This is an optimization exercise on Yosys and OpenROAD, whose aim is small area, a short achievable clock period and few clock cycles, not a production implementation.
Where RTL was checked, it was by simulation tests only, not by an equivalence proof against the original.
Not every run is shown, and edits may drop behaviour that the tests do not exercise.
No functional check of the RTL was part of runs 6 and 7.

==> run_1/gate_families.png <==
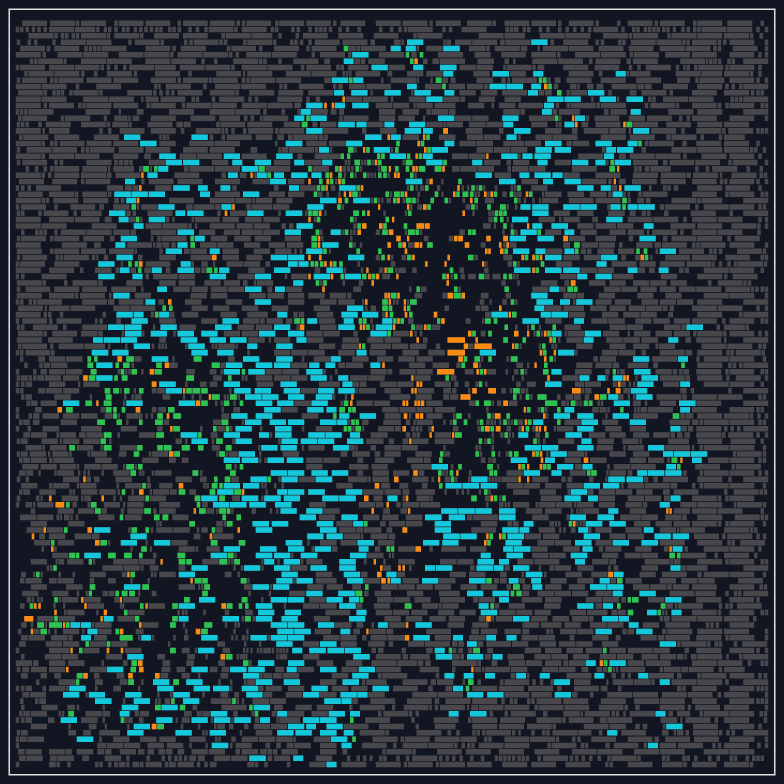
==> run_1/hierarchy.png <==
Other sequential cells in the stronger grey, the rest of the logic in the fainter grey.
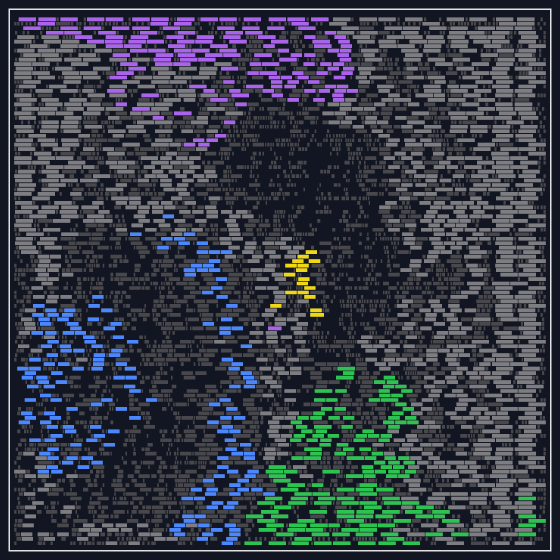
==> run_1/drive_strength.png <==
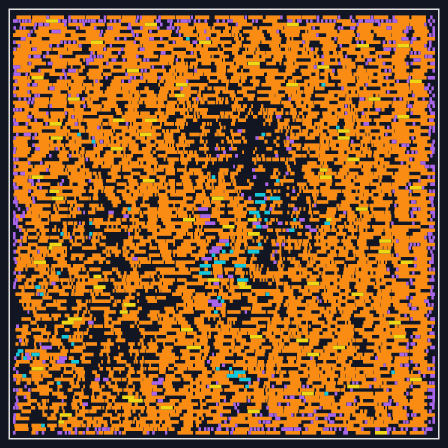
==> flow/design.v, too long to show whole: its modules and the start of the top module <==
// module dct_top: 104 lines
// module dctn_sign1: 14 lines
// module dctn_pass1: 1170 lines
// module dctn_pass2: 1133 lines
// module dctn_bk17: 75 lines
// module dctn_bk18: 80 lines
module dct_top(data_in, clk, rst, dct_en, approx_en, data_out, dct_done);
  // ...
==> flow/flow/run.sh <==
#!/bin/bash
# The standard layout (standard.sh) with two changes:
#  - the port buffers are buf_2 cells instead of the delay buffers that
#    buffer_ports picks itself;
#  - after the standard synthesis, flow/fixinv.py removes inverters between
#    full adders by choosing each full adder's polarity (a full adder is
#    self-dual); registers and all other cells stay as synthesized.
set -euo pipefail
export BUFFER_PORTS_ARGS="-buffer_cell sky130_fd_sc_hd__buf_2"
NET=$PWD/orfs/results/sky130hd/dct_top/base/1_2_yosys.v
bash standard.sh "$NET" > synth.log 2>&1
python3 flow/fixinv.py "$NET" "$NET.fixed" > fixinv.log 2>&1
cp "$NET" "$NET.orig"
mv "$NET.fixed" "$NET"
bash standard.sh > standard.log 2>&1
==> flow/flow/fixinv.py <==
#!/usr/bin/env python3
"""Polarity optimisation of a sky130 gate netlist written by Yosys.

A full adder is self-dual: fa(~a, ~b, ~c) = (~sum, ~cout). The adder
extraction of the synthesis leaves inverters between many full adders; this
script chooses, for each full adder, whether it computes its function on
complemented inputs and outputs, so that as few nets as possible need an
inverter, then rebuilds the inverters. Registers and all other cells are left
as they are.

Usage: fixinv.py IN.v OUT.v
"""
import re
import sys
import random
from collections import defaultdict

OUTPINS = {'X', 'Y', 'Q', 'Q_N', 'SUM', 'COUT', 'HI', 'LO'}
INV_RE = re.compile(r'^sky130_fd_sc_hd__(inv|clkinv)_\d+$')
FA_RE = re.compile(r'^sky130_fd_sc_hd__fa_\d+$')


def parse(text):
    m = re.search(r'^module\s+(\w+)\s*\((.*?)\);', text, re.S | re.M)
    start = m.start()
    body_start = m.end()
    end = text.rindex('endmodule')
    body = text[body_start:end]
    cell_re = re.compile(r'^\s*(sky130_fd_sc_hd__\w+)\s+(\S+)\s*\((.*?)\);\s*$', re.S | re.M)
    cells = []
    for cm in cell_re.finditer(body):
        typ, name, pins = cm.group(1), cm.group(2), cm.group(3)
        conns = []
        for pm in re.finditer(r'\.(\w+)\(\s*((?:\\\S+\s)|[^()]*?)\s*\)', pins):
            conns.append([pm.group(1), pm.group(2).strip()])
        cells.append([typ, name, conns])
    decl = cell_re.sub('', body)
    ports = set()
    for line in decl.split('\n'):
        mm = re.match(r'\s*(input|output)\s+(\[(\d+):(\d+)\]\s+)?(\S+);', line)
        if mm:
            nm = mm.group(5)
            if mm.group(2):
                hi, lo = int(mm.group(3)), int(mm.group(4))
                for b in range(min(hi, lo), max(hi, lo) + 1):
                    ports.add(('%s' % mm.group(1), '%s[%d]' % (nm, b)))
            else:
                ports.add((mm.group(1), nm))
    return text[:body_start], decl, cells, text[end:], ports


def main():
    text = open(sys.argv[1]).read()
    head, decl, cells, tail, ports = parse(text)
    inports = {n for d, n in ports if d == 'input'}
    outports = {n for d, n in ports if d == 'output'}

    driver = {}            # net -> (cell index, pin)
    sinks = defaultdict(list)  # net -> [(cell index, pin index)]
    for ci, (typ, name, conns) in enumerate(cells):
        for pi, (pin, net) in enumerate(conns):
            if pin in OUTPINS:
                driver[net] = (ci, pin)
            else:
                sinks[net].append((ci, pi))
    isinv = [bool(INV_RE.match(c[0])) for c in cells]
    isfa = [bool(FA_RE.match(c[0])) for c in cells]
    # inverters and adders that drive ports stay as they are
    for ci, (typ, name, conns) in enumerate(cells):
        for pin, net in conns:
            if pin in OUTPINS and net in outports:
                isinv[ci] = False
                isfa[ci] = False

    def inv_io(ci):
        d = dict(cells[ci][2])
        return d['A'], d['Y']

    roots = [n for n in set(list(driver) + list(inports)) if not (n in driver and isinv[driver[n][0]])]
    groups = {}
    removable = set()
    invsize = {}
    for r in roots:
        invsize[r] = 1
        sl = []
        stack = [(r, 0)]
        seen = set()
        while stack:
            n, q = stack.pop()
            if n in seen:
                continue
            seen.add(n)
            for ci, pi in sinks.get(n, []):
                if isinv[ci]:
                    removable.add(ci)
                    invsize[r] = max(invsize[r], int(cells[ci][0].rsplit('_', 1)[1]))
                    a, y = inv_io(ci)
                    stack.append((y, q ^ 1))
                else:
                    sl.append((ci, pi, q))
        groups[r] = sl

    flip = [0] * len(cells)

    def drv_flip(r):
        if r in driver and isfa[driver[r][0]]:
            return flip[driver[r][0]]
        return 0

    def need_of(r):
        fd = drv_flip(r)
        return [(ci, pi) for ci, pi, q in groups[r] if q ^ fd ^ (flip[ci] if isfa[ci] else 0)]

    def cost_root(r):
        fd = drv_flip(r)
        for ci, pi, q in groups[r]:
            if q ^ fd ^ (flip[ci] if isfa[ci] else 0):
                return 1
        return 0

    touch = defaultdict(set)
    for r, sl in groups.items():
        if r in driver and isfa[driver[r][0]]:
            touch[driver[r][0]].add(r)
        for ci, pi, q in sl:
            if isfa[ci]:
                touch[ci].add(r)
    total = sum(cost_root(r) for r in groups)
    before = total
    fas = [ci for ci in range(len(cells)) if isfa[ci]]
    improved = True
    rounds = 0
    while improved and rounds < 50:
        improved = False
        rounds += 1
        random.shuffle(fas)
        for ci in fas:
            rs = touch[ci]
            c0 = sum(cost_root(r) for r in rs)
            flip[ci] ^= 1
            c1 = sum(cost_root(r) for r in rs)
            if c1 < c0:
                total += c1 - c0
                improved = True
            else:
                flip[ci] ^= 1
    # annealing
    import math
    T = 2.0
    for it in range(200000):
        ci = random.choice(fas)
        rs = touch[ci]
        c0 = sum(cost_root(r) for r in rs)
        flip[ci] ^= 1
        c1 = sum(cost_root(r) for r in rs)
        d = c1 - c0
        if d <= 0 or random.random() < math.exp(-d / T):
            total += d
        else:
            flip[ci] ^= 1
        T = max(0.05, 2.0 * (1 - it / 180000))
    sys.stderr.write('inverters: %d (removable %d) -> %d nets inverted, %d adders flipped\n'
                     % (sum(1 for c in cells if INV_RE.match(c[0])), len(removable), total, sum(flip)))
    if len(sys.argv) < 3:
        return
    keepcells = [ci for ci in range(len(cells)) if not (ci in removable)]

    extra = []
    ninv = 0
    needs = {r: set(need_of(r)) for r in groups}
    # the outputs of flipped adders carry the complement: give them new names
    rename = {}
    for ci in range(len(cells)):
        if isfa[ci] and flip[ci]:
            for pc in cells[ci][2]:
                if pc[0] in OUTPINS:
                    old = pc[1]
                    new = 'fixinv_c%d' % len(rename)
                    rename[old] = new
                    pc[1] = new
    extra_c = list(rename.values())
    for r0 in groups:
        need = needs[r0]
        r = rename.get(r0, r0)
        for ci, pi, q in groups[r0]:
            if (ci, pi) not in need:
                cells[ci][2][pi][1] = r
        if need:
            nn = 'fixinv_n%d' % ninv
            k = len(need)
            size = 1 if k <= 3 else (2 if k <= 6 else (4 if k <= 12 else 8))
            size = max(size, min(invsize[r0], 8))
            if size not in (1, 2, 4, 6, 8):
                size = 8
            cells.append(['sky130_fd_sc_hd__inv_%d' % size, 'fixinv_i%d' % ninv, [['A', r], ['Y', nn]]])
            keepcells.append(len(cells) - 1)
            extra.append(nn)
            ninv += 1
            for ci, pi in need:
                cells[ci][2][pi][1] = nn
    out = [head.rstrip('\n'), decl.rstrip()]
    for w in extra + extra_c:
        out.append('  wire %s;' % w)
    for ci in keepcells:
        typ, name, conns = cells[ci]
        pins = ',\n'.join('    .%s(%s%s)' % (p, n, ' ' if n.startswith('\\') else '') for p, n in conns)
        out.append('  %s %s (\n%s\n  );' % (typ, name, pins))
    out.append(tail)
    open(sys.argv[2], 'w').write('\n'.join(out))
    sys.stderr.write('inverters now %d\n' % sum(1 for ci in keepcells if INV_RE.match(cells[ci][0])))


if __name__ == '__main__':
    random.seed(1)
    main()
==> flow/standard.sh <==
#!/bin/bash
# synth_recipe.tcl (not shown) runs the flow's synth.tcl, then flattens the netlist and writes it again
# the make line also repeats each setting of config.mk as NAME=value (left out here)
make -C /OpenROAD-flow-scripts/flow DESIGN_CONFIG=/design/flow/config.mk WORK_HOME=/design/flow/orfs CLKGATE_MAP_FILE= SYNTH_SCRIPT=/design/flow/synth_recipe.tcl "${@:-finish}"
==> flow/config.mk <==
export PLATFORM = sky130hd
export DESIGN_NAME = dct_top
export DESIGN_NICKNAME = dct_top
export VERILOG_FILES = /design/flow/design.v
export SDC_FILE = /design/flow/constraint.sdc
export NUM_CORES = 8
export LEC_CHECK = 0
export ABC_CLOCK_PERIOD_IN_PS = 4500
export CAP_MARGIN = 20
export CORE_MARGIN = 2
export CORE_UTILIZATION = 60
export CTS_CLUSTER_DIAMETER = 80
export CTS_CLUSTER_SIZE = 30
export SLEW_MARGIN = 20
==> flow/constraint.sdc <==
create_clock -name core_clock -period 15.0 [get_ports {clk}]
set_input_delay 3.0000 -clock core_clock [delete_from_list [all_inputs] [get_ports {clk}]]
set_output_delay 3.0000 -clock core_clock [all_outputs]
set_load 0.01 [all_outputs]
==> results.rst, run 1 <==
.. list-table::
   :header-rows: 1

   * - Metric
     - Value
   * - Result of the run
     - complete, no violations
   * - Period utilisation layout
     - 0.300
   * - Clk Tree Root Cell
     - sky130_fd_sc_hd__clkbuf_16
   * - Hold-fix buffers at CTS
     - 0
   * - Die span in y
     - about 330 um
   * - Class of the most critical setup path
     - reg -> out
   * - Global-route wire length before repair
     - 245000 um
   * - Resize count post-CTS
     - 0
   * - Relative max-transition margin
     - 0.222
   * - Minimum period implied by the final worst setup slack
     - between 4 and 5 ns
   * - Clock transition at path regs
     - approximately 0.11 ns
   * - CTS tree
     - built
   * - Critical Path Source Type
     - flop
   * - Maximum fanout along the worst path
     - 2
   * - Max Buffers Root-to-Sink
     - 3
   * - Setup TNS Final
     - 0 ns
   * - Setup repair after global routing missed its margin
     - no
   * - Clk sink count
     - 1512
   * - First-pass iteration count of the detailed router
     - 9
   * - Starting density of the core
     - 0.607
   * - Setup-failing EPs final
     - 0
   * - Largest net degree at the start of global routing
     - 82
   * - Gate family responsible for the most delay along the worst path
     - flip-flops
   * - Maximum clock rate
     - 222 MHz
   * - Vias in the first global route
     - 37000
   * - Num CTS Buffers
     - 61
   * - Arr. time, crit path
     - 1.50 ns
   * - Hpwl dp
     - 128000 um
   * - Routed Wire Length
     - 168000 um
   * - Via density per instance
     - 5.66
   * - Initial antenna violation count
     - 7
   * - Type of element capturing the critical path
     - output pin
   * - Register-to-Register Path Depth
     - 9
   * - Core area
     - between 100000 and 150000 um2
   * - Number of design rule violations left after detail routing
     - 0
   * - Average wire length per cell after detail routing
     - ~26 um
   * - Number of antenna diodes
     - 0
   * - Hold depth
     - 0
   * - Cell count along the critical path
     - 1
   * - Syn nets
     - 5342
   * - Final net count
     - 5906
   * - Total of max-cap violations
     - 0
   * - Avg Synthesized Cell Area
     - 13.8 um2
   * - Crit path largest cell delay
     - between 0.5 and 0.6 ns
   * - Routability cong.
     - 0.987
   * - Post-CTS Repair Setup Buffers
     - 0
   * - DIE WIDTH
     - about 330 um
   * - Via count
     - 37200
   * - Worst-Margin Slew
     - around 1.2 ns
   * - Critical Path, Cell by Cell
     - buf_2
   * - Number of core rows
     - 118
   * - Flip-flop count of the largest register after layout
     - 616
   * - Cell count after synthesis
     - 4574
   * - Synthesis warning total
     - 4
   * - Count of endpoints failing hold in the final timing report
     - 0
   * - Io pins
     - 774
   * - H-tree Lvls
     - 2
   * - Skew-Pair Late Insertion Delay
     - between 0.7 and 0.8 ns
   * - Critical Path Slowest Stage Cell
     - sky130_fd_sc_hd__edfxtp_1
   * - Data required time of the worst path
     - ~12 ns
   * - Largest clock skew in the final design
     - 0.0378 ns
   * - Drt first-iter violations
     - between 4000 and 5000
   * - R2R Setup Slk
     - 10.79 ns
   * - Count of pins over their slew limit
     - 0
   * - Post-synthesis cell area
     - 63000 um2
   * - IO Port Bufs
     - 773
   * - Ratio of cells with drive above 1 in the final layout
     - 0.195
   * - Remaining number of nets flagged by the antenna check after routing
     - 0
   * - Global-route usage over all layers
     - 0.311
   * - Type of the tightest min-delay check
     - reg -> reg
   * - Overflow left after global routing
     - 0
   * - Total cell area at the placement stage
     - 67300 um2
   * - CP Buf/Inv Count
     - 1
Testbench counts for the RTL of run 1, summed over its fixed seeds: cycles 6,724.
## Picture notes: gate_families.png
legend:
  inverting AOI/OAI gates:
    colour: green
    cells: 514
  NOR gates:
    colour: orange
    cells: 306
  adder and majority cells:
    colour: cyan
    cells: 700
most common cell after layout, fill and taps aside: sky130_fd_sc_hd__dfxtp_1
Final Instance Count excl. Fillers: 6568
fraction of area in multi-input gates: 0.333

## Picture notes: hierarchy.png
legend:
  p2:
    colour: yellow
    sequential_cells: 17
    where: middle
  g_ring[4]:
    colour: green
    sequential_cells: 163
  p1:
    colour: blue
    sequential_cells: 185
  g_ring[3]:
    colour: purple
    sequential_cells: 145
not coloured: 1002
Total Die Area: 108000 um2
Post-Route Utilization: 0.668

## Picture notes: drive_strength.png
legend:
  drive 2:
    colour: purple
    cells: 873
    share: 17%
  drive 3 to 4:
    colour: cyan
    cells: 60
    share: 1.2%
  drive 1 or less:
    colour: orange
    cells: 4177
    share: 81%
  drive 6 and up:
    colour: yellow
    cells: 78
    share: 1.5%
synth-to-layout area growth: 10.1%
count of plain and timing-repair buffers in the layout: 803
final critical-path setup slack: 10.50 ns
post-route cell area: 69300 um2

==> run 1: metrics by stage <==
step            util  worst slack [ns]  cells  hold slack [ns]
2_1_floorplan      -             11.25   4574            0.310
3_3_place_gp   0.649             10.91   6455            0.310
3_5_place_dp   0.649             10.91   6455            0.312
4_1_cts        0.668             10.46   6568            0.325
5_1_grt        0.668             10.46   6568            0.323
6_report       0.668             10.50   6568            0.312
==> run 1: layout by cell type, fill, tap and decap left out, types with 29 or more instances in the layout <==
master,count
sky130_fd_sc_hd__edfxtp_1,704
sky130_fd_sc_hd__buf_2,773
sky130_fd_sc_hd__xnor2_1,87
sky130_fd_sc_hd__clkbuf_1,33
sky130_fd_sc_hd__nor2b_1,41
sky130_fd_sc_hd__fa_1,481
sky130_fd_sc_hd__dfxtp_1,789
sky130_fd_sc_hd__o21a_1,29
sky130_fd_sc_hd__and2_1,145
sky130_fd_sc_hd__buf_4,30
sky130_fd_sc_hd__mux2i_1,52
sky130_fd_sc_hd__clkbuf_16,65
sky130_fd_sc_hd__inv_1,243
sky130_fd_sc_hd__o21ai_0,146
sky130_fd_sc_hd__a22oi_1,52
sky130_fd_sc_hd__nand2b_1,36
sky130_fd_sc_hd__a21oi_1,150
sky130_fd_sc_hd__xor2_1,58
sky130_fd_sc_hd__a21o_1,34
sky130_fd_sc_hd__nor2_1,209
sky130_fd_sc_hd__nand2_1,362
sky130_fd_sc_hd__ha_1,218
==> run 1: per-layer routing <==
metal	track usage	part of all wire
met5	0	0
met4	0.0923	0.032
met1	0.446	0.42
met3	0.0562	0.087
met2	0.489	0.46
==> run 1: cell type report <==
class,count,area (um2)
fillers,7632,34500
flip-flops and latches,1512,37400
clock inverters,14,248
inverters,270,1040
clock buffers,99,1760
repair buffers,803,4090
well taps,1380,1730
multi-input cells,2490,23100
==> run_1/wire_density.png <==
The bar under the picture is 100 um long. The die is cut into 33 by 33 equal tiles; white is low, dark blue is high, scaled to the fullest tile. Values are wire area over tile area, all layers added.
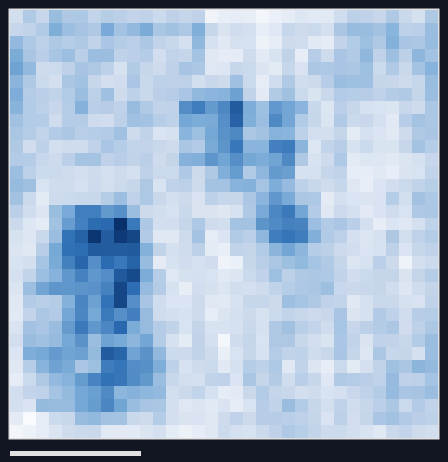

==> run 1 -> run 2 <==
--- a/flow/config.mk
+++ b/flow/config.mk
@@ -10,3 +10,3 @@
 export CORE_MARGIN = 2
-export CORE_UTILIZATION = 60
+export CORE_UTILIZATION = 70
 export CTS_CLUSTER_DIAMETER = 80
==> run_2/wire_density.png <==
The bar under the picture is 100 um long. The die is cut into 30 by 30 equal tiles; white is low, dark blue is high, scaled to the fullest tile. Values are wire area over tile area, all layers added.
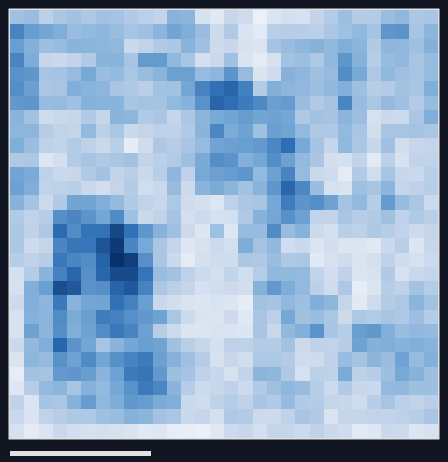
tiles over half the peak: 20%
densest ninth of the die: left middle
mean over tiles: 0.32
fullest tile: 0.85
average wire length per cell after detail routing: 27.2 um
global-route usage over all layers: 0.372
Routed Wire Length: 173000 um

==> run_2/final_congestion.png <==
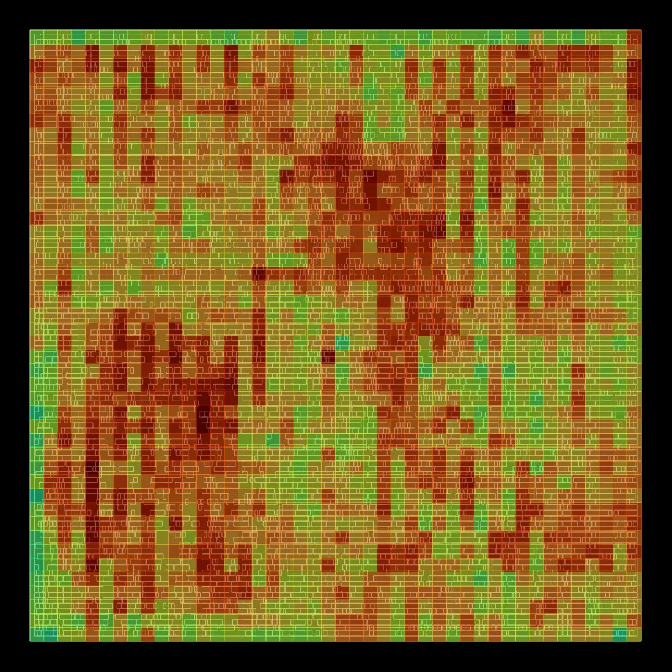
M3 GR Usage: 0.0836
met1 global-route usage: 0.502

==> run 2 against run 1 <==
Worst hold slack got worse by 0.00084 ns; core utilization rose by 10 points; sequential share of layout area rose by 0.34 points; synthesized cell count is the same; flip-flop and latch count did not move; non-clock buffer count is 6 lower; global-route usage is 6.1 points higher; maximum frequency is 1.4% higher.
==> results.rst, run 2 <==
.. list-table::
   :header-rows: 1

   * - Metric
     - Value
   * - Worst slack on hold paths
     - 0.311 ns (-0.000845 ns)
   * - Count of endpoints failing hold in the final timing report
     - 0 (unchanged)
   * - Clock transition at path regs
     - 0.11 ns (about the same)
   * - Critical Path Slowest Stage Cell
     - sky130_fd_sc_hd__edfxtp_1
   * - FILL cells
     - 5393 (-29%)
   * - Cell count along the critical path
     - 1 (unchanged)
   * - Initial antenna violation count
     - 6 (-1)
   * - Area of the multi-input gates
     - 23100 um2 (unchanged)
   * - Overflow left after global routing
     - 0 (unchanged)
   * - First-pass iteration count of the detailed router
     - 9 (unchanged)
   * - Syn nets
     - 5342 (unchanged)
   * - Total Die Area
     - 92400 um2 (-14%)
   * - Routability cong.
     - 1.01 (+1.9%)
   * - H-tree Lvls
     - 2 (unchanged)
   * - Post-route cell area
     - 68900 um2 (-0.62%)
   * - Io pins
     - 774 (unchanged)
   * - Via count
     - 38500 (+3.7%)
   * - Data required time of the worst path
     - 12.00 ns (about the same)
   * - Skew-Pair Late Insertion Delay
     - 0.72 ns (-0.02 ns)
   * - Register-to-Register Path Depth
     - 8 (-1)
   * - Footprint of the flip-flops and latches
     - 37400 um2 (unchanged)
   * - Class of the most critical setup path
     - reg -> out
   * - Maximum fanout along the worst path
     - 2 (unchanged)
   * - Critical Path Source Type
     - flop
   * - Ratio of cells with drive above 1 in the final layout
     - 0.193 (-0.00213)
   * - Worst-Margin Slew
     - 1.08 ns (-0.0731 ns)
   * - Die span in y
     - 304 um (-7.3%)
   * - Minimum period implied by the final worst setup slack
     - 4.44 ns (-0.0616 ns)
   * - Type of the tightest min-delay check
     - reg -> reg
   * - Clk sink count
     - 1512 (unchanged)
   * - Crit path largest cell delay
     - 0.53 ns (-0.03 ns)
   * - Drt first-iter violations
     - 5014 (+20%)
   * - Count of pins over their slew limit
     - 0 (unchanged)
   * - Cell count after synthesis
     - 4574 (unchanged)
   * - Starting density of the core
     - 0.703 (+0.0961)
   * - Hpwl dp
     - 130000 um (+1.8%)
   * - Num CTS Buffers
     - 59 (-3.3%)
   * - Final net count
     - 5898 (-0.14%)
   * - Result of the run
     - complete, no violations
   * - Hold-fix buffers at CTS
     - 0 (unchanged)
   * - Commonest non-fill, non-tap cells in the layout
     - 789 x sky130_fd_sc_hd__dfxtp_1, 773 x sky130_fd_sc_hd__buf_2, 704 x sky130_fd_sc_hd__edfxtp_1
   * - Number of design rule violations left after detail routing
     - 0 (unchanged)
   * - Clk Tree Root Cell
     - sky130_fd_sc_hd__clkbuf_16
   * - Period utilisation layout
     - 0.296 (-0.00411)
   * - CP Buf/Inv Count
     - 1 (unchanged)
   * - Critical Path, Cell by Cell
     - buf_2
   * - Post-CTS Repair Setup Buffers
     - 0 (unchanged)
   * - Global-route wire length before repair
     - 253000 um (+3.0%)
   * - Avg Synthesized Cell Area
     - 13.8 um2 (unchanged)
   * - Post-synthesis cell area
     - 63000 um2 (unchanged)
   * - Hold depth
     - 0 (unchanged)
   * - Core area
     - 89600 um2 (-14%)
   * - Synthesis warning total
     - 4 (unchanged)
   * - Setup-failing EPs final
     - 0 (unchanged)
   * - R2R Setup Slk
     - 10.77 ns (-0.02 ns)
   * - Relative max-transition margin
     - 0.278 (+0.0558)
   * - Synth-to-layout area growth
     - 9.43%
   * - Number of core rows
     - 110 (-6.8%)
   * - Max Buffers Root-to-Sink
     - 3 (unchanged)
   * - Most common cell after layout, fill and taps aside
     - sky130_fd_sc_hd__dfxtp_1
   * - Total of max-cap violations
     - 0 (unchanged)
   * - Vias in the first global route
     - 38600 (+4.3%)
   * - Setup TNS Final
     - 0 ns (unchanged)
   * - Arr. time, crit path
     - 1.44 ns (-0.06 ns)
   * - Resize count post-CTS
     - 0 (unchanged)
   * - CTS tree
     - built
   * - Largest net degree at the start of global routing
     - 90 (+9.8%)
   * - Maximum clock rate
     - 225 MHz (+1.4%)
   * - Via density per instance
     - 6.06 (+7.1%)
   * - DIE WIDTH
     - 304 um (-7.3%)
   * - Type of element capturing the critical path
     - output pin
   * - Largest clock skew in the final design
     - 0.0360 ns (-0.00186 ns)
   * - Total cell area at the placement stage
     - 67000 um2 (-0.46%)
-- run 2: cell types whose count changed in the layout (fill, tap and decap cells not counted), moves of 2 or more --
cell                        before  now
sky130_fd_sc_hd__buf_4          30   22
sky130_fd_sc_hd__clkbuf_1       33   36
sky130_fd_sc_hd__clkbuf_16      65   60
sky130_fd_sc_hd__clkbuf_8        0    2
sky130_fd_sc_hd__clkinv_4        0    2
sky130_fd_sc_hd__diode_2         0    2
sky130_fd_sc_hd__inv_12          2    0
-- run 2: area by class of cell --
class	instances	area share
clock inverter	11	0.00260
sequential	1512	0.542
antenna	2	0.0000726
inverter	270	0.0151
tap	1176	0.0214
clock buffer	98	0.0241
multi-input combinational	2490	0.335
timing repair buffer	797	0.0591
-- run 2: layer usage --
layer	global-route usage	vias to the layer above	routed length, um	share of wire
li1	-	16500	-	-
met1	0.502	19100	66100	0.38
met2	0.590	2397	80700	0.47
met3	0.0836	469	17800	0.10
met4	0.157	0	8440	0.049
met5	0	-	0	0
-- run 2: stage by stage --
| stage | cells | worst slack [ns] | utilization |
|---|---|---|---|
| after floorplan | 4574 | 11.25 | - |
| after global placement | 6244 | 10.80 | 0.748 |
| after detailed placement | 6244 | 10.84 | 0.748 |
| after CTS | 6353 | 10.52 | 0.769 |
| after global routing | 6356 | 10.52 | 0.769 |
| final | 6356 | 10.56 | 0.769 |
==> run_2/hierarchy.png <==
Other sequential cells in the stronger grey, the rest of the logic in the fainter grey.
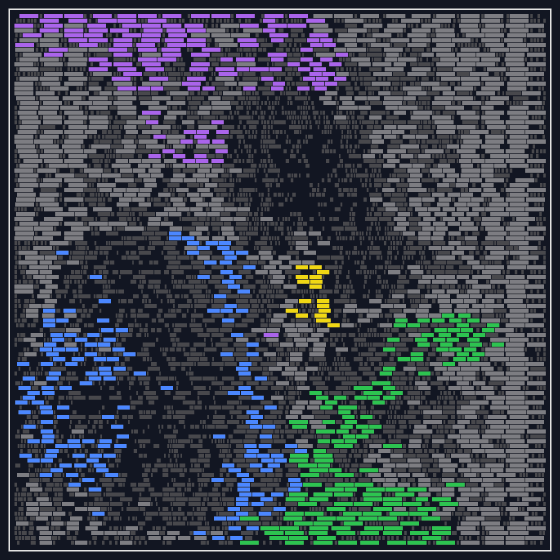

==> run 2 -> run 3 <==
--- a/flow/config.mk
+++ b/flow/config.mk
@@ -10,3 +10,3 @@
 export CORE_MARGIN = 2
-export CORE_UTILIZATION = 70
+export CORE_UTILIZATION = 75
 export CTS_CLUSTER_DIAMETER = 80
==> run_3/hierarchy.png <==
Other sequential cells in the stronger grey, the rest of the logic in the fainter grey.
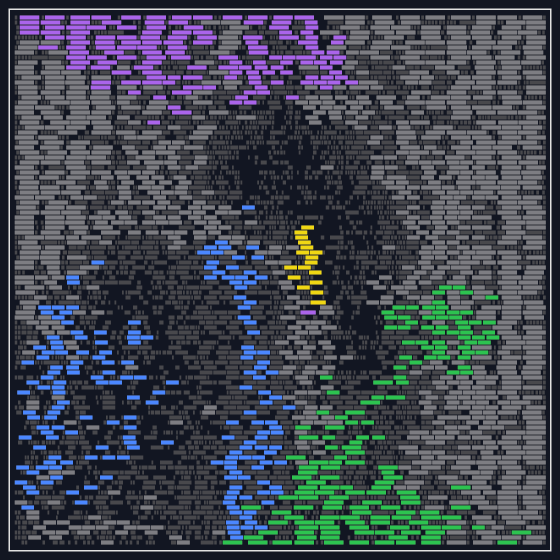
legend:
  p2:
    colour: yellow
    sequential_cells: 17
    where: middle
  p1:
    colour: blue
    sequential_cells: 185
  g_ring[4]:
    colour: green
    sequential_cells: 163
  g_ring[3]:
    colour: purple
    sequential_cells: 145
not coloured: 1002
Total Die Area: 86300 um2
Post-Route Utilization: 0.826
Final Instance Count excl. Fillers: 6266

==> run 3 against run 2 <==
Register-to-register slack hardly changed; synthesized cell count did not move; maximum frequency decreased by 0.42%; synthesized area unchanged; non-clock buffer count rose by 6; die area is 6.6% lower; first-iteration DRC count grew 22%; via count up 5.7%; critical path type unchanged; critical endpoint is now data_out[168]; largest cell class unchanged.
==> results.rst, run 3 <==
.. list-table::
   :header-rows: 1

   * - Metric
     - Value
   * - Skew-Pair Late Insertion Delay
     - 0.69 ns (-0.03 ns)
   * - Hold depth
     - 0 (unchanged)
   * - Flip-flop count of the largest register after layout
     - 616
   * - Count of endpoints failing hold in the final timing report
     - 0 (unchanged)
   * - Number of placed instances, taps included
     - 6153 (-1.5%)
   * - Post-CTS Repair Setup Buffers
     - 0 (unchanged)
   * - Initial antenna violation count
     - 3 (-3)
   * - Setup repair after global routing missed its margin
     - no
   * - Class of the most critical setup path
     - reg -> out
   * - Number of core rows
     - 106 (-3.6%)
   * - Via density per instance
     - 6.50 (+7.3%)
   * - Total cell area at the placement stage
     - 66900 um2 (-0.12%)
   * - Period utilisation layout
     - 0.297 (+0.00125)
   * - Number of design rule violations left after detail routing
     - 0 (unchanged)
   * - First-pass iteration count of the detailed router
     - 10 (+1)
   * - Arr. time, crit path
     - 1.46 ns (+0.02 ns)
   * - Most common cell after layout, fill and taps aside
     - sky130_fd_sc_hd__dfxtp_1
   * - Largest clock skew in the final design
     - 0.0324 ns (-0.00360 ns)
   * - Core area
     - 83400 um2 (-6.9%)
   * - Final net count
     - 5905 (+0.12%)
   * - Cell count along the critical path
     - 1 (unchanged)
   * - Synth-to-layout area growth
     - 9.39% (about the same)
   * - Crit path largest cell delay
     - 0.54 ns (about the same)
   * - Overflow left after global routing
     - 0 (unchanged)
   * - Critical Path, Cell by Cell
     - buf_2
   * - IO Port Bufs
     - 773
   * - Post-synthesis cell area
     - 63000 um2 (unchanged)
   * - Minimum period implied by the final worst setup slack
     - 4.46 ns (+0.0188 ns)
   * - Max Buffers Root-to-Sink
     - 3 (unchanged)
   * - Routed Wire Length
     - 190000 um (+9.8%)
   * - Drt first-iter violations
     - 6119 (+22%)
   * - Gate family responsible for the most delay along the worst path
     - flip-flops
   * - Cell count after synthesis
     - 4574 (unchanged)
   * - Hpwl dp
     - 136000 um (+4.7%)
   * - Result of the run
     - complete, no violations
   * - Resize count post-CTS
     - 0 (unchanged)
   * - Clk Tree Root Cell
     - sky130_fd_sc_hd__clkbuf_16
   * - Global-route wire length before repair
     - 274000 um (+8.4%)
   * - Synthesis warning total
     - 4 (unchanged)
   * - Footprint of the flip-flops and latches
     - 37400 um2 (unchanged)
   * - DP Worst Slack
     - 10.78 ns (-0.0618 ns)
   * - Remaining number of nets flagged by the antenna check after routing
     - 0
   * - Io pins
     - 774 (unchanged)
   * - Post-route cell area
     - 68900 um2 (about the same)
   * - Total of max-cap violations
     - 0 (unchanged)
   * - Avg Synthesized Cell Area
     - 13.8 um2 (unchanged)
   * - Vias in the first global route
     - 40900 (+6.2%)
   * - CTS tree
     - built
   * - H-tree Lvls
     - 2 (unchanged)
   * - Register-to-Register Path Depth
     - 13 (+5)
   * - Via count
     - 40700 (+5.7%)
   * - Commonest non-fill, non-tap cells in the layout
     - 789 x sky130_fd_sc_hd__dfxtp_1, 773 x sky130_fd_sc_hd__buf_2, 704 x sky130_fd_sc_hd__edfxtp_1
   * - Starting density of the core
     - 0.755 (+0.0520)
   * - Maximum fanout along the worst path
     - 3 (+1)
   * - CP Buf/Inv Count
     - 1 (unchanged)
   * - Clk sink count
     - 1512 (unchanged)
   * - Global-route usage over all layers
     - 0.437 (+0.0651)
   * - R2R Setup Slk
     - 10.78 ns (about the same)
   * - Largest net degree at the start of global routing
     - 90 (unchanged)
   * - Count of pins over their slew limit
     - 0 (unchanged)
   * - Critical Path Source Type
     - flop
   * - Relative max-transition margin
     - 0.251 (-0.0271)
   * - Setup TNS Final
     - 0 ns (unchanged)
   * - Num CTS Buffers
     - 60 (+1.7%)
   * - Area of the multi-input gates
     - 23100 um2 (unchanged)
   * - Critical Path Slowest Stage Cell
     - sky130_fd_sc_hd__edfxtp_1
   * - Type of the tightest min-delay check
     - reg -> reg
   * - DIE WIDTH
     - 294 um (-3.3%)
   * - Maximum clock rate
     - 224 MHz (-0.42%)
   * - Clock transition at path regs
     - 0.11 ns (about the same)
   * - Type of element capturing the critical path
     - output pin
   * - Worst-Margin Slew
     - 1.12 ns (+0.0406 ns)
   * - Hold-fix buffers at CTS
     - 0 (unchanged)
   * - FILL cells
     - 4043 (-25%)
   * - Syn nets
     - 5342 (unchanged)
   * - Final critical-path setup slack
     - 10.54 ns (-0.0188 ns)
   * - Ratio of cells with drive above 1 in the final layout
     - 0.194 (+0.00113)
   * - Die span in y
     - 294 um (-3.3%)
   * - Average wire length per cell after detail routing
     - 30.3 um (+11%)
   * - Routability cong.
     - 1.04 (+3.5%)
   * - Data required time of the worst path
     - 12.00 ns (about the same)
   * - Setup-failing EPs final
     - 0 (unchanged)
   * - Worst slack on hold paths
     - 0.326 ns (+0.0147 ns)
==> run_3/gate_families.png <==
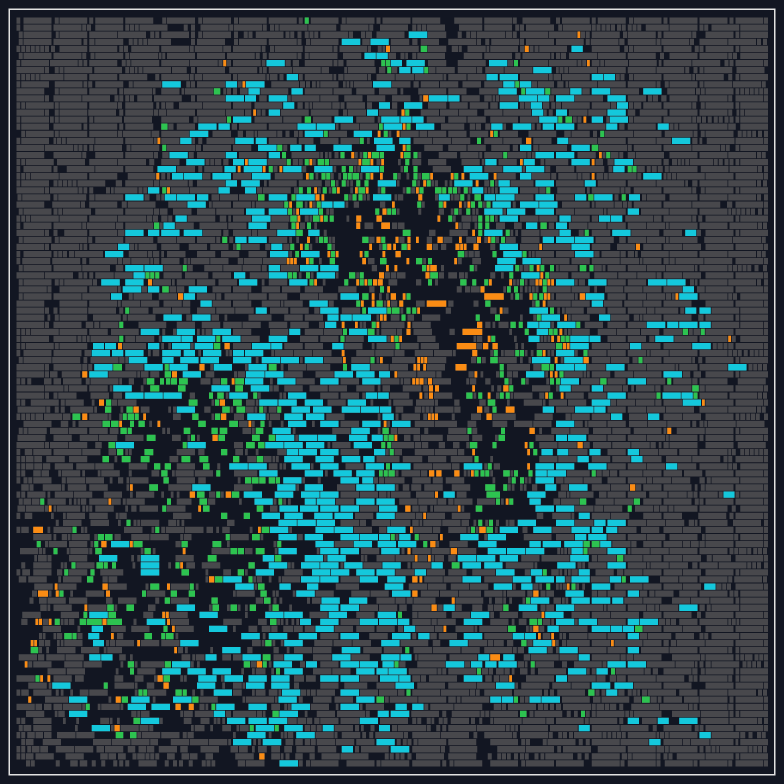
legend:
  inverting AOI/OAI gates:
    colour: green
    cells: 514
  adder and majority cells:
    colour: cyan
    cells: 700
  NOR gates:
    colour: orange
    cells: 306
fraction of area in multi-input gates: 0.336

-- run 3: per-layer routing --
metal / share of wire / track usage
met5: 0.000068 / 0
met4: 0.068 / 0.227
met3: 0.12 / 0.111
met2: 0.47 / 0.703
met1: 0.34 / 0.555
-- run 3: final cells by class --
| class | count | share of cell area |
|---|---|---|
| clock buffer | 97 | 0.0244 |
| multi-input combinational | 2490 | 0.336 |
| antenna | 2 | 0.0000727 |
| timing repair buffer | 803 | 0.0600 |
| clock inverter | 12 | 0.00287 |
| tap | 1080 | 0.0196 |
| sequential | 1512 | 0.542 |
| inverter | 270 | 0.0151 |
==> run_3/wire_density.png <==
The bar under the picture is 100 um long. The die is cut into 29 by 29 equal tiles; white is low, dark blue is high, scaled to the fullest tile. Values are wire area over tile area, all layers added.
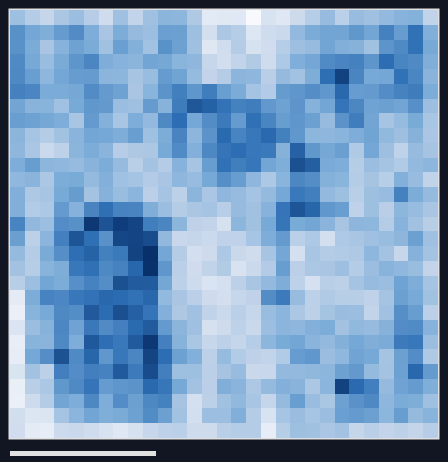

==> run 3 -> run 4 <==
--- a/flow/flow/run.sh
+++ b/flow/flow/run.sh
@@ -6,3 +6,4 @@
 #    full adders by choosing each full adder's polarity (a full adder is
-#    self-dual); registers and all other cells stay as synthesized.
+#    self-dual), and drops the buffers that synthesis put between registers
+#    and the output ports they drive; registers stay as synthesized.
 set -euo pipefail
--- a/flow/flow/fixinv.py
+++ b/flow/flow/fixinv.py
@@ -56,2 +56,32 @@
     outports = {n for d, n in ports if d == 'output'}
+
+    # buffers between a register and an output port (inserted for nets
+    # that are both an output and used inside) are removed: the register
+    # drives the port net directly and the inside loads move onto it
+    BUF_RE = re.compile(r'^sky130_fd_sc_hd__(clk)?buf_\d+$')
+    FF_RE = re.compile(r'^sky130_fd_sc_hd__e?dfxtp_\d+$')
+    drv0 = {}
+    for ci, (typ, name, conns) in enumerate(cells):
+        for pin, net in conns:
+            if pin in OUTPINS:
+                drv0[net] = ci
+    dropped = set()
+    renamed = {}
+    for ci, (typ, name, conns) in enumerate(cells):
+        if not BUF_RE.match(typ):
+            continue
+        d = dict(conns)
+        a, x = d.get('A'), d.get('X')
+        if x in outports and a in drv0 and FF_RE.match(cells[drv0[a]][0]) and a not in outports and a not in renamed:
+            dropped.add(ci)
+            renamed[a] = x
+    if renamed:
+        for ci, (typ, name, conns) in enumerate(cells):
+            if ci in dropped:
+                continue
+            for pc in conns:
+                if pc[1] in renamed:
+                    pc[1] = renamed[pc[1]]
+        cells = [c for ci, c in enumerate(cells) if ci not in dropped]
+    sys.stderr.write('register-to-port buffers removed: %d\n' % len(dropped))
 
--- a/flow/config.mk
+++ b/flow/config.mk
@@ -10,3 +10,3 @@
 export CORE_MARGIN = 2
-export CORE_UTILIZATION = 75
+export CORE_UTILIZATION = 70
 export CTS_CLUSTER_DIAMETER = 80
==> run_4/wire_density.png <==
The bar under the picture is 100 um long. The die is cut into 30 by 30 equal tiles; white is low, dark blue is high, scaled to the fullest tile. Values are wire area over tile area, all layers added.
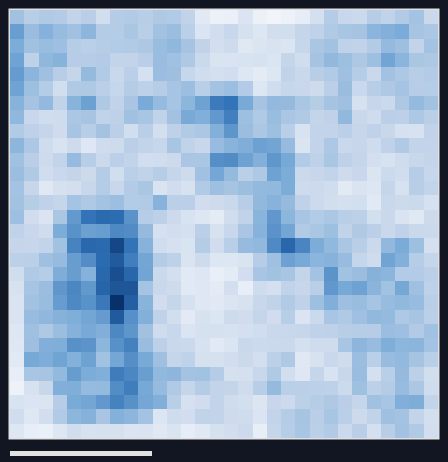
fullest tile: 1.0
mean over tiles: 0.34
tiles over half the peak: 11%
emptiest ninth of the die: bottom middle
via count: 38900
average wire length per cell after detail routing: 27.8 um
global-route usage over all layers: 0.384
Routed Wire Length: 177000 um

==> run 4 against run 3 <==
Critical path depth did not move; clock-buffer cell count up 3; sequential share of layout area is 0.11 points lower; worst setup slack better by 0.018 ns; synthesized area down 1.0%; cell count up 1.4%; highest routed layer unchanged.
==> results.rst, run 4 <==
.. list-table::
   :header-rows: 1

   * - Metric
     - Value
   * - Commonest non-fill, non-tap cells in the layout
     - 789 x sky130_fd_sc_hd__dfxtp_1, 773 x sky130_fd_sc_hd__buf_2, 704 x sky130_fd_sc_hd__edfxtp_1
   * - Arr. time, crit path
     - 1.44 ns (-0.02 ns)
   * - Starting density of the core
     - 0.706 (-0.0487)
   * - Largest net degree at the start of global routing
     - 90 (unchanged)
   * - Critical Path, Cell by Cell
     - buf_2
   * - Type of element capturing the critical path
     - output pin
   * - Syn nets
     - 5254 (-1.6%)
   * - Result of the run
     - complete, no violations
   * - Worst slack on hold paths
     - 0.283 ns (-0.0434 ns)
   * - Setup-failing EPs final
     - 0 (unchanged)
   * - Hpwl dp
     - 132000 um (-3.0%)
   * - Clk sink count
     - 1512 (unchanged)
   * - Worst-Margin Slew
     - 1.05 ns (-0.0737 ns)
   * - Critical Path Source Type
     - flop
   * - First-pass iteration count of the detailed router
     - 11 (+1)
   * - Largest clock skew in the final design
     - 0.0629 ns (+0.0305 ns)
   * - Area of the multi-input gates
     - 23100 um2 (unchanged)
   * - Routability cong.
     - 1.04 (+0.12%)
   * - Synthesis warning total
     - 4 (unchanged)
   * - Ratio of cells with drive above 1 in the final layout
     - 0.194 (about the same)
   * - Hold-fix buffers at CTS
     - 0 (unchanged)
   * - FILL cells
     - 5105 (+26%)
   * - Relative max-transition margin
     - 0.300 (+0.0492)
   * - Number of core rows
     - 109 (+2.8%)
   * - CP Buf/Inv Count
     - 1 (unchanged)
   * - Most common cell after layout, fill and taps aside
     - sky130_fd_sc_hd__dfxtp_1
   * - Critical Path Slowest Stage Cell
     - sky130_fd_sc_hd__edfxtp_1
   * - Die span in y
     - 302 um (+2.9%)
   * - Footprint of the flip-flops and latches
     - 37400 um2 (unchanged)
   * - M1 WL
     - 64900 um (about the same)
   * - Core area
     - 88200 um2 (+5.8%)
   * - Data required time of the worst path
     - 12.00 ns (about the same)
   * - Period utilisation layout
     - 0.296 (-0.00117)
   * - Clk Tree Root Cell
     - sky130_fd_sc_hd__clkbuf_16
   * - R2R Setup Slk
     - 10.81 ns (+0.03 ns)
   * - Via density per instance
     - 6.12 (-5.8%)
   * - Count of pins over their slew limit
     - 0 (unchanged)
   * - Flip-flop count of the largest register after layout
     - 616 (unchanged)
   * - Maximum clock rate
     - 225 MHz (+0.39%)
   * - Global-route wire length before repair
     - 256000 um (-6.5%)
   * - Length of routed met2 wiring
     - 81400 um (-8.4%)
   * - DR WL met3
     - 20300 um (-14%)
   * - CTS tree
     - built
==> run_4/drive_strength.png <==
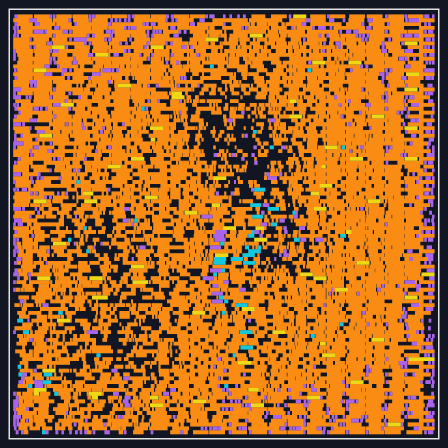
legend:
  drive 3 to 4:
    colour: cyan
    cells: 53
    share: 1.0%
  drive 2:
    colour: purple
    cells: 872
    share: 17%
  drive 6 and up:
    colour: yellow
    cells: 80
    share: 1.5%
  drive 1 or less:
    colour: orange
    cells: 4180
    share: 81%
final critical-path setup slack: 10.56 ns
count of plain and timing-repair buffers in the layout: 798

[run 4: per-stage QoR]
| step | cells | utilization | setup slack, ns | area (um2) |
|---|---|---|---|---|
| CTS | 6349 | 0.782 | 10.54 | 69000 |
| finish | 6353 | 0.782 | 10.56 | 69000 |
| detailed placement | 6234 | 0.760 | 10.92 | 67000 |
| floorplan | 4486 | - | 11.25 | 62300 |
| global placement | 6234 | 0.760 | 10.91 | 67000 |
| global route | 6352 | 0.782 | 10.54 | 69000 |
[run 4: layout make-up]
cell class | count | share of cell area
sequential | 1512 | 0.541
multi-input combinational | 2490 | 0.335
timing repair buffer | 798 | 0.0590
clock buffer | 100 | 0.0253
tap | 1165 | 0.0211
inverter | 270 | 0.0151
clock inverter | 15 | 0.00323
antenna | 3 | 0.000109
[run 4: routing by layer]
metal,vias to the layer above,GRT usage
met5,-,0
met3,530,0.0965
met4,2,0.171
li1,16500,-
met2,2656,0.608
met1,19200,0.508
==> run_4/hierarchy.png <==
Other sequential cells in the stronger grey, the rest of the logic in the fainter grey.
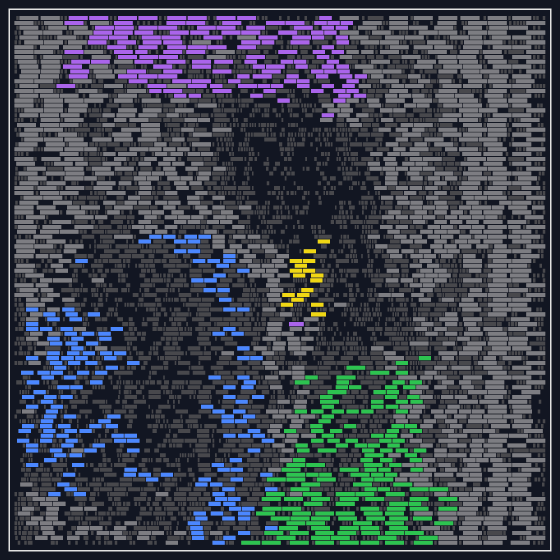

==> run 4 -> run 5 <==
==> flow/flow/run.sh (replaced) <==
#!/bin/bash
# The standard layout (standard.sh) with three changes:
#  - the port buffers are buf_2 cells instead of the delay buffers that
#    buffer_ports picks itself;
#  - the output pins of each accumulator bit are grouped (flow/io.tcl);
#  - after the standard synthesis, flow/fixinv.py removes inverters between
#    full adders by choosing each full adder's polarity (a full adder is
#    self-dual); registers and all other cells stay as synthesized.
set -euo pipefail
export BUFFER_PORTS_ARGS="-buffer_cell sky130_fd_sc_hd__buf_2"
export IO_CONSTRAINTS=$PWD/flow/io.tcl
NET=$PWD/orfs/results/sky130hd/dct_top/base/1_2_yosys.v
bash standard.sh "$NET" > synth.log 2>&1
python3 flow/fixinv.py "$NET" "$NET.fixed" > fixinv.log 2>&1
cp "$NET" "$NET.orig"
mv "$NET.fixed" "$NET"
bash standard.sh > standard.log 2>&1
--- a/flow/flow/fixinv.py
+++ b/flow/flow/fixinv.py
@@ -56,32 +56,2 @@
     outports = {n for d, n in ports if d == 'output'}
-
-    # buffers between a register and an output port (inserted for nets
-    # that are both an output and used inside) are removed: the register
-    # drives the port net directly and the inside loads move onto it
-    BUF_RE = re.compile(r'^sky130_fd_sc_hd__(clk)?buf_\d+$')
-    FF_RE = re.compile(r'^sky130_fd_sc_hd__e?dfxtp_\d+$')
-    drv0 = {}
-    for ci, (typ, name, conns) in enumerate(cells):
-        for pin, net in conns:
-            if pin in OUTPINS:
-                drv0[net] = ci
-    dropped = set()
-    renamed = {}
-    for ci, (typ, name, conns) in enumerate(cells):
-        if not BUF_RE.match(typ):
-            continue
-        d = dict(conns)
-        a, x = d.get('A'), d.get('X')
-        if x in outports and a in drv0 and FF_RE.match(cells[drv0[a]][0]) and a not in outports and a not in renamed:
-            dropped.add(ci)
-            renamed[a] = x
-    if renamed:
-        for ci, (typ, name, conns) in enumerate(cells):
-            if ci in dropped:
-                continue
-            for pc in conns:
-                if pc[1] in renamed:
-                    pc[1] = renamed[pc[1]]
-        cells = [c for ci, c in enumerate(cells) if ci not in dropped]
-    sys.stderr.write('register-to-port buffers removed: %d\n' % len(dropped))
 
==> flow/flow/io.tcl (new file) <==
# Output pins of one accumulator bit (ring i, bit b) for columns 7..0 sit
# next to each other, in ring order, so that the ring registers that shift
# into each other and drive these outputs can be placed together.
set_io_pin_constraint -group -order -pin_names {data_out[77] data_out[66] data_out[55] data_out[44] data_out[33] data_out[22] data_out[11] data_out[0]}
set_io_pin_constraint -group -order -pin_names {data_out[78] data_out[67] data_out[56] data_out[45] data_out[34] data_out[23] data_out[12] data_out[1]}
set_io_pin_constraint -group -order -pin_names {data_out[79] data_out[68] data_out[57] data_out[46] data_out[35] data_out[24] data_out[13] data_out[2]}
set_io_pin_constraint -group -order -pin_names {data_out[80] data_out[69] data_out[58] data_out[47] data_out[36] data_out[25] data_out[14] data_out[3]}
set_io_pin_constraint -group -order -pin_names {data_out[81] data_out[70] data_out[59] data_out[48] data_out[37] data_out[26] data_out[15] data_out[4]}
set_io_pin_constraint -group -order -pin_names {data_out[82] data_out[71] data_out[60] data_out[49] data_out[38] data_out[27] data_out[16] data_out[5]}
set_io_pin_constraint -group -order -pin_names {data_out[83] data_out[72] data_out[61] data_out[50] data_out[39] data_out[28] data_out[17] data_out[6]}
set_io_pin_constraint -group -order -pin_names {data_out[84] data_out[73] data_out[62] data_out[51] data_out[40] data_out[29] data_out[18] data_out[7]}
set_io_pin_constraint -group -order -pin_names {data_out[85] data_out[74] data_out[63] data_out[52] data_out[41] data_out[30] data_out[19] data_out[8]}
set_io_pin_constraint -group -order -pin_names {data_out[86] data_out[75] data_out[64] data_out[53] data_out[42] data_out[31] data_out[20] data_out[9]}
set_io_pin_constraint -group -order -pin_names {data_out[87] data_out[76] data_out[65] data_out[54] data_out[43] data_out[32] data_out[21] data_out[10]}
set_io_pin_constraint -group -order -pin_names {data_out[165] data_out[154] data_out[143] data_out[132] data_out[121] data_out[110] data_out[99] data_out[88]}
set_io_pin_constraint -group -order -pin_names {data_out[166] data_out[155] data_out[144] data_out[133] data_out[122] data_out[111] data_out[100] data_out[89]}
set_io_pin_constraint -group -order -pin_names {data_out[167] data_out[156] data_out[145] data_out[134] data_out[123] data_out[112] data_out[101] data_out[90]}
set_io_pin_constraint -group -order -pin_names {data_out[168] data_out[157] data_out[146] data_out[135] data_out[124] data_out[113] data_out[102] data_out[91]}
set_io_pin_constraint -group -order -pin_names {data_out[169] data_out[158] data_out[147] data_out[136] data_out[125] data_out[114] data_out[103] data_out[92]}
set_io_pin_constraint -group -order -pin_names {data_out[170] data_out[159] data_out[148] data_out[137] data_out[126] data_out[115] data_out[104] data_out[93]}
set_io_pin_constraint -group -order -pin_names {data_out[171] data_out[160] data_out[149] data_out[138] data_out[127] data_out[116] data_out[105] data_out[94]}
set_io_pin_constraint -group -order -pin_names {data_out[172] data_out[161] data_out[150] data_out[139] data_out[128] data_out[117] data_out[106] data_out[95]}
set_io_pin_constraint -group -order -pin_names {data_out[173] data_out[162] data_out[151] data_out[140] data_out[129] data_out[118] data_out[107] data_out[96]}
set_io_pin_constraint -group -order -pin_names {data_out[174] data_out[163] data_out[152] data_out[141] data_out[130] data_out[119] data_out[108] data_out[97]}
set_io_pin_constraint -group -order -pin_names {data_out[175] data_out[164] data_out[153] data_out[142] data_out[131] data_out[120] data_out[109] data_out[98]}
set_io_pin_constraint -group -order -pin_names {data_out[253] data_out[242] data_out[231] data_out[220] data_out[209] data_out[198] data_out[187] data_out[176]}
set_io_pin_constraint -group -order -pin_names {data_out[254] data_out[243] data_out[232] data_out[221] data_out[210] data_out[199] data_out[188] data_out[177]}
set_io_pin_constraint -group -order -pin_names {data_out[255] data_out[244] data_out[233] data_out[222] data_out[211] data_out[200] data_out[189] data_out[178]}
set_io_pin_constraint -group -order -pin_names {data_out[256] data_out[245] data_out[234] data_out[223] data_out[212] data_out[201] data_out[190] data_out[179]}
set_io_pin_constraint -group -order -pin_names {data_out[257] data_out[246] data_out[235] data_out[224] data_out[213] data_out[202] data_out[191] data_out[180]}
set_io_pin_constraint -group -order -pin_names {data_out[258] data_out[247] data_out[236] data_out[225] data_out[214] data_out[203] data_out[192] data_out[181]}
set_io_pin_constraint -group -order -pin_names {data_out[259] data_out[248] data_out[237] data_out[226] data_out[215] data_out[204] data_out[193] data_out[182]}
set_io_pin_constraint -group -order -pin_names {data_out[260] data_out[249] data_out[238] data_out[227] data_out[216] data_out[205] data_out[194] data_out[183]}
set_io_pin_constraint -group -order -pin_names {data_out[261] data_out[250] data_out[239] data_out[228] data_out[217] data_out[206] data_out[195] data_out[184]}
set_io_pin_constraint -group -order -pin_names {data_out[262] data_out[251] data_out[240] data_out[229] data_out[218] data_out[207] data_out[196] data_out[185]}
set_io_pin_constraint -group -order -pin_names {data_out[263] data_out[252] data_out[241] data_out[230] data_out[219] data_out[208] data_out[197] data_out[186]}
set_io_pin_constraint -group -order -pin_names {data_out[341] data_out[330] data_out[319] data_out[308] data_out[297] data_out[286] data_out[275] data_out[264]}
set_io_pin_constraint -group -order -pin_names {data_out[342] data_out[331] data_out[320] data_out[309] data_out[298] data_out[287] data_out[276] data_out[265]}
set_io_pin_constraint -group -order -pin_names {data_out[343] data_out[332] data_out[321] data_out[310] data_out[299] data_out[288] data_out[277] data_out[266]}
set_io_pin_constraint -group -order -pin_names {data_out[344] data_out[333] data_out[322] data_out[311] data_out[300] data_out[289] data_out[278] data_out[267]}
set_io_pin_constraint -group -order -pin_names {data_out[345] data_out[334] data_out[323] data_out[312] data_out[301] data_out[290] data_out[279] data_out[268]}
set_io_pin_constraint -group -order -pin_names {data_out[346] data_out[335] data_out[324] data_out[313] data_out[302] data_out[291] data_out[280] data_out[269]}
set_io_pin_constraint -group -order -pin_names {data_out[347] data_out[336] data_out[325] data_out[314] data_out[303] data_out[292] data_out[281] data_out[270]}
set_io_pin_constraint -group -order -pin_names {data_out[348] data_out[337] data_out[326] data_out[315] data_out[304] data_out[293] data_out[282] data_out[271]}
set_io_pin_constraint -group -order -pin_names {data_out[349] data_out[338] data_out[327] data_out[316] data_out[305] data_out[294] data_out[283] data_out[272]}
set_io_pin_constraint -group -order -pin_names {data_out[350] data_out[339] data_out[328] data_out[317] data_out[306] data_out[295] data_out[284] data_out[273]}
set_io_pin_constraint -group -order -pin_names {data_out[351] data_out[340] data_out[329] data_out[318] data_out[307] data_out[296] data_out[285] data_out[274]}
set_io_pin_constraint -group -order -pin_names {data_out[429] data_out[418] data_out[407] data_out[396] data_out[385] data_out[374] data_out[363] data_out[352]}
set_io_pin_constraint -group -order -pin_names {data_out[430] data_out[419] data_out[408] data_out[397] data_out[386] data_out[375] data_out[364] data_out[353]}
set_io_pin_constraint -group -order -pin_names {data_out[431] data_out[420] data_out[409] data_out[398] data_out[387] data_out[376] data_out[365] data_out[354]}
set_io_pin_constraint -group -order -pin_names {data_out[432] data_out[421] data_out[410] data_out[399] data_out[388] data_out[377] data_out[366] data_out[355]}
set_io_pin_constraint -group -order -pin_names {data_out[433] data_out[422] data_out[411] data_out[400] data_out[389] data_out[378] data_out[367] data_out[356]}
set_io_pin_constraint -group -order -pin_names {data_out[434] data_out[423] data_out[412] data_out[401] data_out[390] data_out[379] data_out[368] data_out[357]}
set_io_pin_constraint -group -order -pin_names {data_out[435] data_out[424] data_out[413] data_out[402] data_out[391] data_out[380] data_out[369] data_out[358]}
set_io_pin_constraint -group -order -pin_names {data_out[436] data_out[425] data_out[414] data_out[403] data_out[392] data_out[381] data_out[370] data_out[359]}
set_io_pin_constraint -group -order -pin_names {data_out[437] data_out[426] data_out[415] data_out[404] data_out[393] data_out[382] data_out[371] data_out[360]}
set_io_pin_constraint -group -order -pin_names {data_out[438] data_out[427] data_out[416] data_out[405] data_out[394] data_out[383] data_out[372] data_out[361]}
set_io_pin_constraint -group -order -pin_names {data_out[439] data_out[428] data_out[417] data_out[406] data_out[395] data_out[384] data_out[373] data_out[362]}
set_io_pin_constraint -group -order -pin_names {data_out[517] data_out[506] data_out[495] data_out[484] data_out[473] data_out[462] data_out[451] data_out[440]}
set_io_pin_constraint -group -order -pin_names {data_out[518] data_out[507] data_out[496] data_out[485] data_out[474] data_out[463] data_out[452] data_out[441]}
set_io_pin_constraint -group -order -pin_names {data_out[519] data_out[508] data_out[497] data_out[486] data_out[475] data_out[464] data_out[453] data_out[442]}
set_io_pin_constraint -group -order -pin_names {data_out[520] data_out[509] data_out[498] data_out[487] data_out[476] data_out[465] data_out[454] data_out[443]}
set_io_pin_constraint -group -order -pin_names {data_out[521] data_out[510] data_out[499] data_out[488] data_out[477] data_out[466] data_out[455] data_out[444]}
set_io_pin_constraint -group -order -pin_names {data_out[522] data_out[511] data_out[500] data_out[489] data_out[478] data_out[467] data_out[456] data_out[445]}
set_io_pin_constraint -group -order -pin_names {data_out[523] data_out[512] data_out[501] data_out[490] data_out[479] data_out[468] data_out[457] data_out[446]}
set_io_pin_constraint -group -order -pin_names {data_out[524] data_out[513] data_out[502] data_out[491] data_out[480] data_out[469] data_out[458] data_out[447]}
set_io_pin_constraint -group -order -pin_names {data_out[525] data_out[514] data_out[503] data_out[492] data_out[481] data_out[470] data_out[459] data_out[448]}
set_io_pin_constraint -group -order -pin_names {data_out[526] data_out[515] data_out[504] data_out[493] data_out[482] data_out[471] data_out[460] data_out[449]}
set_io_pin_constraint -group -order -pin_names {data_out[527] data_out[516] data_out[505] data_out[494] data_out[483] data_out[472] data_out[461] data_out[450]}
set_io_pin_constraint -group -order -pin_names {data_out[605] data_out[594] data_out[583] data_out[572] data_out[561] data_out[550] data_out[539] data_out[528]}
set_io_pin_constraint -group -order -pin_names {data_out[606] data_out[595] data_out[584] data_out[573] data_out[562] data_out[551] data_out[540] data_out[529]}
set_io_pin_constraint -group -order -pin_names {data_out[607] data_out[596] data_out[585] data_out[574] data_out[563] data_out[552] data_out[541] data_out[530]}
set_io_pin_constraint -group -order -pin_names {data_out[608] data_out[597] data_out[586] data_out[575] data_out[564] data_out[553] data_out[542] data_out[531]}
set_io_pin_constraint -group -order -pin_names {data_out[609] data_out[598] data_out[587] data_out[576] data_out[565] data_out[554] data_out[543] data_out[532]}
set_io_pin_constraint -group -order -pin_names {data_out[610] data_out[599] data_out[588] data_out[577] data_out[566] data_out[555] data_out[544] data_out[533]}
set_io_pin_constraint -group -order -pin_names {data_out[611] data_out[600] data_out[589] data_out[578] data_out[567] data_out[556] data_out[545] data_out[534]}
set_io_pin_constraint -group -order -pin_names {data_out[612] data_out[601] data_out[590] data_out[579] data_out[568] data_out[557] data_out[546] data_out[535]}
set_io_pin_constraint -group -order -pin_names {data_out[613] data_out[602] data_out[591] data_out[580] data_out[569] data_out[558] data_out[547] data_out[536]}
set_io_pin_constraint -group -order -pin_names {data_out[614] data_out[603] data_out[592] data_out[581] data_out[570] data_out[559] data_out[548] data_out[537]}
set_io_pin_constraint -group -order -pin_names {data_out[615] data_out[604] data_out[593] data_out[582] data_out[571] data_out[560] data_out[549] data_out[538]}
set_io_pin_constraint -group -order -pin_names {data_out[693] data_out[682] data_out[671] data_out[660] data_out[649] data_out[638] data_out[627] data_out[616]}
set_io_pin_constraint -group -order -pin_names {data_out[694] data_out[683] data_out[672] data_out[661] data_out[650] data_out[639] data_out[628] data_out[617]}
set_io_pin_constraint -group -order -pin_names {data_out[695] data_out[684] data_out[673] data_out[662] data_out[651] data_out[640] data_out[629] data_out[618]}
set_io_pin_constraint -group -order -pin_names {data_out[696] data_out[685] data_out[674] data_out[663] data_out[652] data_out[641] data_out[630] data_out[619]}
set_io_pin_constraint -group -order -pin_names {data_out[697] data_out[686] data_out[675] data_out[664] data_out[653] data_out[642] data_out[631] data_out[620]}
set_io_pin_constraint -group -order -pin_names {data_out[698] data_out[687] data_out[676] data_out[665] data_out[654] data_out[643] data_out[632] data_out[621]}
set_io_pin_constraint -group -order -pin_names {data_out[699] data_out[688] data_out[677] data_out[666] data_out[655] data_out[644] data_out[633] data_out[622]}
set_io_pin_constraint -group -order -pin_names {data_out[700] data_out[689] data_out[678] data_out[667] data_out[656] data_out[645] data_out[634] data_out[623]}
set_io_pin_constraint -group -order -pin_names {data_out[701] data_out[690] data_out[679] data_out[668] data_out[657] data_out[646] data_out[635] data_out[624]}
set_io_pin_constraint -group -order -pin_names {data_out[702] data_out[691] data_out[680] data_out[669] data_out[658] data_out[647] data_out[636] data_out[625]}
set_io_pin_constraint -group -order -pin_names {data_out[703] data_out[692] data_out[681] data_out[670] data_out[659] data_out[648] data_out[637] data_out[626]}
--- a/flow/config.mk
+++ b/flow/config.mk
@@ -10,3 +10,3 @@
 export CORE_MARGIN = 2
-export CORE_UTILIZATION = 70
+export CORE_UTILIZATION = 60
 export CTS_CLUSTER_DIAMETER = 80
==> run_5/hierarchy.png <==
Other sequential cells in the stronger grey, the rest of the logic in the fainter grey.
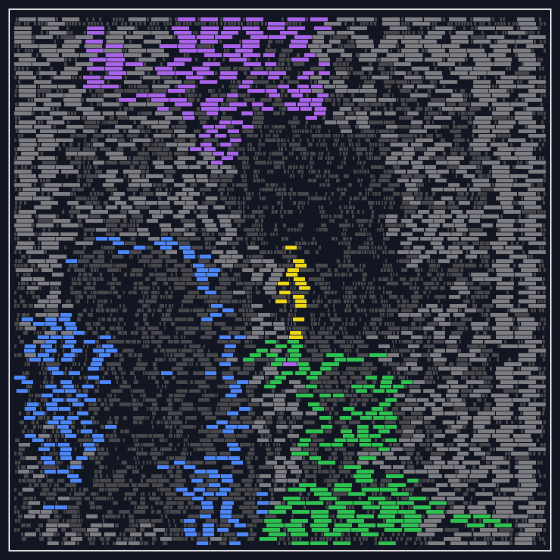
legend:
  g_ring[3]:
    colour: purple
    sequential_cells: 145
  g_ring[4]:
    colour: green
    sequential_cells: 163
  p2:
    colour: yellow
    sequential_cells: 17
    where: middle
  p1:
    colour: blue
    sequential_cells: 185
Post-Route Utilization: 0.668
Total Die Area: 108000 um2
Final Instance Count excl. Fillers: 6566

==> run_5/gate_families.png <==
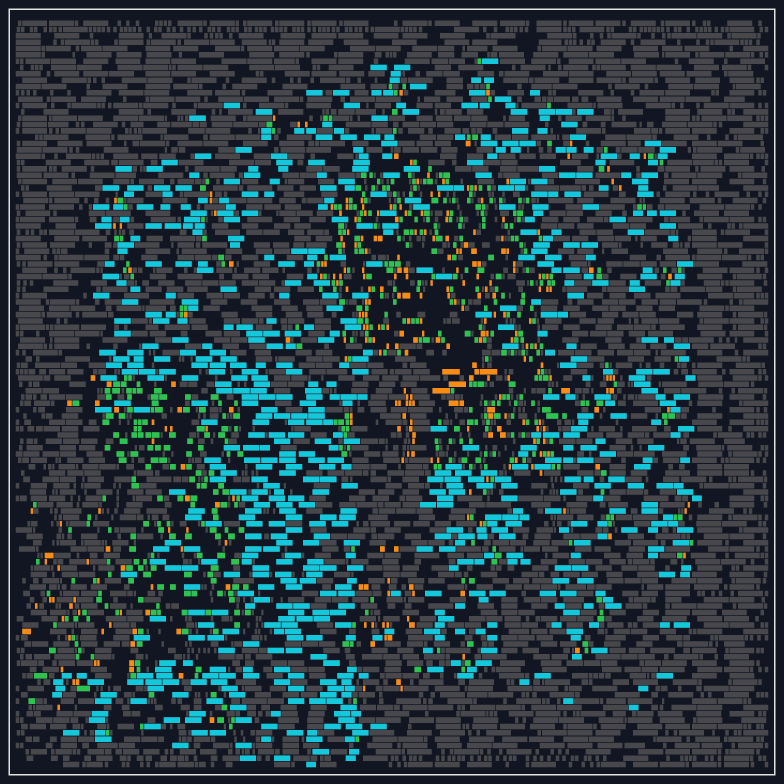
legend:
  adder and majority cells:
    colour: cyan
    cells: 700
  inverting AOI/OAI gates:
    colour: green
    cells: 514
  NOR gates:
    colour: orange
    cells: 306
fraction of area in multi-input gates: 0.333

==> run 5 against run 4 <==
Non-clock buffer count increased by 4; clock-buffer cell count decreased by 6; largest cell class unchanged; flip-flop and latch count did not move; wire length fell by 6.4%; first-iteration DRC count decreased by 22%; die area is 18% higher; final area rose by 0.44%; global-route usage fell by 8.0 points; critical path type unchanged.
==> results.rst, run 5 <==
.. list-table::
   :header-rows: 1

   * - Metric
     - Value
   * - Synthesis warning total
     - 4 (unchanged)
   * - Worst slack on hold paths
     - 0.323 ns (+0.0402 ns)
   * - Period utilisation layout
     - 0.299 (+0.00277)
   * - CP Buf/Inv Count
     - 1 (unchanged)
   * - Critical Path Source Type
     - flop
   * - R2R Setup Slk
     - 10.86 ns (+0.05 ns)
   * - Number of placed instances, taps included
     - 6453 (+3.5%)
   * - Average wire length per cell after detail routing
     - 25.2 um (-9.5%)
   * - CTS tree
     - built
   * - DP Worst Slack
     - 10.89 ns (-0.0283 ns)
   * - Arr. time, crit path
     - 1.49 ns (+0.05 ns)
   * - Clk sink count
     - 1512 (unchanged)
   * - Commonest non-fill, non-tap cells in the layout
     - 789 x sky130_fd_sc_hd__dfxtp_1, 773 x sky130_fd_sc_hd__buf_2, 704 x sky130_fd_sc_hd__edfxtp_1
   * - Largest clock skew in the final design
     - 0.0388 ns (-0.0241 ns)
   * - Post-route cell area
     - 69300 um2 (+0.44%)
   * - Via density per instance
     - 5.66 (-7.6%)
   * - Die span in y
     - 328 um (+8.5%)
   * - Flip-flop count of the largest register after layout
     - 616 (unchanged)
   * - Most common cell after layout, fill and taps aside
     - sky130_fd_sc_hd__dfxtp_1
   * - Starting density of the core
     - 0.607 (-0.0995)
   * - Area of the multi-input gates
     - 23100 um2 (unchanged)
   * - Worst-Margin Slew
     - 1.06 ns (+0.00966 ns)
   * - Relative max-transition margin
     - 0.294 (-0.00644)
   * - Result of the run
     - complete, no violations
   * - Footprint of the flip-flops and latches
     - 37400 um2 (unchanged)
   * - Global-route usage over all layers
     - 0.304 (-0.0799)
   * - Maximum clock rate
     - 223 MHz (-0.93%)
   * - Total cell area at the placement stage
     - 67300 um2 (+0.45%)
   * - Critical Path Slowest Stage Cell
     - sky130_fd_sc_hd__edfxtp_1
   * - Data required time of the worst path
     - 12.00 ns (about the same)
   * - Clk Tree Root Cell
     - sky130_fd_sc_hd__clkbuf_16
   * - Routability cong.
     - 1.01 (-3.0%)
   * - Number of core rows
     - 118 (+8.3%)
   * - Via count
     - 37200 (-4.5%)
   * - Hpwl dp
     - 125000 um (-5.6%)
## run 5: changes by cell type in the layout (fill, tap and decap cells not counted), moves of 2 or more
| cell | change |
|---|---|
| sky130_fd_sc_hd__buf_4 | +4 |
| sky130_fd_sc_hd__clkinv_2 | +2 |
| sky130_fd_sc_hd__diode_2 | -2 |
| sky130_fd_sc_hd__clkinv_8 | -2 |
| sky130_fd_sc_hd__clkbuf_1 | -6 |
## run 5: per-layer routing
| metal | track usage | wire length (um) | up-vias |
|---|---|---|---|
| li1 | - | - | 16500 |
| met2 | 0.469 | 74400 | 1822 |
| met4 | 0.0796 | 5270 | 2 |
| met1 | 0.438 | 70000 | 18500 |
| met3 | 0.0698 | 15700 | 303 |
| met5 | 0 | 13 | - |
## run 5: area by class of cell
| type | instances | share of cell area |
|---|---|---|
| Sequential cell | 1512 | 0.539 |
| Timing Repair Buffer | 802 | 0.0593 |
| Inverter | 270 | 0.0150 |
| Multi-Input combinational cell | 2490 | 0.333 |
| Tap cell | 1380 | 0.0249 |
| Clock buffer | 94 | 0.0249 |
| Antenna cell | 1 | 0.0000361 |
| Clock inverter | 17 | 0.00357 |
## run 5: worst register-to-register path, delay by kind of cell, from the launching register on
kind                     cells  cell delay, ns
flip-flops                   1            0.86
AO/OA/AOI/OAI                1            0.09
buffers and inverters        2            0.36
AND/OR/NAND/NOR              1            0.18
adder cells (fa/ha/maj)      5            2.54
==> run_5/final_congestion.png <==
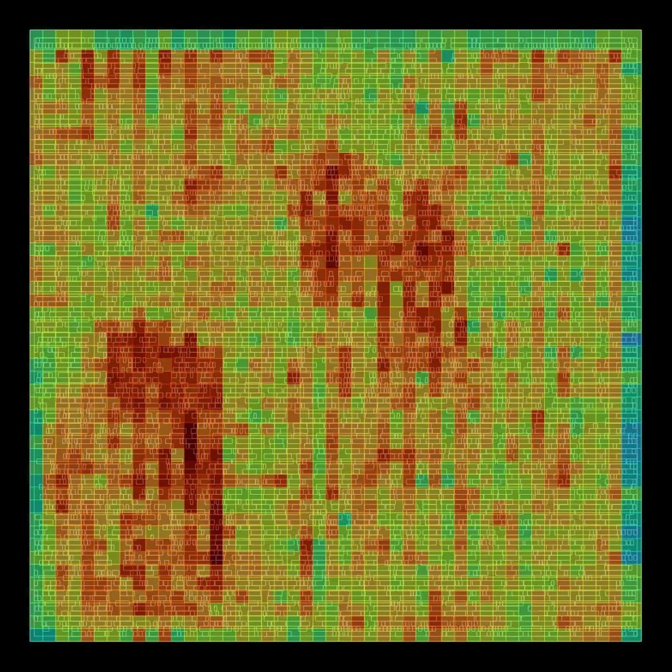

## Run 6: large edit since run 5, in outline
flow/design.v: 2576 -> 2573 lines; modules unchanged: 5
  dctn_pass1: edited, 1170 -> 1167 lines
==> flow/flow/run.sh (replaced) <==
#!/bin/bash
# The standard layout (standard.sh) with two changes:
#  - the port buffers are buf_2 cells instead of the delay buffers that
#    buffer_ports picks itself;
#  - after the standard synthesis, flow/fixinv.py removes inverters between
#    full adders by choosing each full adder's polarity (a full adder is
#    self-dual), and drops the buffers that synthesis put between registers
#    and the output ports they drive; registers stay as synthesized.
set -euo pipefail
export BUFFER_PORTS_ARGS="-buffer_cell sky130_fd_sc_hd__buf_2"
NET=$PWD/orfs/results/sky130hd/dct_top/base/1_2_yosys.v
bash standard.sh "$NET" > synth.log 2>&1
python3 flow/fixinv.py "$NET" "$NET.fixed" > fixinv.log 2>&1
cp "$NET" "$NET.orig"
mv "$NET.fixed" "$NET"
bash standard.sh > standard.log 2>&1
--- a/flow/flow/fixinv.py
+++ b/flow/flow/fixinv.py
@@ -55,4 +55,34 @@
     inports = {n for d, n in ports if d == 'input'}
     outports = {n for d, n in ports if d == 'output'}
+
+    # buffers between a register and an output port (inserted for nets
+    # that are both an output and used inside) are removed: the register
+    # drives the port net directly and the inside loads move onto it
+    BUF_RE = re.compile(r'^sky130_fd_sc_hd__(clk)?buf_\d+$')
+    FF_RE = re.compile(r'^sky130_fd_sc_hd__e?dfxtp_\d+$')
+    drv0 = {}
+    for ci, (typ, name, conns) in enumerate(cells):
+        for pin, net in conns:
+            if pin in OUTPINS:
+                drv0[net] = ci
+    dropped = set()
+    renamed = {}
+    for ci, (typ, name, conns) in enumerate(cells):
+        if not BUF_RE.match(typ):
+            continue
+        d = dict(conns)
+        a, x = d.get('A'), d.get('X')
+        if x in outports and a in drv0 and FF_RE.match(cells[drv0[a]][0]) and a not in outports and a not in renamed:
+            dropped.add(ci)
+            renamed[a] = x
+    if renamed:
+        for ci, (typ, name, conns) in enumerate(cells):
+            if ci in dropped:
+                continue
+            for pc in conns:
+                if pc[1] in renamed:
+                    pc[1] = renamed[pc[1]]
+        cells = [c for ci, c in enumerate(cells) if ci not in dropped]
+    sys.stderr.write('register-to-port buffers removed: %d\n' % len(dropped))
 
     driver = {}            # net -> (cell index, pin)
--- a/flow/config.mk
+++ b/flow/config.mk
@@ -9,5 +9,5 @@
 export CAP_MARGIN = 20
 export CORE_MARGIN = 2
-export CORE_UTILIZATION = 60
+export CORE_UTILIZATION = 70
 export CTS_CLUSTER_DIAMETER = 80
 export CTS_CLUSTER_SIZE = 30
removed: flow/flow/io.tcl
==> run_6/final_congestion.png <==
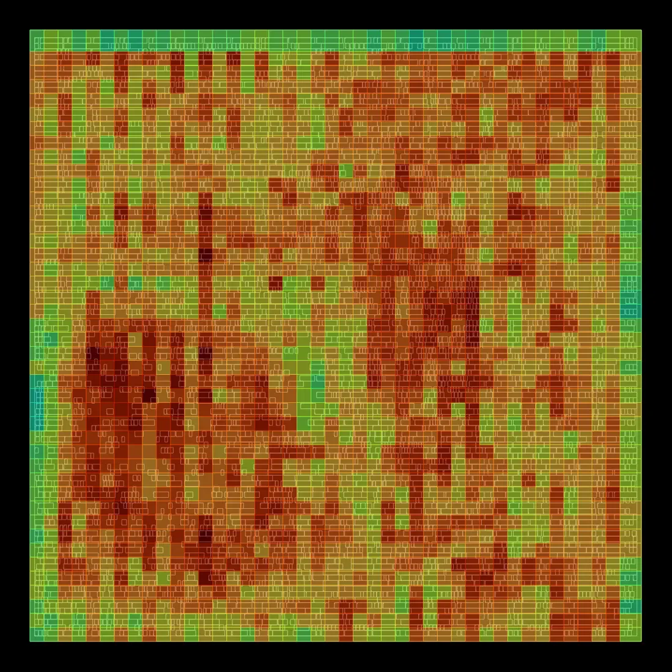
average wire length per cell after detail routing: 28.0 um
M3 GR Usage: 0.0812
met2 GRT Util: 0.639
global-route usage over all layers: 0.390

==> run_6/wire_density.png <==
The bar under the picture is 100 um long. The die is cut into 30 by 30 equal tiles; white is low, dark blue is high, scaled to the fullest tile. Values are wire area over tile area, all layers added.
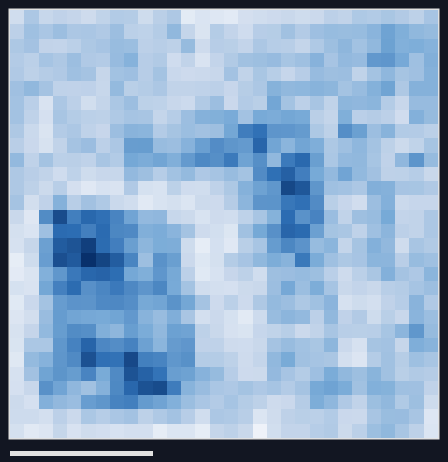
fullest tile: 0.87
tiles over half the peak: 20%
mean over tiles: 0.33
Routed Wire Length: 177000 um
via count: 39000

==> run 6 against run 5 <==
Critical endpoint is now p1.p1_r41$_DFF_P_; wire length rose by 7.1%; final area fell by 1.7%; still clean on timing, DRC and antenna; non-clock buffer count rose by 6; highest routed layer unchanged; worst setup slack got worse by 0.52 ns; synthesized area fell by 2.4%; die area fell by 16%; core utilization rose by 12 points; synthesized cell count fell by 1.9%; first-iteration DRC count rose by 36%; critical path depth rose by 9.
==> results.rst, run 6 <==
.. list-table::
   :header-rows: 1

   * - Metric
     - Value
   * - Number of core rows
     - 108 (-8.5%)
   * - Initial antenna violation count
     - 1
   * - Starting density of the core
     - 0.707 (+0.101)
   * - Setup-failing EPs final
     - 0
   * - Final net count
     - slightly below 6000
   * - Arr. time, crit path
     - 5.64 ns (+4.15 ns)
   * - Ratio of cells with drive above 1 in the final layout
     - 0.196
   * - Hpwl dp
     - 126000 um (+1.3%)
   * - Clk sink count
     - 1461 (-3.4%)
   * - Class of the most critical setup path
     - reg -> reg
   * - Count of pins over their slew limit
     - 0
   * - Minimum period implied by the final worst setup slack
     - approximately 5.0 ns
   * - Clk Tree Root Cell
     - sky130_fd_sc_hd__clkbuf_16
   * - DIE WIDTH
     - ~300 um
   * - Type of element capturing the critical path
     - flop
   * - Data required time of the worst path
     - 15.64 ns (+3.64 ns)
   * - Post-route cell area
     - 68100 um2 (-1.7%)
   * - Result of the run
     - complete, no violations
   * - Largest clock skew in the final design
     - 0.0508 ns (+0.0120 ns)
   * - Crit path largest cell delay
     - 0.85 ns
   * - CP dominant cell by count
     - sky130_fd_sc_hd__fa_1
   * - Hold-fix buffers at CTS
     - 0
   * - Drt first-iter violations
     - 5632
   * - Post-synthesis cell area
     - 61500 um2
   * - Largest net degree at the start of global routing
     - 92
   * - Io pins
     - slightly below 800
   * - Setup repair after global routing missed its margin
     - no
   * - Die span in y
     - 300 um (-8.4%)
   * - Type of the tightest min-delay check
     - reg -> reg
   * - Gate family responsible for the most delay along the worst path
     - adder cells
   * - IO Port Bufs
     - 773
   * - Cell count along the critical path
     - 10
   * - Maximum fanout along the worst path
     - 91
   * - Maximum clock rate
     - 200 MHz (-10%)
   * - First-pass iteration count of the detailed router
     - 8
   * - Critical Path, Cell by Cell
     - buf_4 > mux2i_1 > nand2_1 > o21ai_0 > nand2_1 > fa_1 > fa_1 > fa_1 > fa_1 > fa_1
   * - Number of design rule violations left after detail routing
     - 0
   * - Flip-flop count of the largest register after layout
     - 616 (unchanged)
   * - Overflow left after global routing
     - 0
   * - Number of placed instances, taps included
     - 6210 (-3.8%)
   * - Most common cell after layout, fill and taps aside
     - sky130_fd_sc_hd__buf_2
   * - Relative max-transition margin
     - 0.209 (-0.0843)
   * - Clock transition at path regs
     - around 0.12 ns
   * - Synthesis warning total
     - 4 (unchanged)
   * - Syn nets
     - 5259
   * - Post-Route Utilization
     - 0.784 (+0.116)
   * - Worst-Margin Slew
     - 1.18 ns (+0.116 ns)
   * - Synth-to-layout area growth
     - 10.9%
   * - Remaining number of nets flagged by the antenna check after routing
     - 0
   * - Via density per instance
     - 6.18 (+9.1%)
   * - Commonest non-fill, non-tap cells in the layout
     - 773 x sky130_fd_sc_hd__buf_2, 734 x sky130_fd_sc_hd__dfxtp_1, 704 x sky130_fd_sc_hd__edfxtp_1
   * - Core area
     - 86900 um2
   * - Post-CTS Repair Setup Buffers
     - 0
   * - Final critical-path setup slack
     - approximately 10 ns
   * - Critical Path Slowest Stage Cell
     - sky130_fd_sc_hd__buf_4
   * - Resize count post-CTS
     - 0
   * - R2R Setup Slk
     - 9.99 ns (-0.87 ns)
   * - H-tree Lvls
     - 2
   * - CTS tree
     - built
   * - Num CTS Buffers
     - 59
   * - DP Worst Slack
     - 10.13 ns (-0.757 ns)
   * - Hold depth
     - 0
   * - Vias in the first global route
     - 38900
   * - Global-route wire length before repair
     - approximately 260000 um
   * - Count of endpoints failing hold in the final timing report
     - 0
   * - Max Buffers Root-to-Sink
     - 3
   * - Total cell area at the placement stage
     - 66200 um2 (-1.7%)
   * - CP Buf/Inv Count
     - 1 (unchanged)
   * - Number of antenna diodes
     - 0 (-1)
   * - Critical Path Source Type
     - flop
   * - Final Instance Count excl. Fillers
     - 6318 (-3.8%)
   * - Skew-Pair Late Insertion Delay
     - 0.73 ns
   * - Routability cong.
     - 1.02 (+0.72%)
   * - Period utilisation layout
     - 0.334 (+0.0348)
   * - Cell count after synthesis
     - 4489
   * - Total Die Area
     - 90200 um2 (-16%)
   * - Register-to-Register Path Depth
     - 10
   * - Worst slack on hold paths
     - 0.318 ns (-0.00511 ns)
[run 6: per-layer routing]
metal / track usage / part of all wire / up-vias
met5: 0 / 0.000068 / -
met4: 0.164 / 0.051 / 2
met3: 0.0812 / 0.10 / 512
met2: 0.639 / 0.48 / 2556
met1: 0.513 / 0.37 / 19500
li1: - / - / 16500
[run 6: final cells by class]
cell class	count	area (um2)
clock buffer	93	1690
clock inverter	12	219
fill	4946	18700
inverter	252	983
multi-input combinational	2537	23300
sequential	1461	36400
tap	1155	1450
timing repair buffer	808	4170
==> run_6/gate_families.png <==
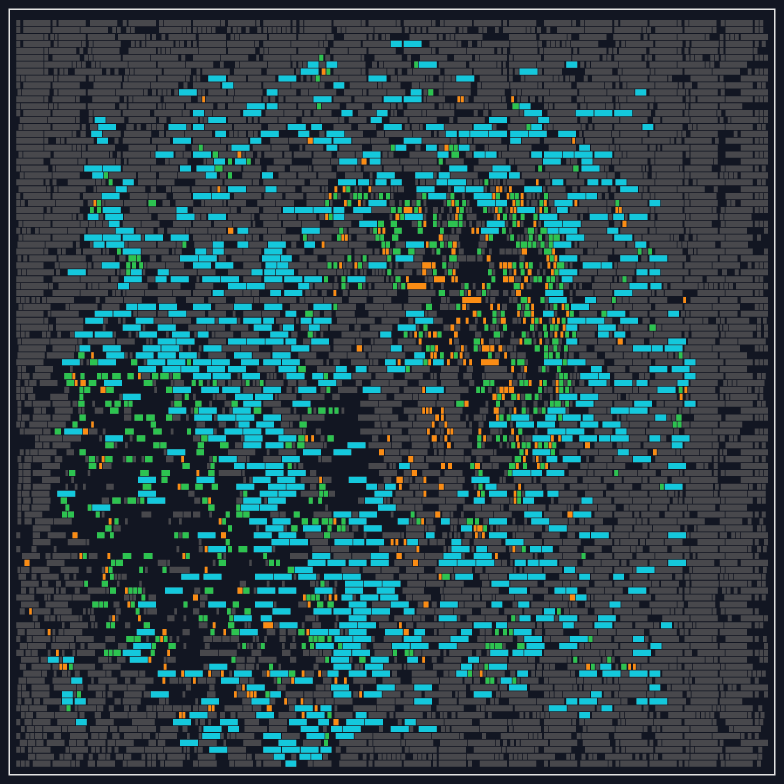

==> run 7: too many edits to list; what changed since run 6 <==
flow/design.v: 2573 -> 2549 lines; modules unchanged: 5
  dctn_pass1: edited, 1167 -> 1143 lines
==> run_7/gate_families.png <==
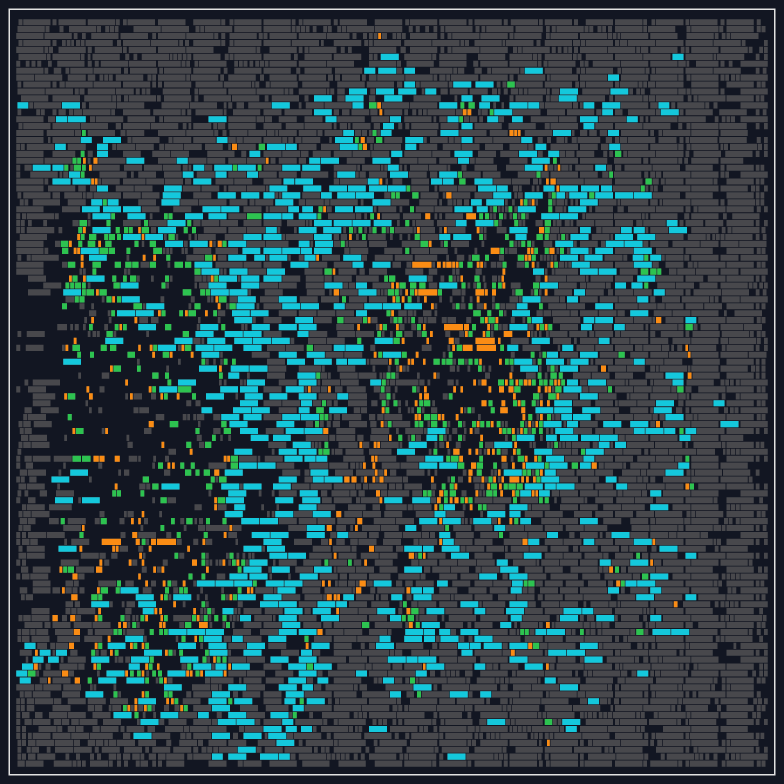
legend:
  NOR gates:
    colour: orange
    cells: 422
  inverting AOI/OAI gates:
    colour: green
    cells: 540
  adder and majority cells:
    colour: cyan
    cells: 701
Final Instance Count excl. Fillers: 6350
most common cell after layout, fill and taps aside: sky130_fd_sc_hd__buf_2
fraction of area in multi-input gates: 0.342

==> run 7 against run 6 <==
Clock-buffer cell count grew 2; non-clock buffer count grew 1; global-route usage grew 1.6 points; flip-flop and latch count grew 2; worst setup slack gained 0.46 ns; register-to-register slack gained 0.46 ns; synthesized cell count grew 0.22%; first-iteration DRC count shrank 8.4%.
==> results.rst, run 7 <==
.. list-table::
   :header-rows: 1

   * - Metric
     - Value
   * - Post-CTS Repair Setup Buffers
     - 0 (unchanged)
   * - Max Buffers Root-to-Sink
     - 3 (unchanged)
   * - Total of max-cap violations
     - 0
   * - Resize count post-CTS
     - 0 (unchanged)
   * - CP Buf/Inv Count
     - 2 (+1)
   * - Count of endpoints failing hold in the final timing report
     - 0 (unchanged)
   * - Arr. time, crit path
     - 5.00 ns (-0.64 ns)
   * - Commonest non-fill, non-tap cells in the layout
     - 773 x sky130_fd_sc_hd__buf_2, 742 x sky130_fd_sc_hd__dfxtp_1, 704 x sky130_fd_sc_hd__edfxtp_1
   * - Result of the run
     - complete, no violations
   * - Cell count after synthesis
     - 4499 (+0.22%)
   * - Crit path largest cell delay
     - 0.75 ns (-0.10 ns)
   * - Largest clock skew in the final design
     - 0.0307 ns (-0.0202 ns)
   * - Setup-failing EPs final
     - 0 (unchanged)
   * - Type of the tightest min-delay check
     - reg -> reg
   * - Number of core rows
     - 108 (unchanged)
   * - Synth-to-layout area growth
     - 10.7%
   * - Worst-Margin Slew
     - 1.10 ns (-0.0710 ns)
   * - Critical Path, Cell by Cell
     - or2_1 > inv_2 > nand3_2 > inv_1 > nand2_1 > a21boi_1 > fa_1 > fa_1 > fa_1
   * - Number of design rule violations left after detail routing
     - 0 (unchanged)
   * - Synthesis warning total
     - 4 (unchanged)
   * - Starting density of the core
     - 0.707 (-0.000716)
   * - H-tree Lvls
     - 2 (unchanged)
   * - Clock transition at path regs
     - 0.11 ns (about the same)
   * - Remaining number of nets flagged by the antenna check after routing
     - 0 (unchanged)
   * - Post-Route Utilization
     - 0.782 (-0.00225)
   * - Ratio of cells with drive above 1 in the final layout
     - 0.192 (-0.00425)
   * - Hold depth
     - 0 (unchanged)
   * - Type of element capturing the critical path
     - flop
   * - Final net count
     - 5914 (+0.42%)
   * - Syn nets
     - 5268 (+0.17%)
   * - Num CTS Buffers
     - 58 (-1.7%)
   * - Relative max-transition margin
     - 0.263 (+0.0536)
   * - Footprint of the flip-flops and latches
     - 36400 um2 (about the same)
   * - Global-route wire length before repair
     - 265000 um (+3.3%)
   * - Vias in the first global route
     - 40200 (+3.1%)
   * - Maximum fanout along the worst path
     - 14 (-85%)
   * - Post-synthesis cell area
     - 61300 um2 (-0.26%)
   * - Hold-fix buffers at CTS
     - 0 (unchanged)
   * - Minimum period implied by the final worst setup slack
     - 4.54 ns (-0.464 ns)
   * - Register-to-Register Path Depth
     - 9 (-1)
   * - FILL cells
     - 4922 (-0.49%)
   * - Cell count along the critical path
     - 9 (-1)
   * - Skew-Pair Late Insertion Delay
     - 0.71 ns (-0.02 ns)
   * - Drt first-iter violations
     - 5157 (-8.4%)
   * - Die span in y
     - 300 um (-0.13%)
   * - Initial antenna violation count
     - 4 (+3)
   * - Setup repair after global routing missed its margin
     - no
   * - Count of pins over their slew limit
     - 0 (unchanged)
   * - Clk sink count
     - 1463 (+0.14%)
   * - Data required time of the worst path
     - 15.46 ns (-0.18 ns)
   * - Class of the most critical setup path
     - reg -> reg
   * - R2R Setup Slk
     - 10.46 ns (+0.46 ns)
   * - Area of the multi-input gates
     - 23200 um2 (-0.35%)
   * - Largest net degree at the start of global routing
     - 90 (-2.2%)
   * - Critical Path Source Type
     - flop
   * - Via density per instance
     - 6.22 (+0.79%)
   * - CTS tree
     - built
   * - Clk Tree Root Cell
     - sky130_fd_sc_hd__clkbuf_16
   * - IO Port Bufs
     - 773 (unchanged)
   * - Overflow left after global routing
     - 0 (unchanged)
   * - Worst slack on hold paths
     - 0.329 ns (+0.0109 ns)
   * - Critical Path Slowest Stage Cell
     - sky130_fd_sc_hd__dfxtp_1
   * - Hpwl dp
     - 135000 um (+6.4%)
   * - Maximum clock rate
     - 220 MHz (+10%)
   * - Gate family responsible for the most delay along the worst path
     - adder cells
   * - First-pass iteration count of the detailed router
     - 8 (unchanged)
   * - Io pins
     - 774 (unchanged)
   * - Total Die Area
     - 89900 um2 (-0.25%)
   * - Period utilisation layout
     - 0.303 (-0.0309)
   * - Routability cong.
     - 1.03 (+1.1%)
   * - Core area
     - 86800 um2 (-0.16%)
   * - CP dominant cell by count
     - sky130_fd_sc_hd__fa_1
==> run_7/wire_density.png <==
The bar under the picture is 100 um long. The die is cut into 30 by 30 equal tiles; white is low, dark blue is high, scaled to the fullest tile. Values are wire area over tile area, all layers added.
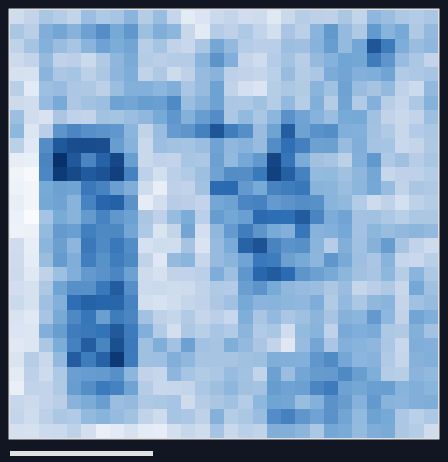
mean over tiles: 0.35
fullest tile: 0.83
tiles over half the peak: 29%
average wire length per cell after detail routing: 28.9 um
global-route usage over all layers: 0.405
Routed Wire Length: 183000 um
via count: 39500

## run 7: stage by stage
| stage | cell area, um2 | worst slack (ns) | cells |
|---|---|---|---|
| 2_1_floorplan | 61300 | 11.06 | 4499 |
| 3_3_place_gp | 66000 | 10.45 | 6238 |
| 3_5_place_dp | 66000 | 10.24 | 6239 |
| 4_1_cts | 67800 | 10.26 | 6348 |
| 5_1_grt | 67800 | 10.36 | 6349 |
| 6_report | 67800 | 10.46 | 6350 |
## run 7: cell type report
type | count | share of cell area
multi-input cells | 2594 | 0.342
repair buffers | 809 | 0.0613
clock buffers | 95 | 0.0239
well taps | 1155 | 0.0213
flip-flops and latches | 1463 | 0.536
clock inverters | 14 | 0.00293
diodes | 1 | 0.0000369
inverters | 219 | 0.0123
## run 7: metal layers
| layer | wire length (um) | global-route usage |
|---|---|---|
| met1 | 63300 | 0.500 |
| met3 | 17100 | 0.0744 |
| met2 | 89300 | 0.675 |
| met4 | 13400 | 0.241 |
| met5 | 46 | 0 |

what the ideal ports hide:
The results above use ideal ports. As a check the final layouts listed here were re-extracted and re-timed, cells and wires unchanged. Step 1 (the two cells are an assumption about what drives the block):
set clk [get_ports {clk}]
set_driving_cell -lib_cell sky130_fd_sc_hd__clkbuf_16 $clk
set_driving_cell -lib_cell sky130_fd_sc_hd__buf_2 [delete_from_list [all_inputs] $clk]
Step 2 times the ports against the registers' clock, not the clock port: input delays grow and output delays shrink by t, the midpoint of the rising clock arrivals with the driver on. Slacks: ideal / step 1 / step 2; pairs: ideal / step 1.
| run | shift t [ns] | slack for setup (ns) | hold slack, ns | worst setup path after step 2 | worst data-port slew with drivers (ns) |
|---|---|---|---|---|---|
| run 1 | 0.803 | 10.495 / 10.415 / 10.792 | 0.312 / 0.312 / 0.312 | register to register | 0.08 |
| run 2 | 0.758 | 10.557 / 10.498 / 10.767 | 0.311 / 0.311 / 0.311 | register to register | 0.11 |
| run 3 | 0.743 | 10.538 / 10.475 / 10.779 | 0.326 / 0.326 / 0.326 | register to register | 0.06 |
| run 4 | 0.742 | 10.555 / 10.498 / 10.810 | 0.283 / 0.283 / 0.283 | register to register | 0.20 |
| run 5 | 0.764 | 10.514 / 10.456 / 10.861 | 0.323 / 0.323 / 0.323 | register to register | 0.10 |
| run 6 | 0.780 | 9.993 / 9.993 / 9.993 | 0.318 / 0.318 / 0.318 | register to register | 0.04 |
| run 7 | 0.770 | 10.457 / 10.438 / 10.457 | 0.329 / 0.329 / 0.329 | register to register | 0.04 |
After both steps setup and hold are still met in every run listed.
